From an optimization exercise on the open Yosys and OpenROAD flow, aimed at a short achievable clock period and few clock cycles; shortcuts taken in it are not production practice.
Where RTL was checked, it was by simulation tests only, not by an equivalence proof against the original.
Not every run is shown, and edits may drop behaviour that the tests do not exercise.
The RTL of runs 2 and 5 to 8 was laid out without a check of its function.
Power and IR drop assume default switching activity.

### flow/constraint.sdc
create_clock -name core_clock -period 12.5 [get_ports {clk}]
set_input_delay 2.5000 -clock core_clock [delete_from_list [all_inputs] [get_ports {clk}]]
set_output_delay 2.5000 -clock core_clock [all_outputs]
set_load 0.01 [all_outputs]
### flow/design.v
`timescale 1ns / 1ps
module cpu(
    input           clk,
    input           resetn,
    output          inst_sram_en,
    output[31:0]    inst_sram_addr,
    input[31:0]     inst_sram_rdata,
    output          data_sram_en,
    output[3:0]     data_sram_wen,
    output[31:0]    data_sram_addr,
    output[31:0]    data_sram_wdata,
    input[31:0]     data_sram_rdata,
    output[31:0]    debug_wb_pc,
    output          debug_wb_rf_wen,
    output[4:0]     debug_wb_rf_wnum,
    output[31:0]    debug_wb_rf_wdata
);
    reg [31:0] pc_f;
    reg        v_d;
    reg [31:0] pc_d, npc_d;
    reg        v_r;
    reg [31:0] ir, pc_r, npc_r;
    reg        v_e;
    reg [31:0] a_e, b_e;
    reg [4:0]  rd_e, rt_e, sh_e;
    reg        add_e, sub_e, and_e, or_e, xor_e, sll_e, mov_e, cmp_e;
    reg        wr_e;                 
    reg        ld_e, st_e, bbt_e;
    reg [31:0] imm_e, tgt_e, pc_e;
    reg [31:0] res_m, addr_m, wdata_m, pc_m;
    reg [4:0]  rd_m;
    reg        wen_m, ld_m, st_m, en_m;
    reg [31:0] res_w, pc_w;
    reg [4:0]  rd_w;
    reg        wen_w, ld_w;
    reg [31:0] res_x, pc_x;
    reg [4:0]  rd_x;
    reg        rep_x, wen_x;
    reg [31:0] rtbits;
    reg        rt_ok;
    reg [31:0] rf [0:31];
    reg        stall_q;              
    reg        en_q;                 
    wire [5:0]  op = ir[31:26];
    wire [4:0]  rs = ir[25:21];
    wire [4:0]  rt = ir[20:16];
    wire [4:0]  rd = ir[15:11];
    wire [10:0] lo = ir[10:0];
    wire d_rtype = (op == 6'h00);
    wire d_add  = d_rtype && lo == 11'h020;
    wire d_sub  = d_rtype && lo == 11'h022;
    wire d_and  = d_rtype && lo == 11'h024;
    wire d_or   = d_rtype && lo == 11'h025;
    wire d_xor  = d_rtype && lo == 11'h026;
    wire d_mov  = d_rtype && lo == 11'h00a;
    wire d_sll  = d_rtype && ir[5:0] == 6'd0 && rs == 5'd0;
    wire d_st   = (op == 6'h2b);
    wire d_ld   = (op == 6'h23);
    wire d_j    = (op == 6'h02);
    wire d_cmp  = (op == 6'h3e) && lo == 11'd0;
    wire d_bbt  = (op == 6'h3f);
    wire d_alu  = d_add | d_sub | d_and | d_or | d_xor;
    wire d_wr   = d_alu | d_sll | d_cmp | d_ld;
    wire use_rs = d_alu | d_mov | d_cmp | d_st | d_ld | d_bbt;
    wire use_rt = d_alu | d_mov | d_cmp | d_st | d_sll;
    wire [4:0] d_rd = d_ld ? rt : rd;
    wire haz_e = v_e & ld_e & ((use_rs & rs == rd_e) | (use_rt & rt == rd_e));
    wire haz_m = ld_m & ((use_rs & rs == rd_m) | (use_rt & rt == rd_m));
    wire stall = stall_q;
    wire [5:0] n_op = inst_sram_rdata[31:26];
    wire [4:0] n_rs = inst_sram_rdata[25:21];
    wire [4:0] n_rt = inst_sram_rdata[20:16];
    wire [10:0] n_lo = inst_sram_rdata[10:0];
    wire n_rtype = (n_op == 6'h00);
    wire n_use_rs = (n_rtype & (n_lo == 11'h020 | n_lo == 11'h022 | n_lo == 11'h024 |
                                n_lo == 11'h025 | n_lo == 11'h026 | n_lo == 11'h00a)) |
                    (n_op == 6'h3e & n_lo == 11'd0) | n_op == 6'h2b | n_op == 6'h23 | n_op == 6'h3f;
    wire n_use_rt = (n_rtype & (n_lo == 11'h020 | n_lo == 11'h022 | n_lo == 11'h024 |
                                n_lo == 11'h025 | n_lo == 11'h026 | n_lo == 11'h00a |
                                (n_lo[5:0] == 6'd0 & n_rs == 5'd0))) |
                    (n_op == 6'h3e & n_lo == 11'd0) | n_op == 6'h2b;
    wire n_dep_r = (n_use_rs & n_rs == rt) | (n_use_rt & n_rt == rt);
    wire n_dep_e = (n_use_rs & n_rs == rd_e) | (n_use_rt & n_rt == rd_e);
    wire stall_n = redir_e ? 1'b0 :
                   stall   ? (v_r & ld_e & ((use_rs & rs == rd_e) | (use_rt & rt == rd_e))) :
                             (v_d & ~take_r & ((v_r & d_ld & n_dep_r) | (ld_e & n_dep_e)));
    wire [31:0] val_w = ld_w ? data_sram_rdata : res_w;
    wire hm_a = wen_m & rd_m == rs;
    wire hw_a = wen_w & rd_w == rs;
    wire hm_b = wen_m & rd_m == rt;
    wire hw_b = wen_w & rd_w == rt;
    wire [31:0] byp_a = hm_a ? res_m : val_w;
    wire [31:0] byp_b = hm_b ? res_m : val_w;
    wire [31:0] rd_a = (hm_a | hw_a) ? byp_a : rf[rs];
    wire [31:0] rd_b = (hm_b | hw_b) ? byp_b : rf[rt];
    wire [31:0] a = a_e;
    wire [31:0] b = b_e;
    wire [31:0] sum = a + b;
    wire [32:0] dif = {1'b0, a} - {1'b0, b};
    wire        eq  = (a == b);
    wire        ltu = dif[32];
    wire [4:0]  c   = {ltu | eq, dif[31] | eq, ltu, dif[31], eq};
    wire [31:0] sllv = b << sh_e;
    wire        bz  = (b == 32'd0);
    wire [31:0] res = ({32{add_e}} & sum) |
                      ({32{sub_e}} & dif[31:0]) |
                      ({32{and_e}} & (a & b)) |
                      ({32{or_e}}  & (a | b)) |
                      ({32{xor_e}} & (a ^ b)) |
                      ({32{sll_e}} & sllv) |
                      ({32{mov_e}} & a) |
                      ({32{cmp_e}} & {22'd0, ~c, c});
    wire wen_e = wr_e | (mov_e & bz);
    wire [31:0] addr = a + imm_e;
    wire redir_e = bbt_e & a[rt_e];
    wire [31:0] tgt_r = npc_r + {{14{ir[15]}}, ir[15:0], 2'b00};
    wire hx_a = wen_x & rd_x == rs;
    wire bbt_late = ((wr_e | mov_e) & rd_e == rs) | (ld_w & rd_w == rs) | ~rt_ok;
    wire bit_r = hm_a ? res_m[rt] : hw_a ? res_w[rt] : hx_a ? res_x[rt] : rtbits[rs];
    wire take_r = v_r & d_bbt & (ir[15:0] != 16'd0) & ~bbt_late & bit_r & ~stall & ~redir_e;
    wire [31:0] inst = inst_sram_rdata;
    wire redir_d = v_d & ~stall & (inst[31:26] == 6'h02) & ~redir_e & ~take_r;
    wire [31:0] jtgt = {npc_d[31:28], inst[25:0], 2'b00};
    wire [31:0] pc_inc = pc_f + 32'd4;
    assign inst_sram_en   = en_q;
    assign inst_sram_addr = pc_f;
    always @(posedge clk) begin
        if (!resetn) begin
            pc_f <= 32'd0;
            v_d  <= 1'b0;
            v_r  <= 1'b0;
            v_e  <= 1'b0;
            stall_q <= 1'b0;
            en_q    <= 1'b1;
        end else begin
            stall_q <= stall_n;
            en_q    <= ~stall_n;
            if (redir_e)      pc_f <= tgt_e;
            else if (take_r)  pc_f <= tgt_r;
            else if (redir_d) pc_f <= jtgt;
            else if (!stall)  pc_f <= pc_inc;
            if (redir_e | take_r | redir_d) v_d <= 1'b0;
            else if (!stall)       v_d <= 1'b1;
            if (redir_e)     v_r <= 1'b0;
            else if (!stall) v_r <= v_d & ~take_r;
            v_e <= v_r & ~stall & ~redir_e;
        end
    end
    always @(posedge clk) begin
        if (!stall) begin
            pc_d  <= pc_f;
            npc_d <= pc_inc;
            ir    <= inst_sram_rdata;
            pc_r  <= pc_d;
            npc_r <= npc_d;
        end
    end
    wire go_e = resetn & v_r & ~stall & ~redir_e;
    always @(posedge clk) begin
        a_e   <= (wen_e & rd_e == rs) ? res : rd_a;
        b_e   <= (wen_e & rd_e == rt) ? res : rd_b;
        rd_e  <= d_rd;
        rt_e  <= rt;
        sh_e  <= ir[10:6];
        imm_e <= {{16{ir[15]}}, ir[15:0]};
        tgt_e <= tgt_r;
        pc_e  <= pc_r;
        add_e <= d_add;
        sub_e <= d_sub;
        and_e <= d_and;
        or_e  <= d_or;
        xor_e <= d_xor;
        sll_e <= d_sll;
        cmp_e <= d_cmp;
        mov_e <= go_e & d_mov;
        wr_e  <= go_e & d_wr;
        ld_e  <= go_e & d_ld;
        st_e  <= go_e & d_st;
        bbt_e <= go_e & d_bbt & (ir[15:0] != 16'd0) & bbt_late;
    end
    always @(posedge clk) begin
        res_m   <= res;
        addr_m  <= addr;
        wdata_m <= b;
        pc_m    <= pc_e;
        rd_m    <= rd_e;
        wen_m   <= resetn & wen_e;
        ld_m    <= resetn & ld_e;
        st_m    <= resetn & st_e;
        en_m    <= resetn & (ld_e | st_e);
        res_w   <= res_m;
        pc_w    <= pc_m;
        rd_w    <= rd_m;
        wen_w   <= resetn & wen_m;
        ld_w    <= resetn & ld_m;
        res_x   <= val_w;
        pc_x    <= pc_w;
        rd_x    <= rd_w;
        rep_x   <= resetn & wen_w & (rd_w != 5'd0);
        wen_x   <= resetn & wen_w;
    end
    integer i, j;
    always @(posedge clk) begin
        for (j = 0; j < 32; j = j + 1)
            rtbits[j] <= rf[j][n_rt];
        rt_ok <= ~stall;
    end
    always @(posedge clk) begin
        if (!resetn) begin
            for (i = 0; i < 32; i = i + 1)
                rf[i] <= 32'd0;
        end else if (wen_w) begin
            rf[rd_w] <= val_w;
        end
    end
    assign data_sram_en    = en_m;
    assign data_sram_wen   = {3'b000, st_m};
    assign data_sram_addr  = addr_m;
    assign data_sram_wdata = wdata_m;
    assign debug_wb_pc       = pc_x;
    assign debug_wb_rf_wen   = rep_x;
    assign debug_wb_rf_wnum  = rd_x;
    assign debug_wb_rf_wdata = res_x;
endmodule
### flow/standard.sh
#!/bin/bash
# synth_recipe.tcl (not shown) runs the flow's synth.tcl, then flattens the netlist and writes it again
# the make line also repeats each setting of config.mk as NAME=value (left out here)
make -C /OpenROAD-flow-scripts/flow DESIGN_CONFIG=/design/flow/config.mk WORK_HOME=/design/flow/orfs CLKGATE_MAP_FILE= SYNTH_SCRIPT=/design/flow/synth_recipe.tcl "${@:-finish}"
### flow/flow/run.sh
#!/bin/bash
set -euo pipefail
MARGIN=${MARGIN:-9}
bash standard.sh synth > synth.log 2>&1
sed "s/SETUP_SLACK_MARGIN=[0-9.]*/SETUP_SLACK_MARGIN=$MARGIN/" standard.sh > layout.sh
bash layout.sh > layout.log 2>&1
### flow/config.mk
export PLATFORM = sky130hd
export DESIGN_NAME = cpu
export DESIGN_NICKNAME = cpu
export VERILOG_FILES = /design/flow/design.v
export SDC_FILE = /design/flow/constraint.sdc
export NUM_CORES = 4
export LEC_CHECK = 0
export ABC_CLOCK_PERIOD_IN_PS = 3000
export CAP_MARGIN = 20
export CORE_MARGIN = 2
export CORE_UTILIZATION = 40
export SETUP_SLACK_MARGIN = 5
export SLEW_MARGIN = 20
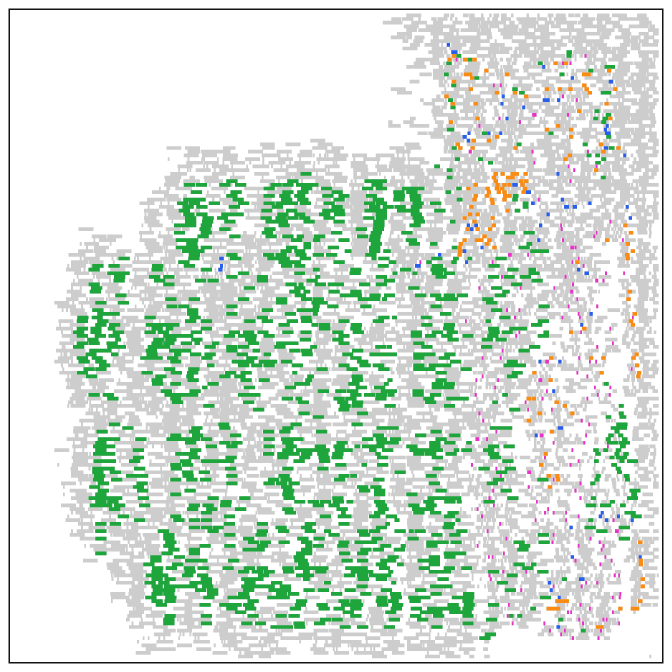
Run 1: selected gate families
- magenta: inverters (cells 190; where a vertical strip on the right)
- orange: XOR/XNOR gates (cells 158)
- blue: AND and OR gates (cells 68; where a vertical strip on the right)
- green: multiplexers (cells 1,255)
fraction of area in multi-input gates: 41.1%
commonest non-fill, non-tap cell in the layout: nor2_1
fin cells: 10,300

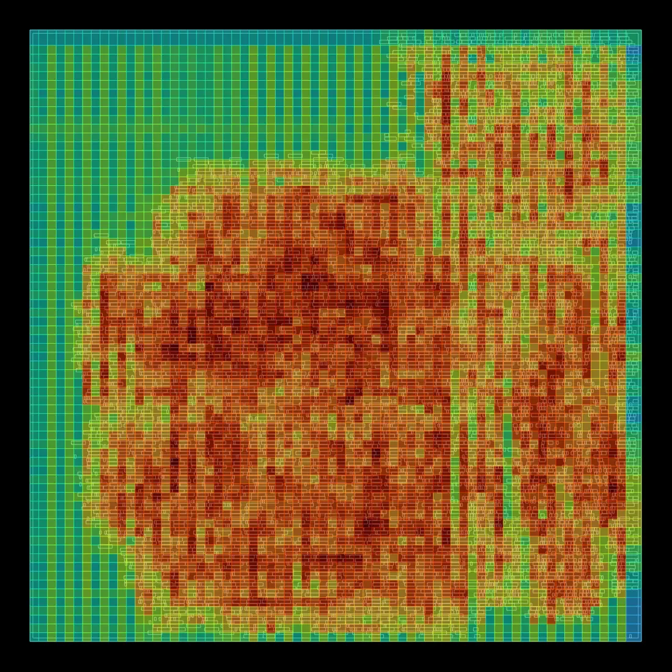
Run 1: routing congestion map
met1 usage: 40.5%
overall routing resource usage: 31.2%

==> qor.txt, run 1 <==
largest net degree at the start of global routing - 101
Setup Buffers After CTS - 135
worst slew pin tran - 1.18 ns
first-pass GRT wire length - 509 mm
Slowest Stage Delay on Critical Path - 0.43 ns
Root Buffer - clkbuf_16
Leak Pwr - 39.9 nW
Via Count - 68,900
Post-synth ARST share - 0%
Synth top cells by count - nor2_1, edfxtp_1, mux4_2
sequential share of power - 42.4%
detailed placement HPWL - 239 mm
pre-CTS setup slack - 5.93 ns
NetSw - 4.72 mW
cts hold-fix bufs - 0
Yosys top cell area share - 38.9%
Setup CP Type - reg -> out
max_slew headroom - 20.7%
synthesized area - 91,100 um^2
clock group share of total power - 36.9%
total wire length - 380 mm
startpoint class of the critical path - register
First-pass DRT Iterations - 6
Max Cap Viol - 0
crit share post-route - 31.7%
core box area - 227,000 um^2
clk buf depth - 3
ranking of synthesized cells by area - edfxtp_1, mux4_2, dfxtp_1
vias in the first global route - 63,900
H-tree depth - 4
Total Power - 15.7 mW
status - timing/DRC/antenna clean
Synth Area per Inst - 13.4 um^2
Sequential Area - 46,400 um^2
count leader, synth - nor2_1
initial antenna violation count - 30
CP top delay family - flip-flops
layout cells sized above 1 - 35.4%
Synth warnings - 1
switching share of power - 30.1%
Int Power - 10.9 mW
synthesized flop and latch total - 1,702
CP endpoint kind - output pin
Congestion Overflow GR - 0
Top pwr grp - registers
TritonCTS clock tree - done
slowest CP cell - dfxtp_4
final net count - 7,309
Slew Limit Fails - 0
RSZ-0062 raised after global routing - true
Area Overhead vs Synth - 22.0%
Largest Register - rf
Max rail drop VDD - 0.164 mV
final worst setup slack - 8.53 ns
Vias/cell - 6.72
comb pwr - 3.24 mW
Die Wd - 481 um
Iter 0 DRT Violations - 11,100
clock skew - 0.0752 ns
std cell rows - 175
clock-pin slew of the registers on the worst-case setup and hold paths - 0.07 ns
Cell Pwr Density - 141 nW/um^2
Most used DFF post-synth - edfxtp_1
Die Y-Extent - 481 um
sequential-cell power consumption - 6.64 mW
Mapped Cells - 6,804
Seq/Total Area, Yosys - 50.4%
fmax - 0.252 GHz
minimum clock period - 3.97 ns
Post-CTS Resized - 1,528
clk pwr - 5.78 mW
CP Max Fanout - 2
die area - 232,000 um^2
Port Buffers - 234
Setup TNS - 0 ns
Min-Delay Path Class - reg -> reg
Post-synth EDFFs - 1,180
Sink Count - 1,702
residual DRC count - 0
drt wl/cell - 37.1 um
Final ANT Viol Nets - 0
I/O Pins - 238
leading area contributor after synthesis - edfxtp_1
clock latency on the worst-skew pair - 0.91 ns
max reg flops - 1,024
CP arrival - 1.47 ns
multi-input gate area in the final layout - 45,700 um^2
Buf/Inv on CP - 1
CTS Buf Count - 183
Netlist cell types - 97
Hold Violations, Final - 0
initial core utilization - 40.2%
routability-driven placement congestion ratio - 0.992
Comb power frac - 20.7%
Critical Path RT - 10.00 ns
count of filler cells inserted in the layout - 19,200
endpoints failing setup - 0
Testbench counts for the RTL of run 1, summed over its fixed seeds: cycles 6,258.
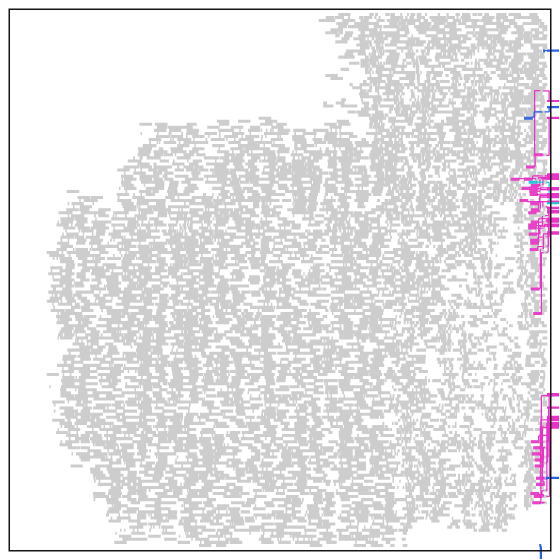
Run 1: nets reached from selected ports
- magenta: data_sram_addr (bits 32; direction output; end cells 32; buffers 32; wire 1,200 um)
- blue: data_sram_wen (bits 4; direction output; end cells 4; buffers 1; wire 32.4 um)
- cyan: data_sram_en (bits 1; direction output; end cells 1; buffers 1; wire 27.7 um)

run 1: logic make-up (layout without fill, tap and decap cells):
| group | count (synthesis) | in the layout | share of synthesized area, % |
|---|---|---|---|
| AOI/OAI and AO/OA | 847 | 847 | 6.05 |
| xor gates and xnor gates | 158 | 158 | 1.52 |
| adders and majority gates | 161 | 161 | 2.24 |
| buffers and inverters | 797 | 1182 | 3.36 |
| DFF | 1702 | 1702 | 50.4 |
| muxes | 1255 | 1255 | 27.9 |
| other | 1 | 15 | 0.00412 |
| and+or+nand+nor | 1883 | 1928 | 8.53 |
run 1: worst paths after layout:
kind,start,cells past startpoint,to,slack (ns)
setup / recovery,res_x[31]$_DFF_P_,1,debug_wb_rf_wdata[31],8.53
hold / removal,pc_w[21]$_DFF_P_,0,pc_x[21]$_DFF_P_,0.32
setup reg to reg,register,9,a_e[9]$_DFF_P_,8.80
hold reg to reg,pc_w[21]$_DFF_P_,0,pc_x[21]$_DFF_P_,0.32
run 1: area by class of cell:
class / instances / share of cell area, %
timing repair buffer: 653 / 7.36
clock buffer: 240 / 4.55
multi-input combinational: 4352 / 41.1
antenna: 12 / 0.0270
tap: 3009 / 3.39
sequential: 1702 / 41.7
clock inverter: 99 / 1.21
inverter: 190 / 0.660
run 1: through the flow:
| step | hold WS [ns] | cell area [um^2] | cells | utilization (%) |
|---|---|---|---|---|
| after floorplan | 0.310 | 92900 | 6806 | - |
| after global placement | 0.310 | 97000 | 9573 | 42.8 |
| after detailed placement | 0.312 | 97000 | 9573 | 42.8 |
| after CTS | 0.316 | 109000 | 10100 | 47.9 |
| after global routing | 0.318 | 111000 | 10200 | 49.0 |
| final | 0.316 | 111000 | 10300 | 49.0 |
run 1: per-layer routing:
layer | wire (um) | vias up | GRT usage, %
li1 | - | 26800 | -
met1 | 132000 | 35100 | 40.5
met2 | 168000 | 5953 | 47.5
met3 | 59200 | 1005 | 10.9
met4 | 21900 | 22 | 12.9
met5 | 140 | - | 0
run 1: layout by cell type (no fill, tap or decap), types with 66 or more instances in the layout:
cell type / count
nor2_1: 1200
edfxtp_1: 1180
mux4_2: 1023
dfxtp_1: 326
nand2_1: 317
buf_4: 232
clkbuf_16: 212
o21ai_0: 207
a21oi_1: 203
inv_1: 173
buf_6: 161
ha_1: 129
dfxtp_4: 105
xnor2_1: 96
dfxtp_2: 91
mux2i_1: 84
nand2_8: 69
nand3_1: 66
Run 1, routed clock nets over the placement:
Scale bar: 100 um.
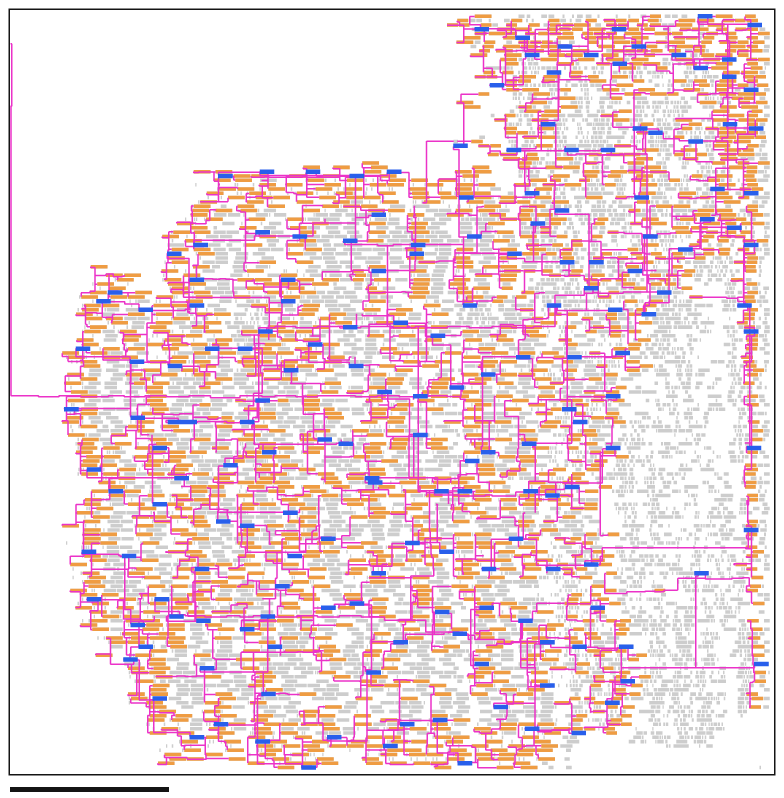

==> run 2: changes to the inputs <==
--- a/flow/design.v
+++ b/flow/design.v
@@ -37,5 +37,5 @@
     reg [4:0]  rd_x;
-    reg        rep_x, wen_x;
+    reg        rep_x;
     reg [31:0] rtbits;
-    reg        rt_ok;
+    reg        rt_ok, hx_a, xbit;
     reg [31:0] rf [0:31];
@@ -116,5 +116,4 @@
     wire [31:0] tgt_r = npc_r + {{14{ir[15]}}, ir[15:0], 2'b00};
-    wire hx_a = wen_x & rd_x == rs;
     wire bbt_late = ((wr_e | mov_e) & rd_e == rs) | (ld_w & rd_w == rs) | ~rt_ok;
-    wire bit_r = hm_a ? res_m[rt] : hw_a ? res_w[rt] : hx_a ? res_x[rt] : rtbits[rs];
+    wire bit_r = hm_a ? res_m[rt] : hw_a ? res_w[rt] : hx_a ? xbit : rtbits[rs];
     wire take_r = v_r & d_bbt & (ir[15:0] != 16'd0) & ~bbt_late & bit_r & ~stall & ~redir_e;
@@ -199,3 +198,2 @@
         rep_x   <= resetn & wen_w & (rd_w != 5'd0);
-        wen_x   <= resetn & wen_w;
     end
@@ -206,2 +204,4 @@
         rt_ok <= ~stall;
+        hx_a  <= wen_w & rd_w == n_rs;
+        xbit  <= val_w[n_rt];
     end
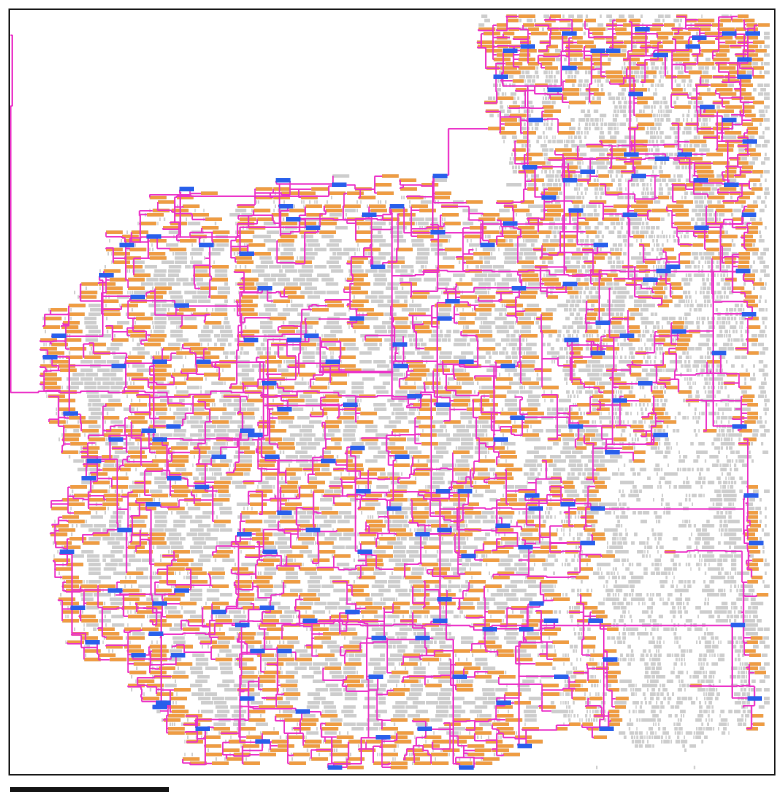
Run 2: routed clock nets over the placement
Scale bar: 100 um.
- blue: clock drivers (count 182)
- orange: flip-flops (count 1,703)
- magenta: clock wires (length 22.3 mm)
- routed clock nets: 183

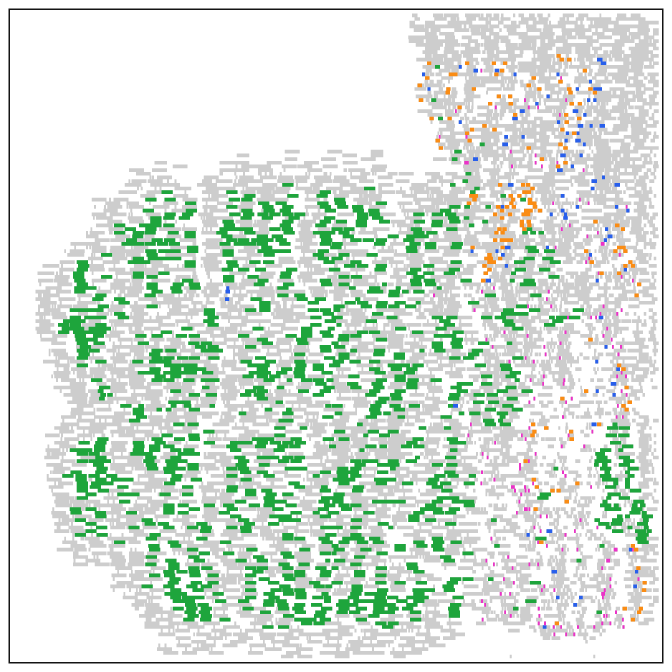
Run 2: selected gate families
- green: multiplexers (cells 1,218)
- orange: XOR/XNOR gates (cells 160; where a vertical strip on the right)
- blue: AND and OR gates (cells 88; where a vertical strip on the right)
- magenta: inverters (cells 183; where a vertical strip on the right)

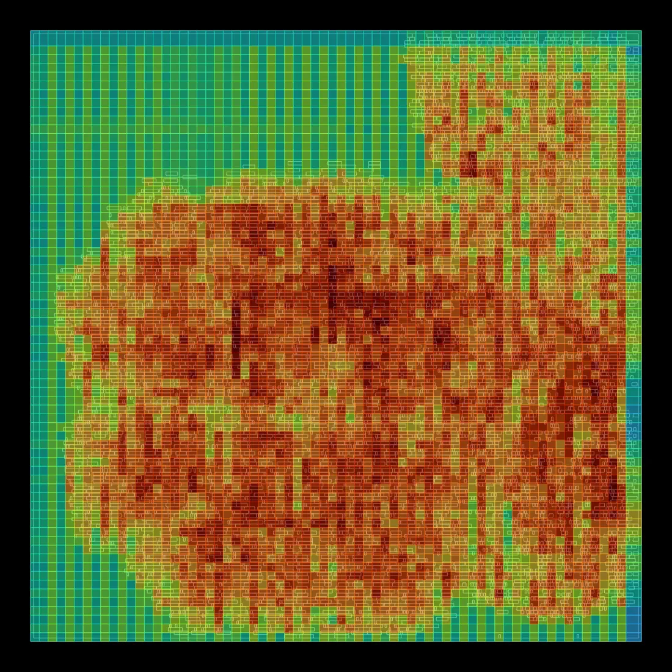
Run 2: routing congestion map
overall routing resource usage: 31.9%
met1 usage: 41.0%
GRT Max-Usage Layer: met2
GR Util met3: 12.8%
GR Layer Usage met2: 47.6%

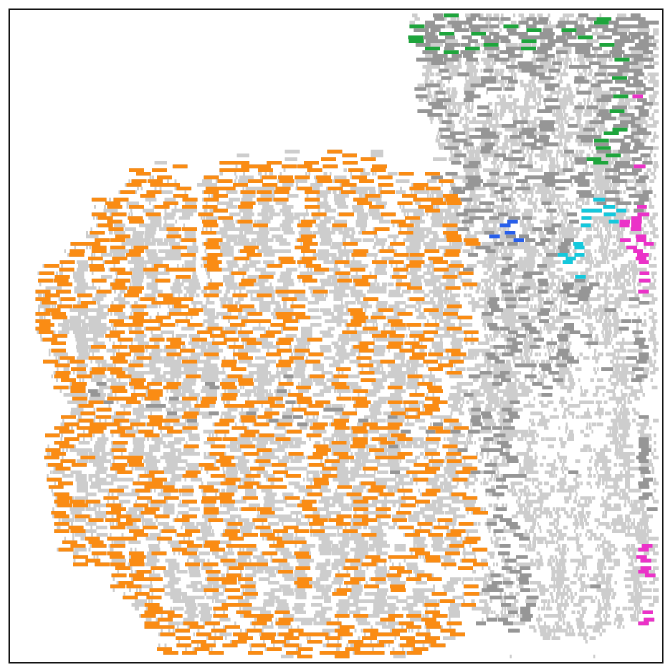
Run 2: where the registers sit
Other sequential cells in the stronger grey, the rest of the logic in the fainter grey.
- cyan: imm_e (sequential cells 16)
- orange: rf (sequential cells 1,024)
- green: pc_d (sequential cells 30; where top right)
- magenta: addr_m (sequential cells 32)
- blue: rd_w (sequential cells 5)
- not coloured: 596

==> qor.txt, run 2 <==
Slowest Stage Delay on Critical Path - 0.39 ns
Post-synth EDFFs - 1,180
Final ANT Viol Nets - 0
post-synthesis xor/xnor area fraction - 1.54%
Die Wd - 481 um
Setup CP Type - reg -> out
first-pass GRT wire length - 518 mm
Worst Reg2Reg Path Length in Cells - 10
drt wl/cell - 38.4 um
core box area - 227,000 um^2
post-synthesis simple-gate area fraction - 8.65%
largest net degree at the start of global routing - 106
final net count - 7,204
Post-synth ARST share - 0%
I/O Pins - 238
CP endpoint kind - output pin
post-layout util - 48.6%
cts hold-fix bufs - 0
clk buf depth - 3
vias in the first global route - 63,800
Worst Hold Launch - pc_w[4]$_DFF_P_
main combinational cell family by area after synthesis - multiplexers
leading area contributor after synthesis - edfxtp_1
Critical Path RT - 10.00 ns
Leak Pwr - 39.6 nW
Hold Path Cell Cnt - 0
CP Max Fanout - 1
slowest CP cell - dfxtp_4
max reg flops - 1,024
RR Startpoint - rt_e[0]$_DFF_P_
max_slew headroom - 20.4%
Buf/Inv on CP - 1
Hold Violations, Final - 0
First-pass DRT Iterations - 8
Vias/cell - 6.85
critical path launch point - res_x[28]$_DFF_P_
Synth top cells by count - nor2_1, edfxtp_1, mux4_2
initial antenna violation count - 34
initial core utilization - 40.2%
die area - 232,000 um^2
layout cells sized above 1 - 36.2%
Seq/Total Area, Yosys - 50.4%
Synth Area per Inst - 13.5 um^2
detailed placement HPWL - 249 mm
Yosys top cell area share - 38.9%
Area Overhead vs Synth - 21.0%
endpoints failing setup - 0
clock skew - 0.0699 ns
commonest non-fill, non-tap cell in the layout - nor2_1
Congestion Overflow GR - 0
Max Cap Viol - 0
std cell rows - 175
Sink Count - 1,703
residual DRC count - 0
Min-Delay Path Class - reg -> reg
Most used DFF post-synth - edfxtp_1
fmax - 0.254 GHz
TritonCTS clock tree - done
CP Cell Sequence - buf_6
RSZ-0062 raised after global routing - true
Slew Limit Fails - 0
Synth Area in Compound Gates - 6.06%
H-tree depth - 4
synthesized flop and latch total - 1,703
crit share post-route - 31.5%
CP arrival - 1.44 ns
count leader, synth - nor2_1
CP top delay family - flip-flops
Largest Register - rf
clock latency on the worst-skew pair - 0.91 ns
Mapped Cells - 6,757
startpoint class of the critical path - register
worst reg2reg setup slack - 8.93 ns
total wire length - 389 mm
Synth warnings - 1
Via Count - 69,600
Iter 0 DRT Violations - 12,000
Crit. path cell count - 1
synthesized area - 91,100 um^2
worst slew pin tran - 1.19 ns
Root Buffer - clkbuf_16
Max rail drop VDD - 0.152 mV
Setup TNS - 0 ns
Cell Pwr Density - 139 nW/um^2
Port Buffers - 234
CTS Buf Count - 182
status - timing/DRC/antenna clean
Netlist cell types - 91
Post-Synth Adder-Cell Area - 2.24%
highest-count cells in the layout ignoring fill and taps - nor2_1, edfxtp_1, mux4_2
routability-driven placement congestion ratio - 0.972
clock-pin slew of the registers on the worst-case setup and hold paths - 0.07 ns
ranking of synthesized cells by area - edfxtp_1, mux4_2, dfxtp_1
minimum clock period - 3.94 ns
post-synthesis mux area share - 27.7%
Die Y-Extent - 481 um
run 2: changes by cell type in the layout (fill, tap and decap cells not counted), moves of 16 or more:
cell	before	now
nand2_1	317	241
a21o_1	30	46
mux2i_1	84	49
buf_2	46	66
clkdlybuf4s50_1	32	6
buf_4	232	181
o21ai_1	34	18
nand2_4	22	38
o21ai_0	207	190
nor2b_1	25	45
a211oi_1	33	68
a21oi_1	203	163
nand2_8	69	42
run 2: final timing paths:
kind                            to
min                pc_x[4]$_DFF_P_
max reg2reg  pc_f[24]$_SDFFE_PN0P_
max          debug_wb_rf_wdata[28]
min reg2reg        pc_x[4]$_DFF_P_
run 2: layer usage:
layer,track usage (%),share of wire (%),wire length [um]
met1,41.0,34,134000
met2,47.6,43,169000
met3,12.8,16,61500
met4,13.4,6.3,24700
met5,0.0829,0.15,582
run 2: power breakdown:
group | switching, mW | total, mW | internal, mW
combinational | 1.79 | 3.06 | 1.27
sequential | 0.372 | 6.68 | 6.31
clock | 2.49 | 5.55 | 3.07
total | 4.64 | 15.3 | 10.6
run 2: layout make-up:
cell class	count	area (um^2)
timing repair buffer	619	7890
sequential	1703	46400
fill	19300	117000
clock buffer	250	5140
multi-input combinational	4288	45300
tap	3009	3760
clock inverter	86	995
antenna	13	32.5
inverter	183	696
run 2: kinds of logic (layout without fill, tap and decap cells):
logic type	Yosys count	after routing
simple gates	1883	1906
flops	1703	1703
mux	1218	1218
compound gates	840	840
buf+inv	791	1138
fa+ha+maj	161	161
xor+xnor	160	160
other cells	1	16
run 2: repair_timing:
item,in CTS,in global routing
pin swaps,48,80
setup endpoints to repair,2016,650
buffers inserted,119,77
resized for setup,1604,282
gates cloned,53,43
run 2: through the flow:
stage	power [mW]	cells	instance area [um^2]	setup WS, ns	hold WS, ns
5_1_grt	15.6	10100	110000	8.55	0.318
2_1_floorplan	8.13	6759	93500	8.22	0.310
4_1_cts	15.0	10000	108000	8.52	0.311
6_report	15.3	10200	110000	8.56	0.318
3_3_place_gp	9.28	9510	97100	6.91	0.310
3_5_place_dp	9.29	9510	97100	6.89	0.312
Run 2, nets reached from selected ports:
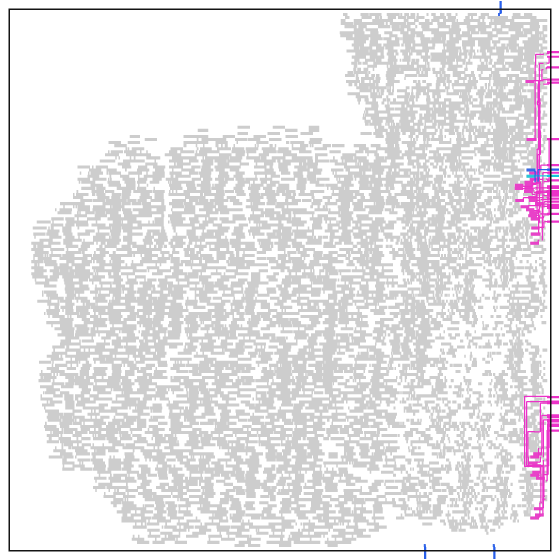

==> run 3: changes to the inputs <==
--- a/flow/design.v
+++ b/flow/design.v
@@ -38,2 +38,3 @@
     reg        rep_x;
+    reg        done_w;               
     reg [31:0] rtbits;
@@ -194,7 +195,10 @@
         ld_w    <= resetn & ld_m;
-        res_x   <= val_w;
-        pc_x    <= pc_w;
-        rd_x    <= rd_w;
-        rep_x   <= resetn & wen_w & (rd_w != 5'd0);
-    end
+        res_x   <= need_x ? val_w : res_m;
+        pc_x    <= need_x ? pc_w : pc_m;
+        rd_x    <= need_x ? rd_w : rd_m;
+        rep_x   <= resetn & (need_x | early_w);
+        done_w  <= resetn & ~need_x & early_w;
+    end
+    wire need_x  = wen_w & (rd_w != 5'd0) & ~done_w;
+    wire early_w = wen_m & ~ld_m & (rd_m != 5'd0);
     integer i, j;
--- a/flow/config.mk
+++ b/flow/config.mk
@@ -10,3 +10,3 @@
 export CORE_MARGIN = 2
-export CORE_UTILIZATION = 40
+export CORE_UTILIZATION = 50
 export SETUP_SLACK_MARGIN = 5
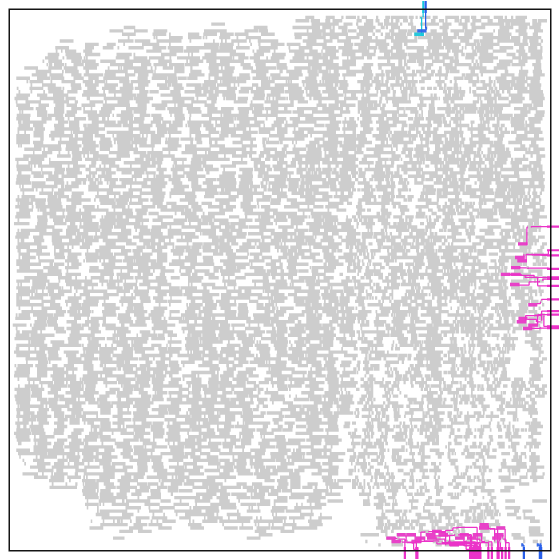
Run 3: nets reached from selected ports
- cyan: data_sram_en (bits 1; direction output; end cells 1; buffers 1; wire 22.1 um)
- blue: data_sram_wen (bits 4; direction output; end cells 4; buffers 1; wire 30.8 um)
- magenta: data_sram_addr (bits 32; direction output; end cells 32; buffers 32; wire 828 um)

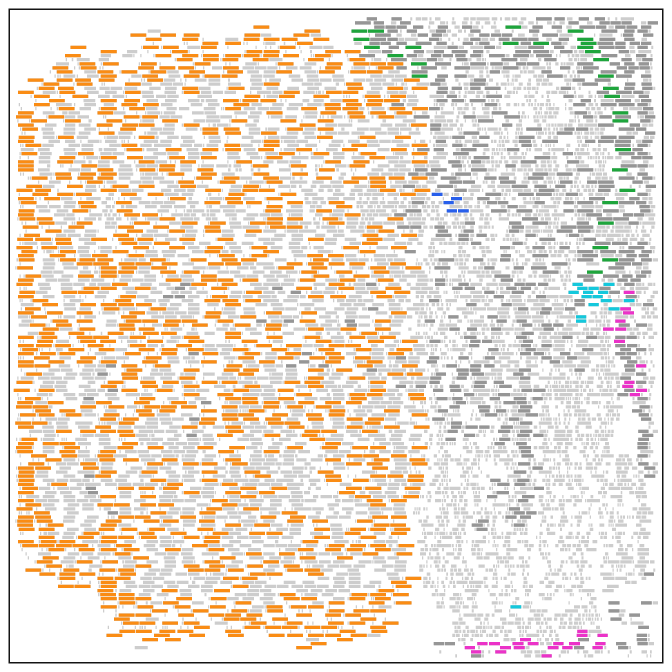
Run 3: where the registers sit
Other sequential cells in the stronger grey, the rest of the logic in the fainter grey.
- blue: rd_w (sequential cells 5)
- green: pc_d (sequential cells 30)
- orange: rf (sequential cells 1,024)
- magenta: addr_m (sequential cells 32)
- cyan: imm_e (sequential cells 16; where right middle)
- not coloured: 597
Sequential Area: 46,300 um^2
post-layout util: 61.1%
Seq area share: 41.3%
sequential-cell power consumption: 6.66 mW

==> qor.txt, run 3 <==
status - timing/DRC/antenna clean
final hold slack - 0.324 ns
die area - 189,000 um^2
CP Cell Sequence - buf_6
Critical Path RT - 10.00 ns
Cell Area, Placed - 97,800 um^2
First-pass DRT Iterations - 6
cts hold-fix bufs - 0
Hold Violations, Final - 0
final worst setup slack - 8.59 ns
endpoints failing setup - 0
Die Y-Extent - 434 um
clock-pin slew of the registers on the worst-case setup and hold paths - 0.06 ns
worst slew pin tran - 1.23 ns
CP arrival - 1.41 ns
clock group share of total power - 35.5%
H-tree depth - 4
Int Power - 10.7 mW
NetSw - 4.70 mW
Comb power frac - 21.2%
count of filler cells inserted in the layout - 14,100
Total Power - 15.4 mW
Min-Delay Path Class - reg -> reg
Crit. path cell count - 1
Via Count - 71,800
fmax - 0.256 GHz
Worst Setup EP - inst_sram_addr[27]
final net count - 7,469
max_slew headroom - 18.2%
Mapped Cells - 6,928
RSZ-0062 raised after global routing - true
highest-count cells in the layout ignoring fill and taps - nor2_1, edfxtp_1, mux4_2
detailed placement HPWL - 243 mm
I/O Pins - 238
leading area contributor after synthesis - edfxtp_1
Synth top cells by count - nor2_1, edfxtp_1, mux4_2
pre-CTS setup slack - 6.24 ns
max reg flops - 1,024
Die Wd - 434 um
Setup TNS - 0 ns
clk buf depth - 3
TritonCTS clock tree - done
Seq/Total Area, Yosys - 49.6%
ranking of synthesized cells by area - edfxtp_1, mux4_2, dfxtp_1
Post-Layout Inst Area - 112,000 um^2
std cell rows - 157
Netlist cell types - 91
worst reg2reg setup slack - 8.88 ns
CP Max Fanout - 2
FF-to-FF End - b_e[27]$_DFF_P_
commonest non-fill, non-tap cell in the layout - nor2_1
Port Buffers - 234
Congestion Overflow GR - 0
Iter 0 DRT Violations - 12,900
fin cells - 9,875
Max Cap Viol - 0
core box area - 183,000 um^2
Setup Buffers After CTS - 168
Area Overhead vs Synth - 21.2%
Max rail drop VDD - 0.123 mV
initial core utilization - 50.5%
Buf/Inv on CP - 1
Slew Limit Fails - 0
Vias/cell - 7.27
Worst Reg2Reg Path Length in Cells - 11
clock latency on the worst-skew pair - 0.91 ns
initial antenna violation count - 45
Setup CP Type - reg -> out
Final ANT Viol Nets - 0
Synth warnings - 1
count leader, synth - nor2_1
Largest Register - rf
Testbench counts for the RTL of run 3, summed over its fixed seeds: cycles 6,234.
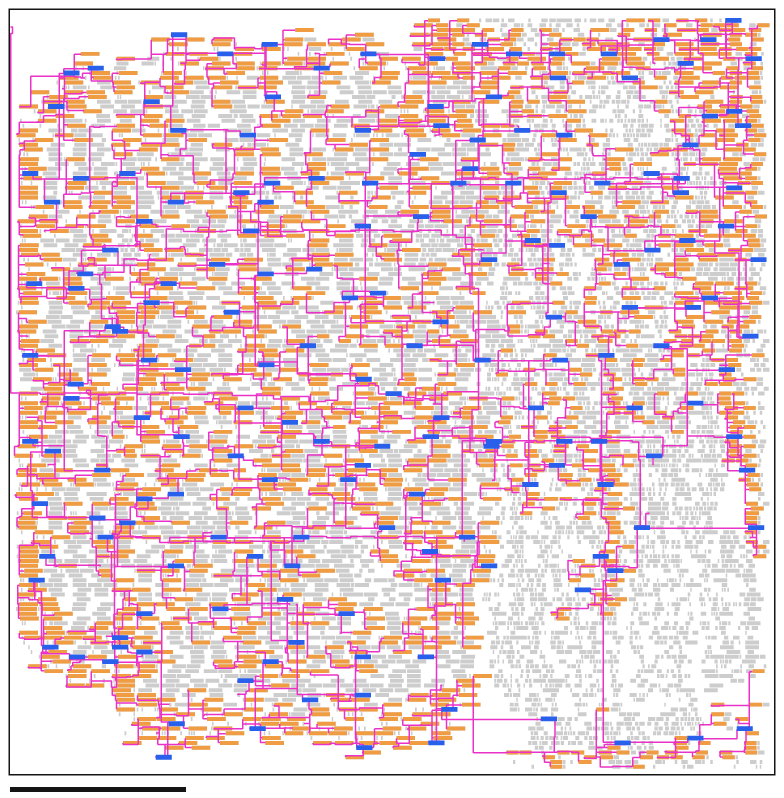
Run 3: routed clock nets over the placement
Scale bar: 100 um.
- orange: flip-flops (count 1,704)
- blue: clock drivers (count 182)
- magenta: clock wires (length 22.0 mm)
- flops lie: widely spread
clock skew: 0.0593 ns
clk pwr: 5.46 mW

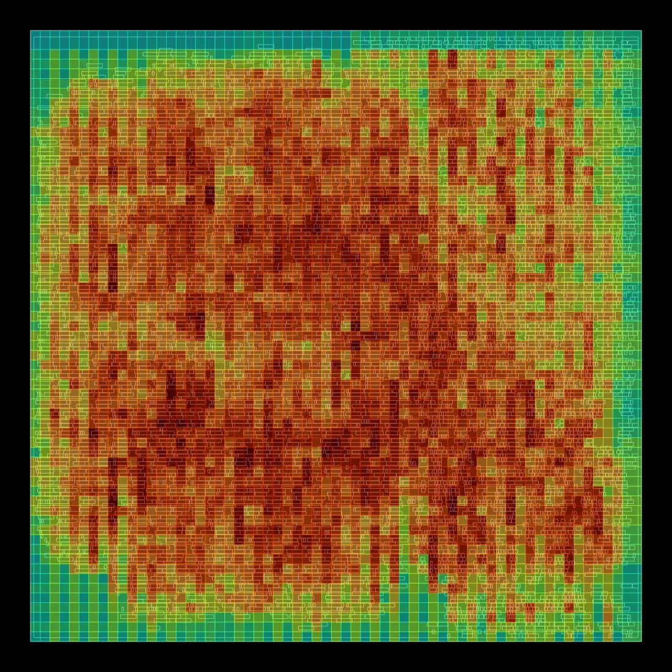
Run 3: routing congestion map
GR Layer Usage met2: 59.7%
GR Util met3: 15.0%
overall routing resource usage: 40.6%
drt wl/cell: 40.0 um

==> run 3: cell count changes after synthesis, sizes merged, moves of 15 or more <==
| cell | delta |
|---|---|
| mux2 | +78 |
| o21ai | -69 |
| a21oi | +68 |
| nand2 | -51 |
| nor2 | +36 |
| inv | -31 |
| clkbuf | +27 |
| xnor2 | -25 |
| mux2i | -21 |
| and3 | +20 |
| a211oi | +18 |
| and2 | +16 |
| a31oi | +15 |
==> run 3: layout make-up <==
type,instances,area (um^2),area share (%)
clock inverters,102,915,0.815
diodes,13,32.5,0.0290
flip-flops and latches,1704,46300,41.3
multi-input cells,4474,47000,41.9
well taps,2464,3080,2.75
inverters,154,599,0.534
repair buffers,726,9200,8.20
clock buffers,238,5050,4.50
==> run 3: cell families (layout without fill, tap and decap cells) <==
kind of cell	count (synthesis)	count (layout)	synth area share [%]
simple gates	1970	2002	9.18
flops	1704	1704	49.6
mux	1266	1266	27.8
compound gates	904	904	6.56
buf+inv	784	1220	3.35
fa+ha+maj	161	161	2.21
xor+xnor	138	138	1.31
other cells	1	16	0.00405
==> run 3: worst min-delay path by stage <==
| stage | start | to | slack, ns | depth (start not counted) |
|---|---|---|---|---|
| final | pc_e[8]$_DFF_P_ | pc_m[8]$_DFF_P_ | 0.32 | 0 |
| after global routing | pc_e[29]$_DFF_P_ | pc_m[29]$_DFF_P_ | 0.33 | 0 |
| after CTS | pc_e[16]$_DFF_P_ | pc_m[16]$_DFF_P_ | 0.33 | 0 |
| after detailed placement | pc_e[16]$_DFF_P_ | pc_m[16]$_DFF_P_ | 0.31 | 0 |
| after global placement | pc_e[22]$_DFF_P_ | pc_m[22]$_DFF_P_ | 0.31 | 0 |
| after floorplan | pc_e[10]$_DFF_P_ | pc_m[10]$_DFF_P_ | 0.31 | 0 |
==> run 3: layer usage <==
layer	global-route usage [%]	up-vias	routed length, um
met5	0	-	375
met4	23.0	50	31700
met3	15.0	1372	60600
met2	59.7	6563	170000
met1	52.0	36200	133000
li1	-	27600	-
==> run 3: power by group through the flow <==
stage / Combinational, mW / Sequential [mW] / Clock (mW)
6_report: 3.25 / 6.66 / 5.46
2_1_floorplan: 1.62 / 6.59 / 0
3_3_place_gp: 2.58 / 6.76 / 0
4_1_cts: 2.93 / 6.63 / 5.47
3_5_place_dp: 2.60 / 6.77 / 0
5_1_grt: 3.31 / 6.66 / 5.68
Run 3, selected gate families:
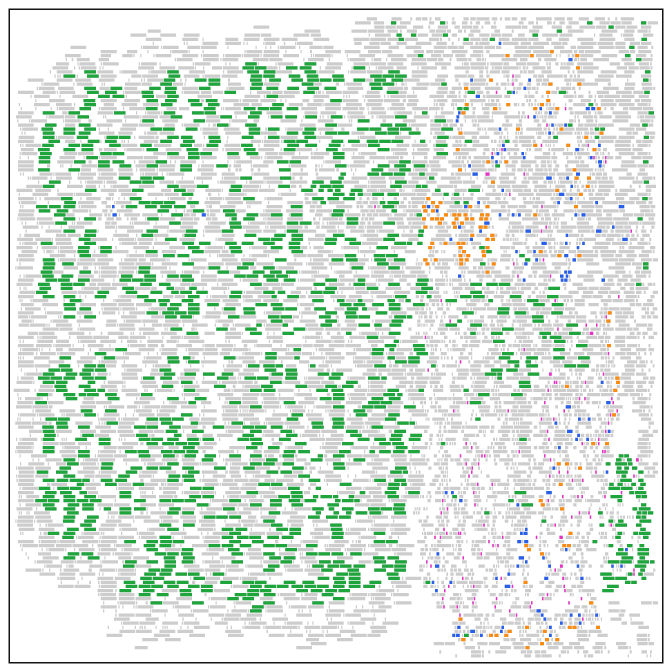

==> run 4: changes to the inputs <==
--- a/flow/config.mk
+++ b/flow/config.mk
@@ -10,3 +10,3 @@
 export CORE_MARGIN = 2
-export CORE_UTILIZATION = 50
+export CORE_UTILIZATION = 40
 export SETUP_SLACK_MARGIN = 5
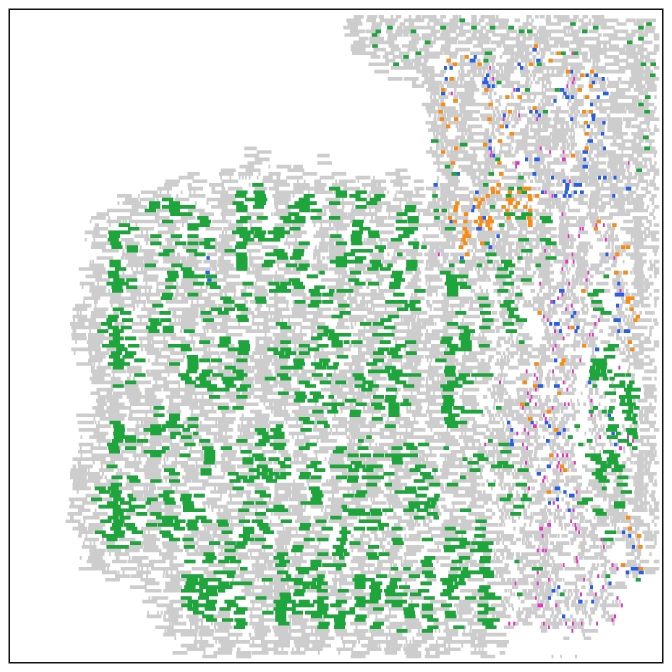
Run 4: selected gate families
- green: multiplexers (cells 1,266)
- blue: AND and OR gates (cells 145; where a vertical strip on the right)
- magenta: inverters (cells 154; where a vertical strip on the right)
- orange: XOR/XNOR gates (cells 138)
fin cells: 10,400
fraction of area in multi-input gates: 41.9%

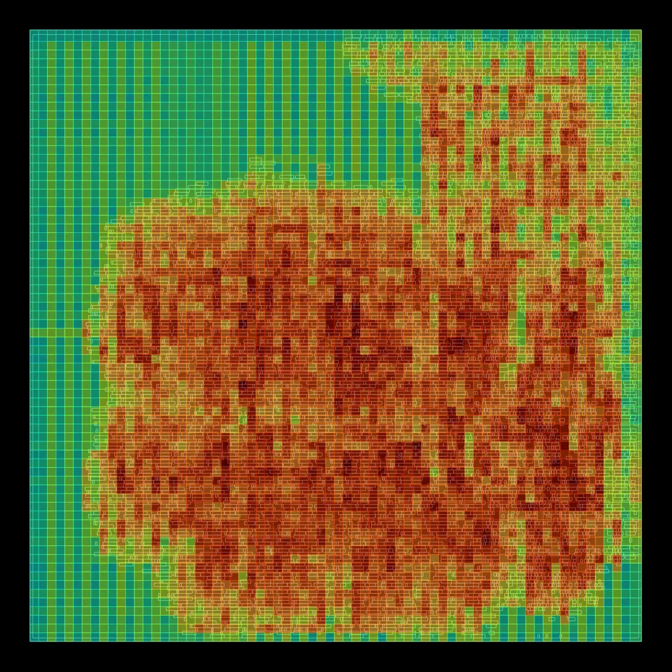
Run 4: routing congestion map
GR Layer Usage met2: 46.7%
post-layout util: 48.9%
GR Util met3: 12.5%
met1 usage: 40.4%

==> qor.txt, run 4 <==
status - timing/DRC/antenna clean
clock-pin slew of the registers on the worst-case setup and hold paths - 0.06 ns
drt wl/cell - 37.6 um
vias in the first global route - 66,300
max reg flops - 1,024
highest-count cells in the layout ignoring fill and taps - nor2_1, edfxtp_1, mux4_2
synthesized area - 92,600 um^2
Largest Register - rf
Slowest Stage Delay on Critical Path - 0.39 ns
Worst Hold Launch - pc_r[26]$_DFFE_PN_
synthesized flop and latch total - 1,704
Slew Limit Fails - 0
endpoints failing setup - 0
Setup TNS - 0 ns
Mapped Cells - 6,928
std cell rows - 176
detailed placement HPWL - 244 mm
Netlist cell types - 91
Leak Pwr - 40.1 nW
total wire length - 390 mm
startpoint class of the critical path - register
Iter 0 DRT Violations - 11,800
Setup CP Type - reg -> out
cts hold-fix bufs - 0
Max rail drop VDD - 0.152 mV
Die Y-Extent - 485 um
Synth Area per Inst - 13.4 um^2
count leader, synth - nor2_1
minimum clock period - 3.86 ns
initial antenna violation count - 38
overall routing resource usage - 31.7%
residual DRC count - 0
initial core utilization - 40.2%
Synth warnings - 1
clk buf depth - 3
worst slew pin tran - 1.20 ns
Most used DFF post-synth - edfxtp_1
Post-synth ARST share - 0%
CP arrival - 1.36 ns
Yosys top cell area share - 38.3%
largest net degree at the start of global routing - 75
Vias/cell - 6.87
Root Buffer - clkbuf_16
critical path launch point - pc_f[24]$_SDFFE_PN0P_
Post-CTS Resized - 1,472
commonest non-fill, non-tap cell in the layout - nor2_1
CP Cell Sequence - buf_6
H-tree depth - 4
Buf/Inv on CP - 1
clock latency on the worst-skew pair - 0.88 ns
Seq/Total Area, Yosys - 49.6%
slowest CP cell - dfxtp_4
Min-Delay Path Class - reg -> reg
Die Wd - 485 um
Final ANT Viol Nets - 0
Via Count - 71,400
Setup Buffers After CTS - 149
CP endpoint kind - output pin
First-pass DRT Iterations - 6
fmax - 0.259 GHz
CP top delay family - flip-flops
Post-synth EDFFs - 1,180
Critical Path RT - 10.00 ns
max_slew headroom - 19.6%
Synth top cells by count - nor2_1, edfxtp_1, mux4_2
placed cell count - 9,687
Hold Violations, Final - 0
Area Overhead vs Synth - 21.5%
RR Startpoint - ir[18]$_DFFE_PN_
Sink Count - 1,704
core box area - 230,000 um^2
CP Max Fanout - 2
Port Buffers - 234
Cell Pwr Density - 139 nW/um^2
CTS Buf Count - 183
TritonCTS clock tree - done
RSZ-0062 raised after global routing - true
I/O Pins - 238
routability-driven placement congestion ratio - 1.01
layout cells sized above 1 - 36.4%
first-pass GRT wire length - 528 mm
ranking of synthesized cells by area - edfxtp_1, mux4_2, dfxtp_1
leading area contributor after synthesis - edfxtp_1
Congestion Overflow GR - 0
Max Cap Viol - 0
crit share post-route - 30.9%
die area - 235,000 um^2
final net count - 7,409
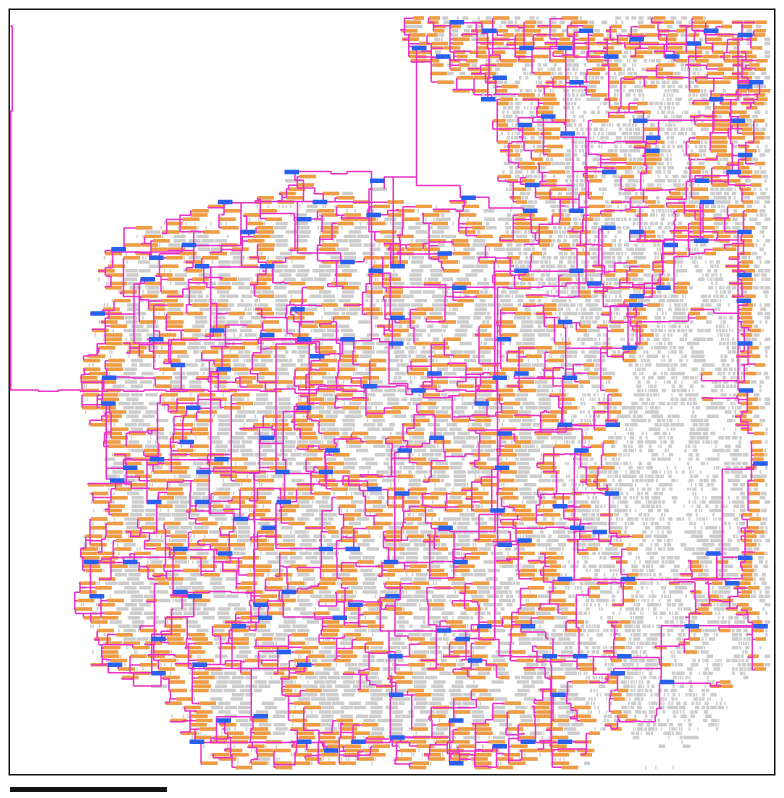
Run 4: routed clock nets over the placement
Scale bar: 100 um.
- blue: clock drivers (count 183)
- magenta: clock wires (length 22.3 mm)
- orange: flip-flops (count 1,704)
- flops lie: widely spread
clock group share of total power: 36.8%
clock skew: 0.0592 ns

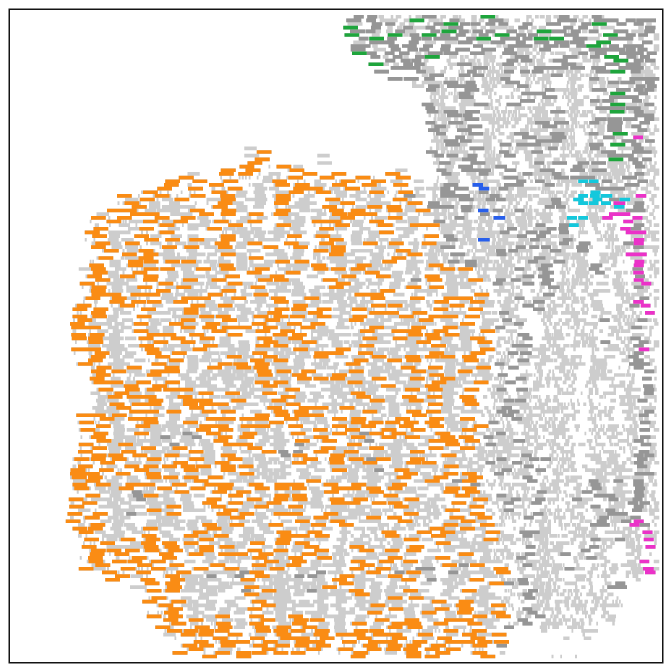
Run 4: where the registers sit
Other sequential cells in the stronger grey, the rest of the logic in the fainter grey.
- magenta: addr_m (sequential cells 32)
- orange: rf (sequential cells 1,024)
- green: pc_d (sequential cells 30; where top right)
- cyan: imm_e (sequential cells 16)
- blue: rd_w (sequential cells 5)
Sequential Area: 46,300 um^2
Seq area share: 41.2%
sequential-cell power consumption: 6.64 mW

[run 4: changes by cell type in the layout (fill, tap and decap cells not counted), sizes merged, moves of 6 or more]
cell	change
nand2	+16
clkinvlp	+14
clkinv	-18
clkdlybuf4s50	+6
clkbuf	-24
bufinv	+13
buf	-64
[run 4: path summary, 6_finish.rpt]
kind / endpoint / slack (ns) / cells past startpoint
setup / recovery: inst_sram_addr[24] / 8.64 / 1
setup reg to reg: pc_f[4]$_SDFFE_PN0P_ / 8.90 / 12
hold / removal: pc_e[26]$_DFF_P_ / 0.31 / 0
hold reg to reg: pc_e[26]$_DFF_P_ / 0.31 / 0
[run 4: final cells by class]
class / count / area, um^2
Clock inverter: 111 / 1350
Sequential cell: 1704 / 46300
Multi-Input combinational cell: 4490 / 47200
Antenna cell: 14 / 35.0
Timing Repair Buffer: 649 / 8200
Inverter: 154 / 597
Tap cell: 3026 / 3790
Clock buffer: 232 / 5020
Fill cell: 19400 / 118000
[run 4: where the power goes]
part           switching [mW]  total (mW)  internal [mW]  leakage, nW
combinational            1.94        3.27           1.33         20.2
sequential              0.334        6.64           6.31         16.9
clock                    2.49        5.78           3.29         3.07
[run 4: through the flow]
stage | utilization, % | setup WS (ns) | hold WS [ns] | instance area (um^2) | power (mW)
finish | 48.9 | 8.64 | 0.310 | 112000 | 15.7
global route | 48.9 | 8.61 | 0.330 | 112000 | 16.0
CTS | 47.8 | 8.57 | 0.316 | 110000 | 15.4
detailed placement | 42.8 | 6.04 | 0.312 | 98500 | 9.37
global placement | 42.8 | 6.07 | 0.310 | 98500 | 9.34
floorplan | - | 8.22 | 0.310 | 95000 | 8.21
[run 4: layer usage]
layer / global-route usage [%] / wire (um)
met4: 16.1 / 27600
met3: 12.5 / 60900
met1: 40.4 / 134000
met5: 0 / 679
met2: 46.7 / 167000
[run 4: cells by family (layout without fill, tap and decap cells)]
logic type | Yosys count | after routing | synth area share, %
AOI/OAI and AO/OA | 904 | 904 | 6.56
xor gates and xnor gates | 138 | 138 | 1.31
adders and majority gates | 161 | 161 | 2.21
buffers and inverters | 784 | 1146 | 3.35
DFF | 1704 | 1704 | 49.6
muxes | 1266 | 1266 | 27.8
other | 1 | 17 | 0.00405
and+or+nand+nor | 1970 | 2018 | 9.18
Run 4, nets reached from selected ports:
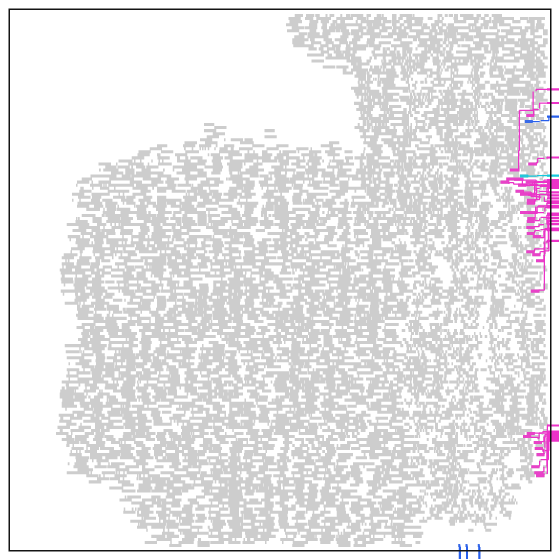

==> run 5: changes to the inputs <==
--- a/flow/design.v
+++ b/flow/design.v
@@ -121,2 +121,3 @@
     wire [31:0] inst = inst_sram_rdata;
+    wire take_r1 = (ir[15:0] == 16'd1);
     wire redir_d = v_d & ~stall & (inst[31:26] == 6'h02) & ~redir_e & ~take_r;
@@ -138,6 +139,6 @@
             if (redir_e)      pc_f <= tgt_e;
-            else if (take_r)  pc_f <= tgt_r;
+            else if (take_r & ~take_r1) pc_f <= tgt_r;
             else if (redir_d) pc_f <= jtgt;
             else if (!stall)  pc_f <= pc_inc;
-            if (redir_e | take_r | redir_d) v_d <= 1'b0;
+            if (redir_e | (take_r & ~take_r1) | redir_d) v_d <= 1'b0;
             else if (!stall)       v_d <= 1'b1;
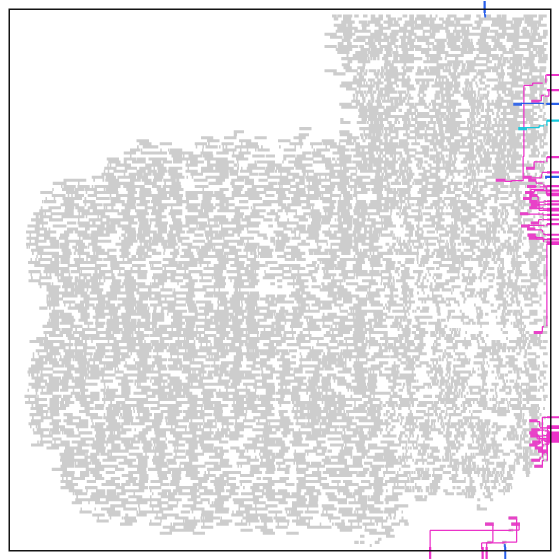
Run 5: nets reached from selected ports
- cyan: data_sram_en (bits 1; direction output; end cells 1; buffers 1; wire 24.5 um)
- blue: data_sram_wen (bits 4; direction output; end cells 4; buffers 1; wire 35.5 um)
- magenta: data_sram_addr (bits 32; direction output; end cells 32; buffers 32; wire 887 um)

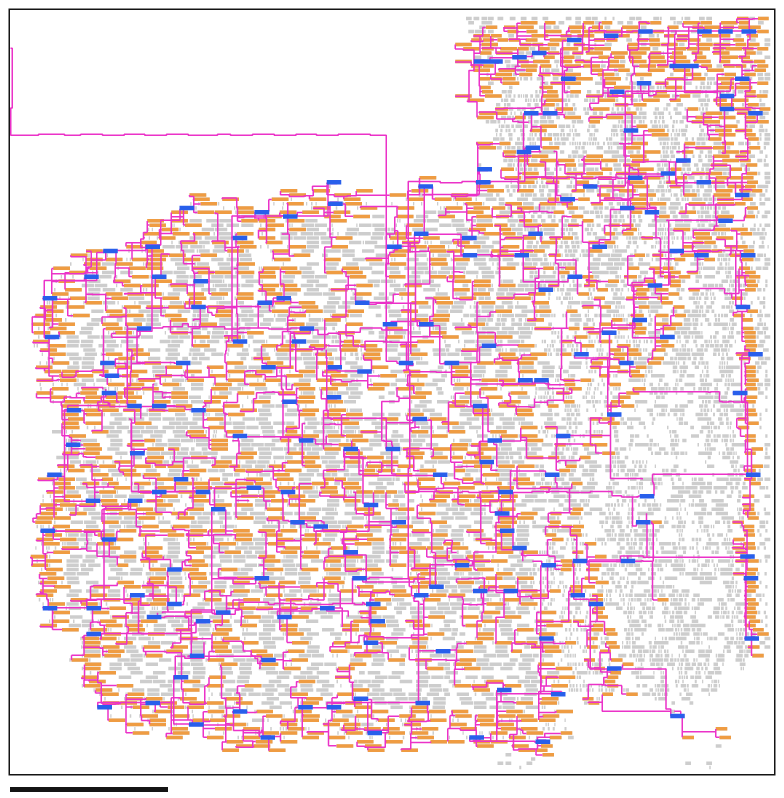
Run 5: routed clock nets over the placement
Scale bar: 100 um.
- orange: flip-flops (count 1,704)
- blue: clock drivers (count 186)
- magenta: clock wires (length 22.5 mm)
- flops lie: widely spread
- routed clock nets: 187
clk pwr: 5.83 mW
clock latency on the worst-skew pair: 0.90 ns
clock skew: 0.0744 ns
clock group share of total power: 37.3%

==> qor.txt, run 5 <==
vias in the first global route - 64,400
Post-synth EDFFs - 1,180
final worst setup slack - 8.59 ns
CTS Buf Count - 186
Total Power - 15.6 mW
Sequential Area - 46,300 um^2
Min-Delay Path Class - reg -> reg
Netlist cell types - 94
final hold slack - 0.270 ns
Buf/Inv on CP - 1
count of filler cells inserted in the layout - 19,300
CP endpoint kind - output pin
max_slew headroom - 19.6%
overall routing resource usage - 31.8%
Seq/Total Area, Yosys - 50.1%
Congestion Overflow GR - 0
Synth warnings - 1
CP Max Fanout - 5
cts hold-fix bufs - 0
Post-synth ARST share - 0%
Critical Path RT - 10.00 ns
Synth Area in Compound Gates - 5.89%
pre-CTS setup slack - 6.28 ns
fmax - 0.256 GHz
core box area - 228,000 um^2
endpoints failing setup - 0
Hold Violations, Final - 0
post-synthesis mux area share - 28.2%
Synth Area per Inst - 13.3 um^2
Most used DFF post-synth - edfxtp_1
Largest Register - rf
Cell Area, Placed - 97,700 um^2
synthesized area - 91,700 um^2
Via Count - 69,700
post-synthesis simple-gate area fraction - 8.79%
Area Overhead vs Synth - 21.7%
minimum clock period - 3.91 ns
Mapped Cells - 6,890
drt wl/cell - 37.2 um
Slowest Stage Delay on Critical Path - 0.40 ns
largest net degree at the start of global routing - 160
RR Startpoint - ir[21]$_DFFE_PN_
Die Y-Extent - 483 um
Post-Synth Adder-Cell Area - 2.23%
TritonCTS clock tree - done
Worst Hold Launch - pc_e[22]$_DFF_P_
post-layout util - 49.0%
first-pass GRT wire length - 520 mm
Root Buffer - clkbuf_16
detailed placement HPWL - 242 mm
CP Cell Sequence - buf_6
I/O Pins - 238
RSZ-0062 raised after global routing - true
initial antenna violation count - 37
total wire length - 384 mm
First-pass DRT Iterations - 8
Yosys top cell area share - 38.6%
Worst Reg2Reg Path Length in Cells - 15
ranking of synthesized cells by area - edfxtp_1, mux4_2, dfxtp_1
post-synthesis xor/xnor area fraction - 1.54%
Post-Layout Inst Area - 112,000 um^2
count leader, synth - nor2_1
status - timing/DRC/antenna clean
Max rail drop VDD - 0.119 mV
crit share post-route - 31.3%
leading area contributor after synthesis - edfxtp_1
hold worst-path end - pc_m[22]$_DFF_P_
CP top delay family - flip-flops
startpoint class of the critical path - register
slowest CP cell - dfxtp_4
worst slew pin tran - 1.21 ns
Max Cap Viol - 0
std cell rows - 175
Sink Count - 1,704
Synth top cells by count - nor2_1, edfxtp_1, mux4_2
layout cells sized above 1 - 36.6%
initial core utilization - 40.3%
Setup CP Type - reg -> out
main combinational cell family by area after synthesis - multiplexers
Vias/cell - 6.74
die area - 233,000 um^2
max reg flops - 1,024
Final ANT Viol Nets - 0
CP arrival - 1.41 ns
highest-count cells in the layout ignoring fill and taps - nor2_1, edfxtp_1, mux4_2
worst reg2reg setup slack - 8.72 ns
placed cell count - 9,635
Port Buffers - 234
Slew Limit Fails - 0
Hold Path Cell Cnt - 0
FF-to-FF End - pc_f[3]$_SDFFE_PN0P_
Iter 0 DRT Violations - 12,200
residual DRC count - 0
Die Wd - 483 um
clk buf depth - 3
Setup TNS - 0 ns
synthesized flop and latch total - 1,704
multi-input gate area in the final layout - 46,300 um^2
Cell Pwr Density - 140 nW/um^2
routability-driven placement congestion ratio - 0.996
clock-pin slew of the registers on the worst-case setup and hold paths - 0.06 ns
final net count - 7,378
Leak Pwr - 39.7 nW
commonest non-fill, non-tap cell in the layout - nor2_1
H-tree depth - 4
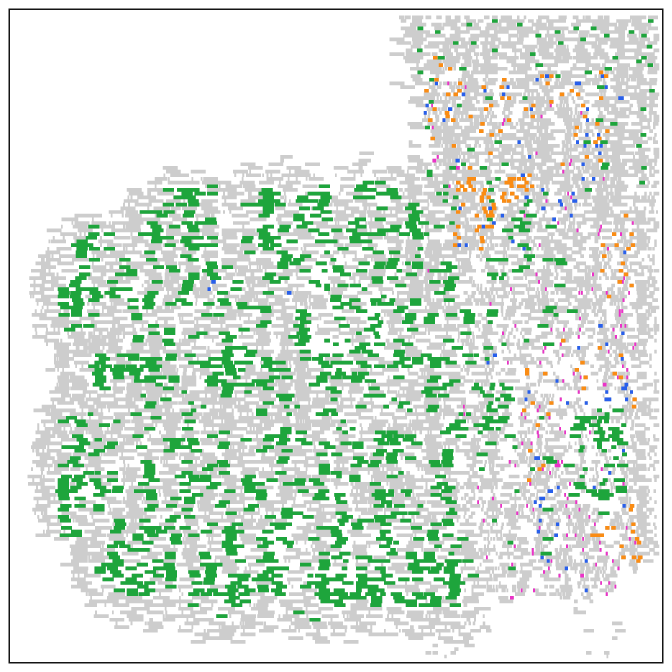
Run 5: selected gate families
- blue: AND and OR gates (cells 92; where a vertical strip on the right)
- green: multiplexers (cells 1,277)
- magenta: inverters (cells 157)
- orange: XOR/XNOR gates (cells 161)
fin cells: 10,300
fraction of area in multi-input gates: 41.5%

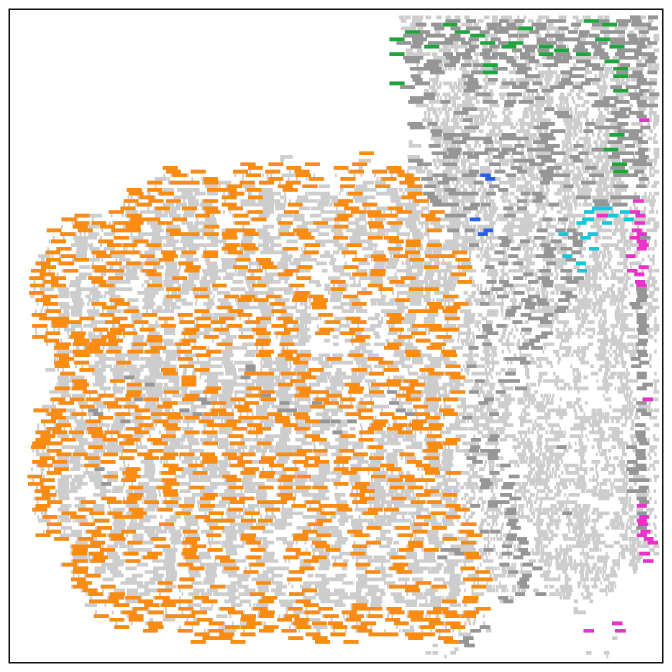
Run 5: where the registers sit
Other sequential cells in the stronger grey, the rest of the logic in the fainter grey.
- orange: rf (sequential cells 1,024)
- blue: rd_w (sequential cells 5)
- cyan: imm_e (sequential cells 16)
- green: pc_d (sequential cells 30; where top right)
- magenta: addr_m (sequential cells 32)

## run 5: cell count changes in the layout (fill, tap and decap cells not counted), sizes merged, moves of 17 or more
cell    delta
buf       +20
a21oi     +61
clkinv    +17
a31oi     -17
and3      -18
o21ai     +72
xnor2     +29
a211oi    -71
nor2b     -22
nand2     +72
## run 5: worst register-to-register path, stage by stage (launching register included)
cell and delay [ns]:
edfxtp_1 0.40, buf_12 0.19, mux4_2 0.65, mux2i_2 0.21, a21oi_2 0.12, o311a_1 0.35
a211o_4 0.39, nand4_4 0.14, nor3b_4 0.26, buf_4 0.16, buf_8 0.13, buf_6 0.12
buf_16 0.14, mux2_4 0.31, nand2_1 0.06, a21oi_1 0.05
## run 5: power breakdown
group | switching [mW] | internal, mW | total, mW
clock | 2.54 | 3.29 | 5.83
combinational | 1.85 | 1.32 | 3.17
sequential | 0.326 | 6.31 | 6.63
## run 5: cell type report
class / instances / share of cell area [%]
sequential: 1704 / 41.5
multi-input combinational: 4458 / 41.5
timing repair buffer: 644 / 7.19
clock buffer: 238 / 4.52
tap: 3009 / 3.37
clock inverter: 114 / 1.30
inverter: 157 / 0.538
antenna: 17 / 0.0381
## run 5: logic make-up (layout without fill, tap and decap cells)
group	count (synthesis)	after routing
other	1	20
AO/OA/AOI/OAI	870	870
buffers and inverters	771	1153
adder cells (fa/ha/maj)	161	161
flip-flops	1704	1704
AND/OR/NAND/NOR	1945	1986
multiplexers	1277	1277
XOR/XNOR	161	161
## run 5: per-layer routing
layer  share of wire [%]  global-route usage [%]  wire (um)
met2                  43                    46.9     166000
met5               0.043                       0        167
met4                 6.2                    14.0      23700
met3                  16                    12.9      60800
met1                  35                    41.1     134000
## run 5: how the worst max path moves through the flow
stage | startpoint | end | cells past startpoint
finish | pc_f[20]$_SDFFE_PN0P_ | inst_sram_addr[20] | 1
global route | pc_f[20]$_SDFFE_PN0P_ | inst_sram_addr[20] | 1
CTS | pc_f[20]$_SDFFE_PN0P_ | inst_sram_addr[20] | 1
detailed placement | inst_sram_rdata[16] | rtbits[25]$_DFF_P_ | 6
global placement | inst_sram_rdata[16] | rtbits[27]$_DFF_P_ | 6
floorplan | inst_sram_rdata[16] | rtbits[19]$_DFF_P_ | 6
## run 5: timing repair
action	CTS	global route
pin swaps	88	105
gates resized for setup	1582	282
buffers inserted	164	68
setup endpoints to repair	2169	1137
gates cloned	73	32
Run 5, routing congestion map:
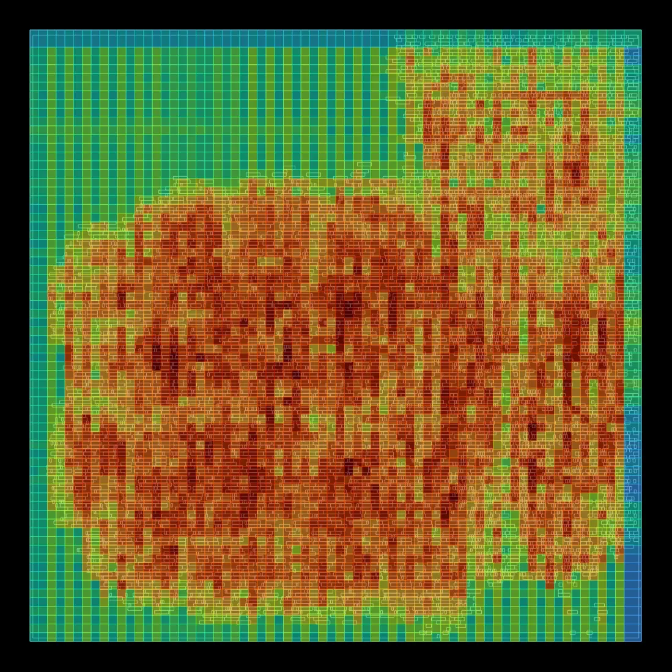

==> run 6: changes to the inputs <==
--- a/flow/design.v
+++ b/flow/design.v
@@ -123,2 +123,3 @@
     wire redir_d = v_d & ~stall & (inst[31:26] == 6'h02) & ~redir_e & ~take_r;
+    wire j_next  = (inst[25:0] == npc_d[27:2]);
     wire [31:0] jtgt = {npc_d[31:28], inst[25:0], 2'b00};
@@ -140,5 +141,5 @@
             else if (take_r & ~take_r1) pc_f <= tgt_r;
-            else if (redir_d) pc_f <= jtgt;
+            else if (redir_d) pc_f <= j_next ? pc_inc : jtgt;
             else if (!stall)  pc_f <= pc_inc;
-            if (redir_e | (take_r & ~take_r1) | redir_d) v_d <= 1'b0;
+            if (redir_e | (take_r & ~take_r1) | (redir_d & ~j_next)) v_d <= 1'b0;
             else if (!stall)       v_d <= 1'b1;
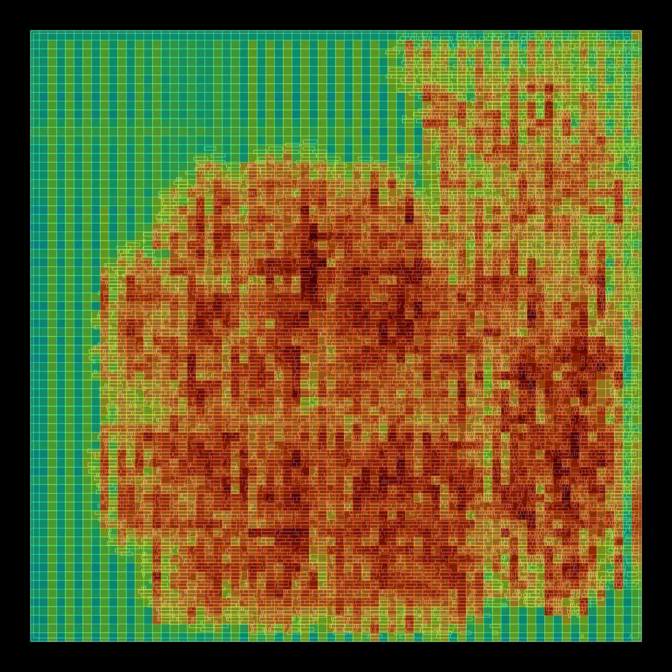
Run 6: routing congestion map
met1 usage: 40.4%
overall routing resource usage: 32.0%

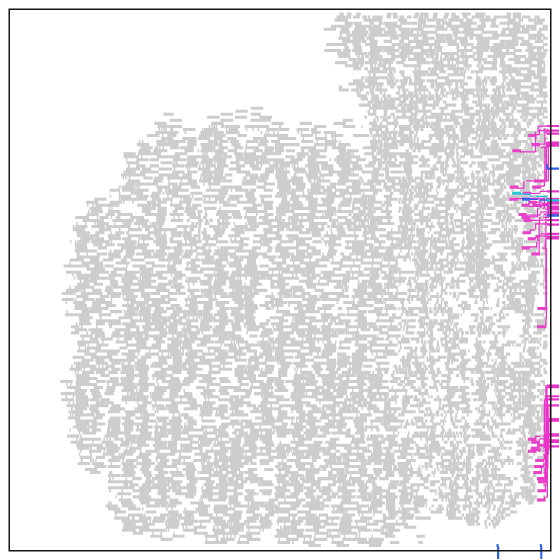
Run 6: nets reached from selected ports
- magenta: data_sram_addr (bits 32; direction output; end cells 32; buffers 32; wire 1,270 um)
- cyan: data_sram_en (bits 1; direction output; end cells 1; buffers 1; wire 29.0 um)
- blue: data_sram_wen (bits 4; direction output; end cells 4; buffers 1; wire 42.0 um)
I/O Pins: 238
Port Buffers: 234

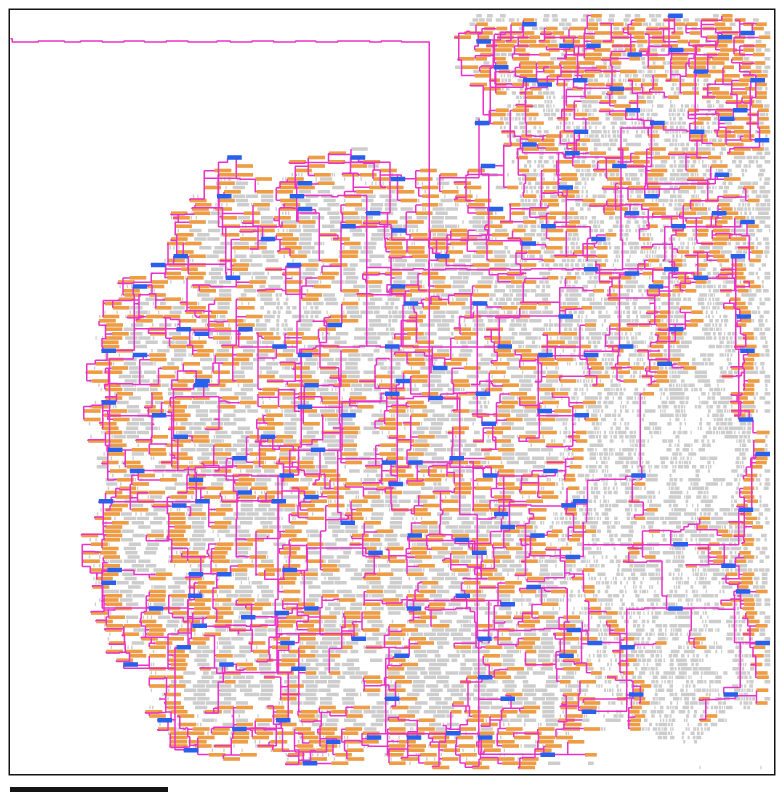
Run 6: routed clock nets over the placement
Scale bar: 100 um.
- magenta: clock wires (length 22.4 mm)
- blue: clock drivers (count 182)
- orange: flip-flops (count 1,704)
- flops lie: widely spread

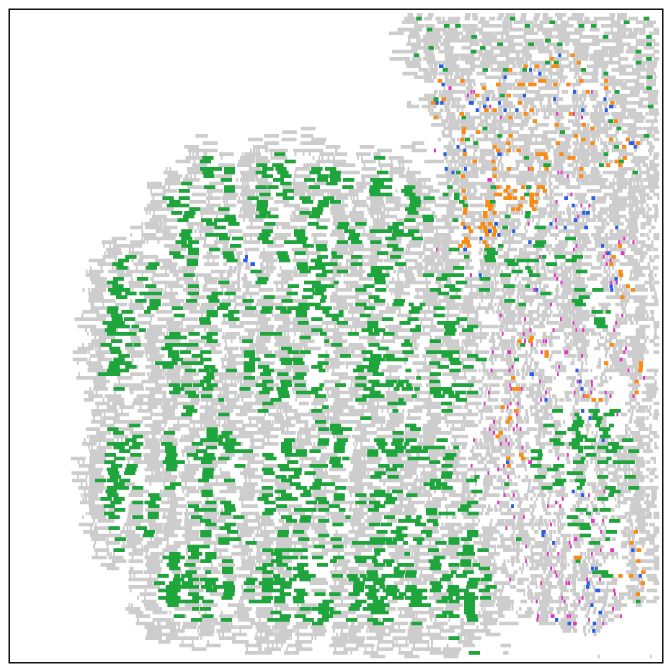
Run 6: selected gate families
- green: multiplexers (cells 1,269)
- blue: AND and OR gates (cells 87; where a vertical strip on the right)
- orange: XOR/XNOR gates (cells 178)
- magenta: inverters (cells 174)
fin cells: 10,400
fraction of area in multi-input gates: 41.0%

==> qor.txt, run 6 <==
status - timing/DRC/antenna clean
endpoints failing setup - 0
clock skew - 0.0647 ns
Post-synth ARST share - 0%
TritonCTS clock tree - done
Die Y-Extent - 484 um
Max Cap Viol - 0
core box area - 229,000 um^2
Slew Limit Fails - 0
routability-driven placement congestion ratio - 1.01
worst slew pin tran - 1.22 ns
CP arrival - 1.41 ns
Seq/Total Area, Yosys - 49.9%
CP Max Fanout - 2
Yosys top cell area share - 38.5%
die area - 234,000 um^2
Hold Violations, Final - 0
Synth top cells by count - nor2_1, edfxtp_1, mux4_2
clock-pin slew of the registers on the worst-case setup and hold paths - 0.06 ns
leading area contributor after synthesis - edfxtp_1
commonest non-fill, non-tap cell in the layout - nor2_1
Max rail drop VDD - 0.129 mV
ranking of synthesized cells by area - edfxtp_1, mux4_2, dfxtp_1
final net count - 7,404
Total Power - 15.6 mW
Post-synth EDFFs - 1,180
largest net degree at the start of global routing - 105
Most used DFF post-synth - edfxtp_1
detailed placement HPWL - 242 mm
Congestion Overflow GR - 0
Iter 0 DRT Violations - 13,100
CTS Buf Count - 182
crit share post-route - 31.3%
clk buf depth - 3
First-pass DRT Iterations - 6
layout cells sized above 1 - 35.8%
minimum clock period - 3.91 ns
Root Buffer - clkbuf_16
initial antenna violation count - 46
vias in the first global route - 66,000
count leader, synth - nor2_1
Sink Count - 1,704
synthesized area - 92,000 um^2
residual DRC count - 0
Largest Register - rf
total wire length - 390 mm
Netlist cell types - 93
synthesized flop and latch total - 1,704
Synth warnings - 1
RSZ-0062 raised after global routing - true
Mapped Cells - 6,883
Vias/cell - 6.83
drt wl/cell - 37.6 um
Via Count - 70,900
Area Overhead vs Synth - 21.9%
Synth Area per Inst - 13.4 um^2
first-pass GRT wire length - 530 mm
cts hold-fix bufs - 0
Cell Pwr Density - 139 nW/um^2
Final ANT Viol Nets - 0
placed cell count - 9,671
max reg flops - 1,024
max_slew headroom - 18.7%
Min-Delay Path Class - reg -> reg
highest-count cells in the layout ignoring fill and taps - nor2_1, edfxtp_1, mux4_2
Setup TNS - 0 ns
Setup CP Type - reg -> out
fmax - 0.256 GHz
CP endpoint kind - output pin
std cell rows - 176
Leak Pwr - 40.2 nW
Critical Path RT - 10.00 ns
H-tree depth - 4
Die Wd - 484 um
clock latency on the worst-skew pair - 0.89 ns
initial core utilization - 40.1%
startpoint class of the critical path - register
[run 6: final timing paths]
path,start,to,slack (ns),cells past startpoint
worst max register to register,ir[18]$_DFFE_PN_,pc_f[29]$_SDFFE_PN0P_,8.78,13
worst max-delay path,pc_f[25]$_SDFFE_PN0P_,inst_sram_addr[25],8.59,2
worst min register to register,pc_e[20]$_DFF_P_,pc_m[20]$_DFF_P_,0.32,0
worst min-delay path,pc_e[20]$_DFF_P_,pc_m[20]$_DFF_P_,0.32,0
[run 6: per-stage QoR]
step | setup slack, ns | area (um^2) | hold WS, ns | util (%)
after floorplan | 8.21 | 93800 | 0.310 | -
after global placement | 6.26 | 98100 | 0.310 | 42.8
after detailed placement | 6.22 | 98100 | 0.312 | 42.8
after CTS | 8.53 | 110000 | 0.316 | 48.0
after global routing | 8.54 | 112000 | 0.324 | 48.9
final | 8.59 | 112000 | 0.321 | 48.9
[run 6: kinds of logic after synthesis]
family	after synthesis	share of synthesized area [%]
adders and majority gates	161	2.22
muxes	1269	28.0
DFF	1704	49.9
buffers and inverters	789	3.32
other	1	0.00407
and+or+nand+nor	1949	8.84
xor gates and xnor gates	178	1.69
AOI/OAI and AO/OA	832	6.06
[run 6: area by class of cell]
class | count | area, um^2
diodes | 23 | 57.6
clock buffers | 244 | 5120
clock inverters | 97 | 1300
fillers | 19400 | 117000
inverters | 174 | 678
multi-input cells | 4419 | 46100
flip-flops and latches | 1704 | 46300
well taps | 3026 | 3790
repair buffers | 696 | 8950
[run 6: routing by layer]
layer	GRT usage [%]	wire [um]
met4	16.1	26900
met1	40.4	132000
met2	47.2	168000
met5	0.510	465
met3	13.1	62500
[run 6: what timing repair did]
action | in CTS | in global routing
buffers inserted | 186 | 57
gates cloned | 84 | 21
gates resized for setup | 1498 | 285
endpoints found under the hold margin | 0 | 0
pin swaps | 57 | 59
setup endpoints to repair | 1562 | 768
[run 6: power by group]
group | leakage, nW | total [mW] | switching, mW | internal [mW]
clock network | 3.13 | 5.81 | 2.49 | 3.33
registers | 16.9 | 6.63 | 0.326 | 6.30
logic | 20.2 | 3.11 | 1.80 | 1.31
total | 40.2 | 15.6 | 4.62 | 10.9
[run 6: critical path, stage by stage, from the launching register on]
cell     delay, ns
dfxtp_1       0.31
buf_6         0.12
buf_6         0.11
Run 6, where the registers sit:
Other sequential cells in the stronger grey, the rest of the logic in the fainter grey.
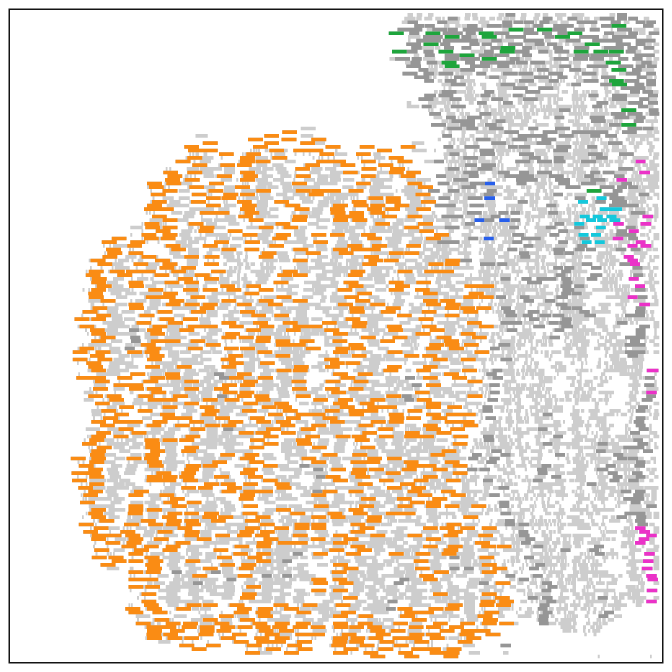

==> run 7: changes to the inputs <==
--- a/flow/design.v
+++ b/flow/design.v
@@ -38,3 +38,3 @@
     reg        rep_x;
-    reg        done_w;               
+    reg        done_m, done_w;       
     reg [31:0] rtbits;
@@ -123,3 +123,2 @@
     wire redir_d = v_d & ~stall & (inst[31:26] == 6'h02) & ~redir_e & ~take_r;
-    wire j_next  = (inst[25:0] == npc_d[27:2]);
     wire [31:0] jtgt = {npc_d[31:28], inst[25:0], 2'b00};
@@ -141,5 +140,5 @@
             else if (take_r & ~take_r1) pc_f <= tgt_r;
-            else if (redir_d) pc_f <= j_next ? pc_inc : jtgt;
+            else if (redir_d) pc_f <= jtgt;
             else if (!stall)  pc_f <= pc_inc;
-            if (redir_e | (take_r & ~take_r1) | (redir_d & ~j_next)) v_d <= 1'b0;
+            if (redir_e | (take_r & ~take_r1) | redir_d) v_d <= 1'b0;
             else if (!stall)       v_d <= 1'b1;
@@ -197,10 +196,12 @@
         ld_w    <= resetn & ld_m;
-        res_x   <= need_x ? val_w : res_m;
-        pc_x    <= need_x ? pc_w : pc_m;
-        rd_x    <= need_x ? rd_w : rd_m;
-        rep_x   <= resetn & (need_x | early_w);
-        done_w  <= resetn & ~need_x & early_w;
-    end
-    wire need_x  = wen_w & (rd_w != 5'd0) & ~done_w;
-    wire early_w = wen_m & ~ld_m & (rd_m != 5'd0);
+        res_x   <= pend_w ? val_w : pend_m ? res_m : res;
+        pc_x    <= pend_w ? pc_w : pend_m ? pc_m : pc_e;
+        rd_x    <= pend_w ? rd_w : pend_m ? rd_m : rd_e;
+        rep_x   <= resetn & (pend_w | (pend_m & ~ld_m) | (~pend_m & rep_e));
+        done_w  <= resetn & ~pend_w & (done_m | pend_m & ~ld_m);
+        done_m  <= resetn & ~pend_w & ~pend_m & rep_e;
+    end
+    wire pend_w = wen_w & (rd_w != 5'd0) & ~done_w;
+    wire pend_m = wen_m & (rd_m != 5'd0) & ~done_m;
+    wire rep_e  = wen_e & (rd_e != 5'd0) & ~ld_e;
     integer i, j;
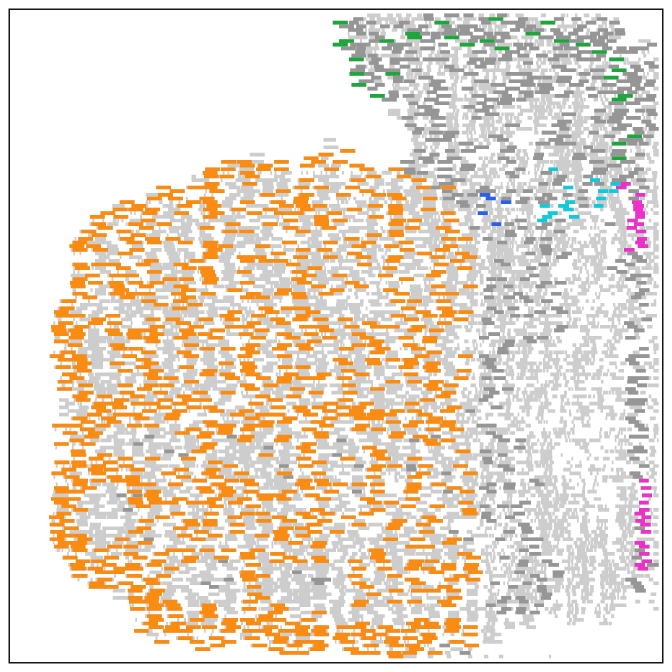
Run 7: where the registers sit
Other sequential cells in the stronger grey, the rest of the logic in the fainter grey.
- blue: rd_w (sequential cells 5)
- magenta: addr_m (sequential cells 32)
- green: pc_d (sequential cells 30)
- cyan: imm_e (sequential cells 16)
- orange: rf (sequential cells 1,024)
- not coloured: 598
Sequential Area: 46,400 um^2
post-layout util: 49.5%
sequential-cell power consumption: 6.68 mW
Seq area share: 40.8%

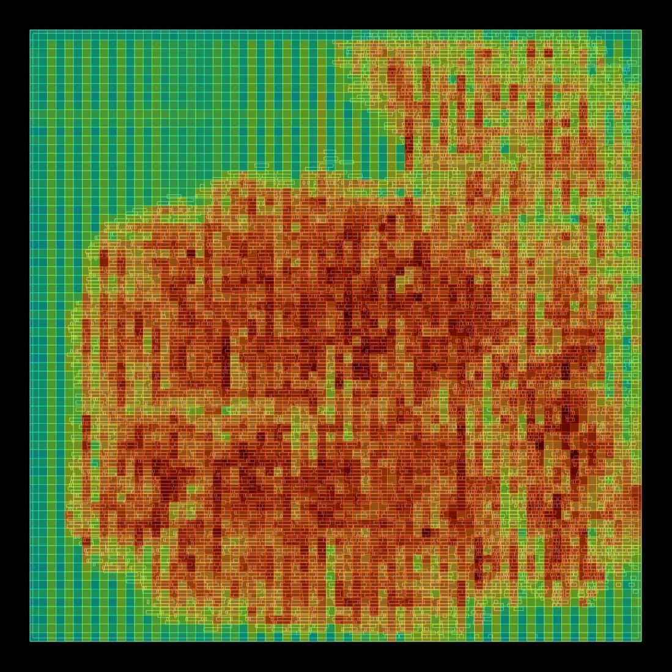
Run 7: routing congestion map
GR Layer Usage met2: 48.7%
GR Util met3: 11.7%
drt wl/cell: 37.7 um
met1 usage: 41.7%

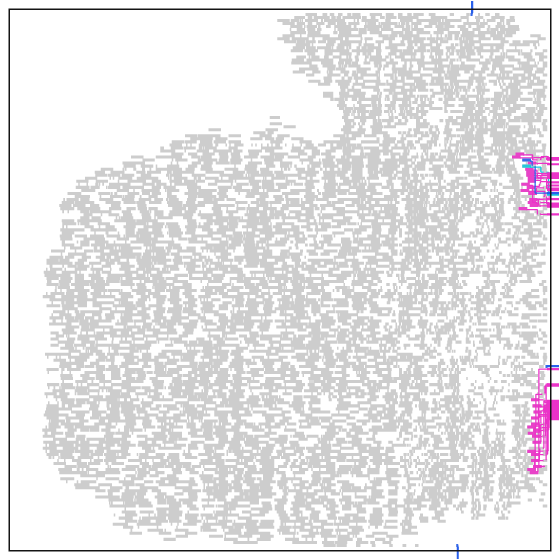
Run 7: nets reached from selected ports
- cyan: data_sram_en (bits 1; direction output; end cells 1; buffers 1; wire 38.8 um)
- blue: data_sram_wen (bits 4; direction output; end cells 4; buffers 1; wire 52.3 um)
- magenta: data_sram_addr (bits 32; direction output; end cells 32; buffers 32; wire 940 um)

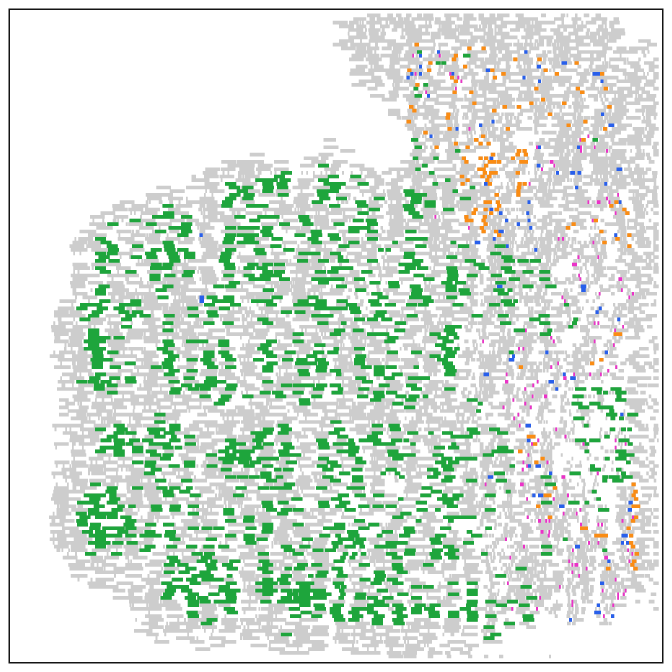
Run 7: selected gate families
- green: multiplexers (cells 1,200)
- magenta: inverters (cells 148; where a vertical strip on the right)
- orange: XOR/XNOR gates (cells 155)
- blue: AND and OR gates (cells 90)
fraction of area in multi-input gates: 41.5%
fin cells: 10,500

==> qor.txt, run 7 <==
status - timing/DRC/antenna clean
switching share of power - 30.8%
Sink Count - 1,705
leading area contributor after synthesis - edfxtp_1
RSZ-0062 raised after global routing - true
Die Wd - 484 um
max reg flops - 1,024
total wire length - 397 mm
Post-synth EDFFs - 1,180
CTS Buf Count - 186
initial antenna violation count - 37
endpoints failing setup - 0
Setup CP Type - in -> reg
Comb power frac - 22.6%
final worst setup slack - 8.42 ns
die area - 234,000 um^2
I/O Pins - 238
Slew Limit Fails - 0
Netlist cell types - 92
Area Overhead vs Synth - 23.3%
TritonCTS clock tree - done
Port Buffers - 234
commonest non-fill, non-tap cell in the layout - nor2_1
ranking of synthesized cells by area - edfxtp_1, mux4_2, dfxtp_1
largest net degree at the start of global routing - 162
CP Max Fanout - 2
first-pass GRT wire length - 539 mm
core box area - 229,000 um^2
Post-synth ARST share - 0%
overall routing resource usage - 32.4%
Synth warnings - 1
routability-driven placement congestion ratio - 0.984
Total Power - 16.1 mW
clk buf depth - 3
Leak Pwr - 40.6 nW
Cell Area, Placed - 98,100 um^2
pre-CTS setup slack - 6.03 ns
Via Count - 71,700
worst slew pin tran - 1.24 ns
max_slew headroom - 17.0%
Setup TNS - 0 ns
std cell rows - 176
Int Power - 11.1 mW
worst reg2reg setup slack - 8.63 ns
CP endpoint kind - register
Synth top cells by count - nor2_1, edfxtp_1, mux4_2
Critical Path RT - 13.26 ns
Max rail drop VDD - 0.161 mV
layout cells sized above 1 - 37.4%
H-tree depth - 4
startpoint class of the critical path - primary input
Hold Violations, Final - 0
residual DRC count - 0
Mapped Cells - 7,009
clock-pin slew of the registers on the worst-case setup and hold paths - 0.06 ns
Worst Reg2Reg Path Length in Cells - 13
Iter 0 DRT Violations - 11,800
Final ANT Viol Nets - 0
minimum clock period - 4.08 ns
clock group share of total power - 35.9%
Vias/cell - 6.80
Post-Layout Inst Area - 114,000 um^2
Max Cap Viol - 0
Most used DFF post-synth - edfxtp_1
CP arrival - 4.84 ns
Root Buffer - clkbuf_16
Min-Delay Path Class - reg -> reg
Synth Area per Inst - 13.2 um^2
## run 7: final timing paths
check	start	to
min reg2reg	pc_r[24]$_DFFE_PN_	pc_e[24]$_DFF_P_
min	pc_r[24]$_DFFE_PN_	pc_e[24]$_DFF_P_
max	inst_sram_rdata[31]	en_q$_SDFF_PN1_
max reg2reg	ir[21]$_DFFE_PN_	pc_f[31]$_SDFFE_PN0P_
## run 7: critical path: stages
cell and delay [ns]:
buf_12 0.10, or4_4 0.55, nor3_4 0.17, a22oi_2 0.13, nor4_4 0.41, a41oi_4 0.11
nor4_4 0.35, o211ai_1 0.11, nand2_1 0.11, nand2_1 0.07, a21oi_2 0.16, inv_1 0.06
## run 7: routing by layer
metal,share of wire (%),vias to the layer above,global-route usage [%],routed length (um)
met4,6.5,36,15.3,25700
met2,44,6284,48.7,173000
met3,15,1217,11.7,61400
met5,0.077,-,0,305
li1,-,27700,-,-
met1,34,36400,41.7,137000
## run 7: area by class of cell
type,count,area (um^2),share of cell area (%)
antenna,8,20.0,0.0176
clock buffer,237,5130,4.52
clock inverter,113,1190,1.05
inverter,148,586,0.515
multi-input combinational,4562,47200,41.5
sequential,1705,46400,40.8
tap,3026,3790,3.33
timing repair buffer,744,9320,8.20
## run 7: power groups by stage
stage / combinational [mW] / clock [mW] / sequential, mW
final: 3.63 / 5.77 / 6.68
after global routing: 3.69 / 6.00 / 6.69
after CTS: 3.21 / 5.79 / 6.65
after detailed placement: 2.72 / 0 / 6.81
after global placement: 2.71 / 0 / 6.80
after floorplan: 1.66 / 0 / 6.63
## run 7: repair_timing
item / CTS / global route
hold buffers: 0 / 0
endpoints found under the hold margin: 0 / 0
gates resized for setup: 1686 / 303
endpoints found under the setup margin: 2329 / 963
pin swaps: 150 / 116
setup buffers: 217 / 95
cloned: 88 / 27
## run 7: cells by family (layout without fill, tap and decap cells)
logic type / after synthesis / in the layout / share of synthesized area [%]
compound gates: 963 / 963 / 6.79
xor+xnor: 155 / 155 / 1.47
fa+ha+maj: 161 / 161 / 2.22
buf+inv: 788 / 1242 / 3.32
flops: 1705 / 1705 / 49.8
mux: 1200 / 1200 / 27.1
other cells: 1 / 11 / 0.00407
simple gates: 2036 / 2080 / 9.20
Run 7, routed clock nets over the placement:
Scale bar: 100 um.
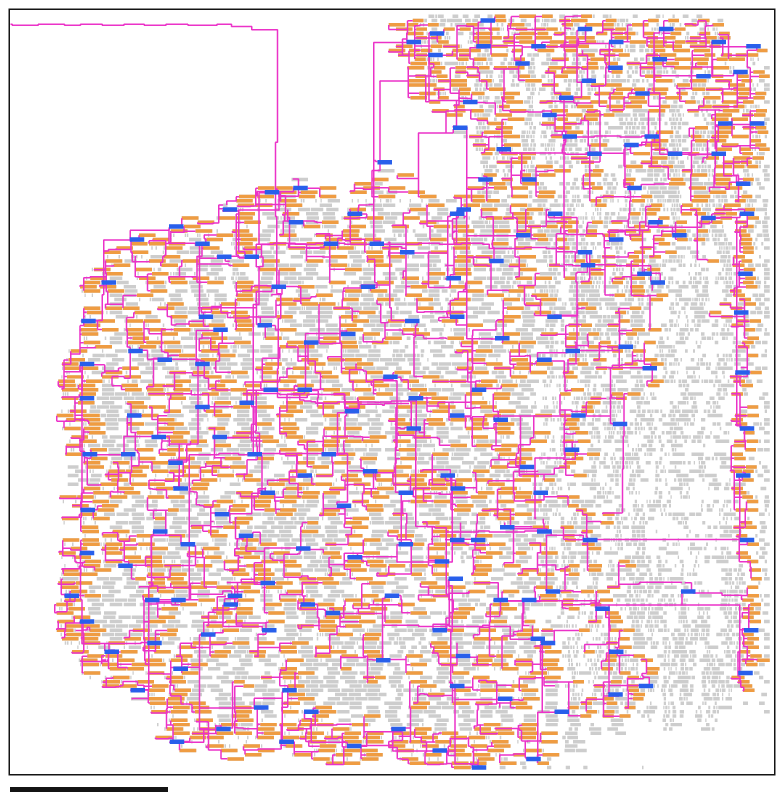

==> run 8: changes to the inputs <==
--- a/flow/design.v
+++ b/flow/design.v
@@ -74,10 +74,4 @@
     wire [10:0] n_lo = inst_sram_rdata[10:0];
-    wire n_rtype = (n_op == 6'h00);
-    wire n_use_rs = (n_rtype & (n_lo == 11'h020 | n_lo == 11'h022 | n_lo == 11'h024 |
-                                n_lo == 11'h025 | n_lo == 11'h026 | n_lo == 11'h00a)) |
-                    (n_op == 6'h3e & n_lo == 11'd0) | n_op == 6'h2b | n_op == 6'h23 | n_op == 6'h3f;
-    wire n_use_rt = (n_rtype & (n_lo == 11'h020 | n_lo == 11'h022 | n_lo == 11'h024 |
-                                n_lo == 11'h025 | n_lo == 11'h026 | n_lo == 11'h00a |
-                                (n_lo[5:0] == 6'd0 & n_rs == 5'd0))) |
-                    (n_op == 6'h3e & n_lo == 11'd0) | n_op == 6'h2b;
+    wire n_use_rs = (n_op != 6'h02) & ~(n_op == 6'h00 & n_lo[5:0] == 6'd0);
+    wire n_use_rt = (n_op == 6'h00) | (n_op == 6'h3e) | (n_op == 6'h2b);
     wire n_dep_r = (n_use_rs & n_rs == rt) | (n_use_rt & n_rt == rt);
@@ -122,5 +116,8 @@
     wire take_r1 = (ir[15:0] == 16'd1);
-    wire redir_d = v_d & ~stall & (inst[31:26] == 6'h02) & ~redir_e & ~take_r;
+    wire redir_d = v_d & ~stall & ~redir_e & ~take_r & (inst[31:26] == 6'h02);
     wire [31:0] jtgt = {npc_d[31:28], inst[25:0], 2'b00};
     wire [31:0] pc_inc = pc_f + 32'd4;
+    wire [31:0] pc_early = redir_e ? tgt_e :
+                           (take_r & ~take_r1) ? tgt_r :
+                           stall ? pc_f : pc_inc;
     assign inst_sram_en   = en_q;
@@ -138,6 +135,3 @@
             en_q    <= ~stall_n;
-            if (redir_e)      pc_f <= tgt_e;
-            else if (take_r & ~take_r1) pc_f <= tgt_r;
-            else if (redir_d) pc_f <= jtgt;
-            else if (!stall)  pc_f <= pc_inc;
+            pc_f <= redir_d ? jtgt : pc_early;
             if (redir_e | (take_r & ~take_r1) | redir_d) v_d <= 1'b0;
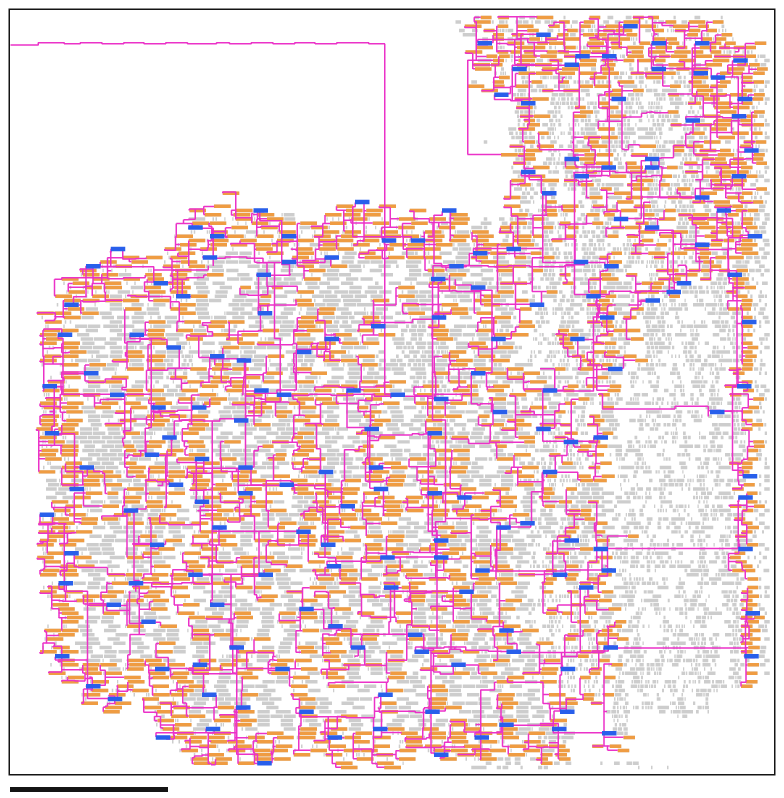
Run 8: routed clock nets over the placement
Scale bar: 100 um.
- magenta: clock wires (length 22.4 mm)
- orange: flip-flops (count 1,705)
- blue: clock drivers (count 184)
- flops lie: widely spread
clock latency on the worst-skew pair: 0.88 ns
clk pwr: 5.78 mW

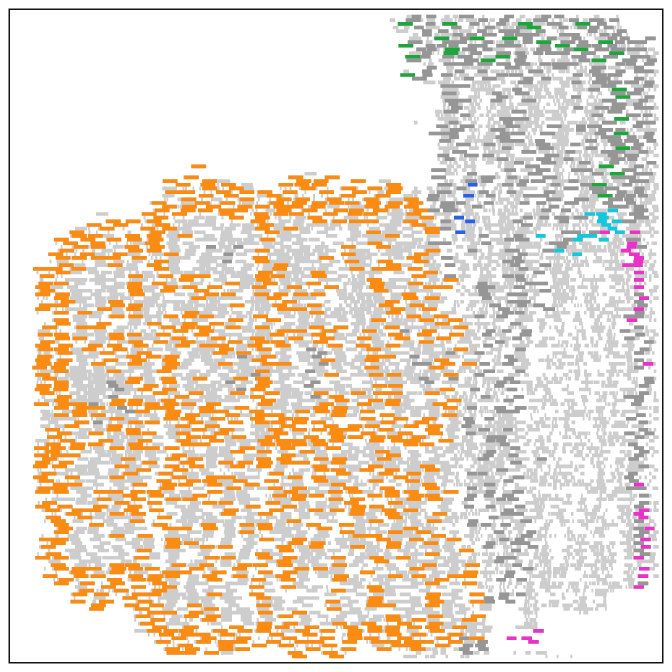
Run 8: where the registers sit
Other sequential cells in the stronger grey, the rest of the logic in the fainter grey.
- green: pc_d (sequential cells 30; where top right)
- cyan: imm_e (sequential cells 16)
- orange: rf (sequential cells 1,024)
- blue: rd_w (sequential cells 5)
- magenta: addr_m (sequential cells 32)
- not coloured: 598
sequential-cell power consumption: 6.69 mW
Sequential Area: 46,400 um^2
Seq area share: 41.1%
post-layout util: 49.1%

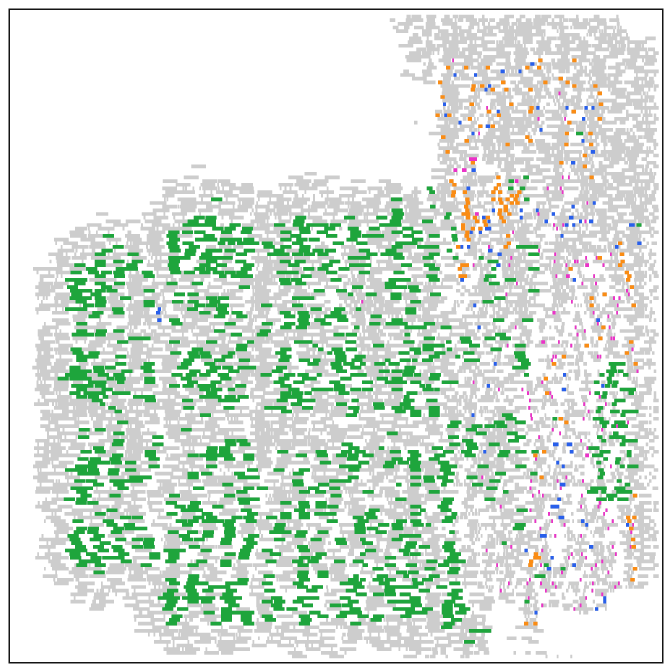
Run 8: selected gate families
- orange: XOR/XNOR gates (cells 151)
- green: multiplexers (cells 1,210)
- blue: AND and OR gates (cells 90; where a vertical strip on the right)
- magenta: inverters (cells 169)
fraction of area in multi-input gates: 41.6%
fin cells: 10,500

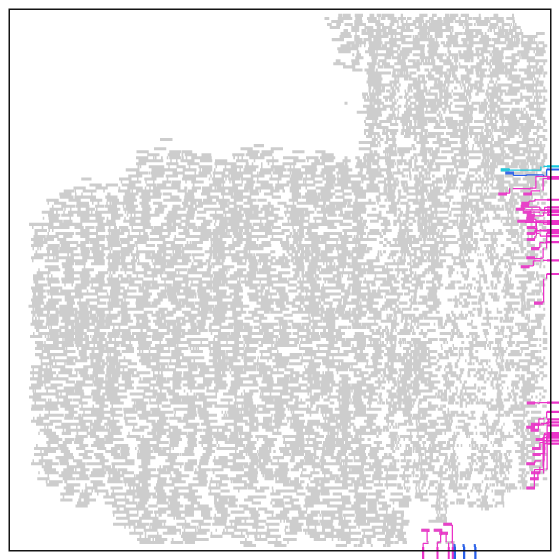
Run 8: nets reached from selected ports
- blue: data_sram_wen (bits 4; direction output; end cells 4; buffers 1; wire 48.7 um)
- cyan: data_sram_en (bits 1; direction output; end cells 1; buffers 1; wire 37.7 um)
- magenta: data_sram_addr (bits 32; direction output; end cells 32; buffers 32; wire 759 um)

==> qor.txt, run 8 <==
status - timing/DRC/antenna clean
hold worst-path end - pc_e[15]$_DFF_P_
max reg flops - 1,024
clk buf depth - 3
Leak Pwr - 40.3 nW
Congestion Overflow GR - 0
Synth Area in Compound Gates - 6.92%
Int Power - 11.0 mW
Slowest Stage Delay on Critical Path - 0.40 ns
total wire length - 397 mm
Post-synth EDFFs - 1,180
Via Count - 72,400
synthesized flop and latch total - 1,705
initial core utilization - 40.2%
Most used DFF post-synth - edfxtp_1
Iter 0 DRT Violations - 12,800
Die Wd - 485 um
worst slew pin tran - 1.31 ns
Critical Path RT - 10.00 ns
placed cell count - 9,820
Hold Path Cell Cnt - 0
synthesized area - 92,500 um^2
Setup CP Type - reg -> out
worst reg2reg setup slack - 8.66 ns
layout cells sized above 1 - 35.2%
Root Buffer - clkbuf_16
FF-to-FF End - pc_f[2]$_SDFFE_PN0P_
Vias/cell - 6.87
drt wl/cell - 37.7 um
Post-synth ARST share - 0%
Min-Delay Path Class - reg -> reg
CP Max Fanout - 1
post-synthesis xor/xnor area fraction - 1.43%
commonest non-fill, non-tap cell in the layout - nor2_1
TritonCTS clock tree - done
Worst Reg2Reg Path Length in Cells - 14
minimum clock period - 3.87 ns
Total Power - 15.9 mW
switching share of power - 30.4%
final net count - 7,563
Comb power frac - 21.4%
leading area contributor after synthesis - edfxtp_1
sequential share of power - 42.1%
routability-driven placement congestion ratio - 0.990
overall routing resource usage - 32.4%
Port Buffers - 234
ranking of synthesized cells by area - edfxtp_1, mux4_2, dfxtp_1
Slew Limit Fails - 0
RR Startpoint - ir[21]$_DFFE_PN_
Synth Area per Inst - 13.1 um^2
CP Cell Sequence - buf_6
Setup TNS - 0 ns
core box area - 230,000 um^2
CP endpoint kind - output pin
NetSw - 4.83 mW
RSZ-0062 raised after global routing - true
Netlist cell types - 89
residual DRC count - 0
Post-Synth Adder-Cell Area - 2.21%
std cell rows - 176
Cell Pwr Density - 141 nW/um^2
Hold Violations, Final - 0
Synth top cells by count - nor2_1, edfxtp_1, mux4_2
Area Overhead vs Synth - 22.1%
first-pass GRT wire length - 539 mm
Yosys top cell area share - 38.3%
clock-pin slew of the registers on the worst-case setup and hold paths - 0.06 ns
CP arrival - 1.37 ns
main combinational cell family by area after synthesis - multiplexers
Die Y-Extent - 485 um
count of filler cells inserted in the layout - 19,600
Max rail drop VDD - 0.107 mV
Worst Hold Launch - pc_r[15]$_DFFE_PN_
crit share post-route - 31.0%
largest net degree at the start of global routing - 82
slowest CP cell - dfxtp_4
vias in the first global route - 67,100
Mapped Cells - 7,063
initial antenna violation count - 35
Largest Register - rf
post-synthesis simple-gate area fraction - 9.34%
fmax - 0.258 GHz
CP top delay family - flip-flops
Max Cap Viol - 0
Sink Count - 1,705
CTS Buf Count - 184
startpoint class of the critical path - register
die area - 235,000 um^2
clock group share of total power - 36.4%
final hold slack - 0.339 ns
clock skew - 0.0933 ns
Buf/Inv on CP - 1
max_slew headroom - 12.2%
endpoints failing setup - 0
I/O Pins - 238
H-tree depth - 4
detailed placement HPWL - 250 mm
highest-count cells in the layout ignoring fill and taps - nor2_1, edfxtp_1, mux4_2
Seq/Total Area, Yosys - 49.7%
count leader, synth - nor2_1
post-synthesis mux area share - 27.0%
Synth warnings - 1
First-pass DRT Iterations - 8
Final ANT Viol Nets - 0
-- run 8: layout make-up --
| type | instances | area [um^2] | share of cell area (%) |
|---|---|---|---|
| multi-input cells | 4593 | 47000 | 41.6 |
| flip-flops and latches | 1705 | 46400 | 41.1 |
| repair buffers | 683 | 8740 | 7.74 |
| clock buffers | 254 | 5300 | 4.69 |
| well taps | 3026 | 3790 | 3.35 |
| clock inverters | 91 | 1070 | 0.952 |
| inverters | 169 | 678 | 0.601 |
| diodes | 12 | 30.0 | 0.0266 |
-- run 8: what timing repair did --
| action | 4_1_cts | 5_1_grt |
|---|---|---|
| setup endpoints to repair | 2110 | 713 |
| hold buffers | 0 | 0 |
| resized for setup | 1581 | 257 |
| setup buffers | 169 | 66 |
| pin swaps | 83 | 74 |
| cloned | 94 | 26 |
-- run 8: how the worst max path moves through the flow --
stage	start	endpoint	slack [ns]	cells after the start
global route	res_x[14]$_DFF_P_	debug_wb_rf_wdata[14]	8.61	1
detailed placement	inst_sram_rdata[17]	rtbits[24]$_DFF_P_	6.23	6
CTS	pc_f[21]$_SDFFE_PN0P_	inst_sram_addr[21]	8.60	1
global placement	inst_sram_rdata[17]	rtbits[26]$_DFF_P_	6.33	6
floorplan	inst_sram_rdata[16]	rtbits[0]$_DFF_P_	8.22	6
finish	res_x[14]$_DFF_P_	debug_wb_rf_wdata[14]	8.63	1
-- run 8: power by group through the flow --
stage	logic, mW	clock network, mW	registers [mW]
final	3.40	5.78	6.69
after global routing	3.46	6.01	6.70
after CTS	3.09	5.80	6.66
after detailed placement	2.73	0	6.78
after global placement	2.72	0	6.78
after floorplan	1.65	0	6.62
-- run 8: cells by family (layout without fill, tap and decap cells) --
family / count (synthesis) / in the layout
mux: 1210 / 1210
buf+inv: 810 / 1197
flops: 1705 / 1705
fa+ha+maj: 161 / 161
xor+xnor: 151 / 151
simple gates: 2059 / 2102
other cells: 1 / 15
compound gates: 966 / 966
-- run 8: layer usage --
layer / up-vias / part of all wire (%) / track usage (%)
met5: - / 0.14 / 0.429
met1: 36800 / 34 / 40.8
met3: 1356 / 15 / 12.9
li1: 27800 / - / -
met4: 44 / 6.7 / 15.7
met2: 6375 / 44 / 48.6
-- run 8: per-stage QoR --
step                      setup slack, ns  instance area [um^2]
after detailed placement             6.23                 98400
final                                8.63                113000
after global routing                 8.61                113000
after CTS                            8.60                111000
after floorplan                      8.22                 94900
after global placement               6.33                 98400

==> afterwards: timing with drivers on the ports <==
How much do the figures lean on ideal ports? The routed layouts below were timed once more, with nothing changed but the port constraints.
Step 1 assumes that a clkbuf_16 drives the clock port and a buf_2 every other input.
Step 2, shift: input delay + t, output delay - t, t = (earliest + latest rising clock arrival at the registers) / 2. This alone moves slack from input paths to output paths.
a / b / c = ideal / step 1 / step 2; a / b = the first two.
run	t (ns)	setup WS [ns]	hold slack, ns	worst register clock-pin slew, ns	worst data-port slew with drivers (ns)
run 1	0.960	8.533 / 8.250 / 7.291	0.316 / 0.316 / 0.316	0.07 / 0.07	0.63
run 2	0.970	8.560 / 8.458 / 7.489	0.318 / 0.318 / 0.318	0.07 / 0.07	0.39
run 3	0.968	8.594 / 8.384 / 7.416	0.324 / 0.324 / 0.324	0.07 / 0.07	0.54
run 4	0.946	8.639 / 8.294 / 7.348	0.310 / 0.310 / 0.310	0.07 / 0.07	0.54
run 5	0.945	8.591 / 8.421 / 7.476	0.270 / 0.270 / 0.270	0.07 / 0.07	0.46
run 6	0.959	8.587 / 8.266 / 7.308	0.321 / 0.321 / 0.321	0.07 / 0.07	0.52
run 7	0.947	8.422 / 8.457 / 7.510	0.324 / 0.324 / 0.324	0.07 / 0.07	0.38
run 8	0.926	8.628 / 8.423 / 7.497	0.339 / 0.339 / 0.339	0.07 / 0.07	0.46
After both steps every run listed still meets setup and hold. The setup slack of run 4, which loses most, moves by -0.345 ns with the drivers and by -1.291 ns with both steps.
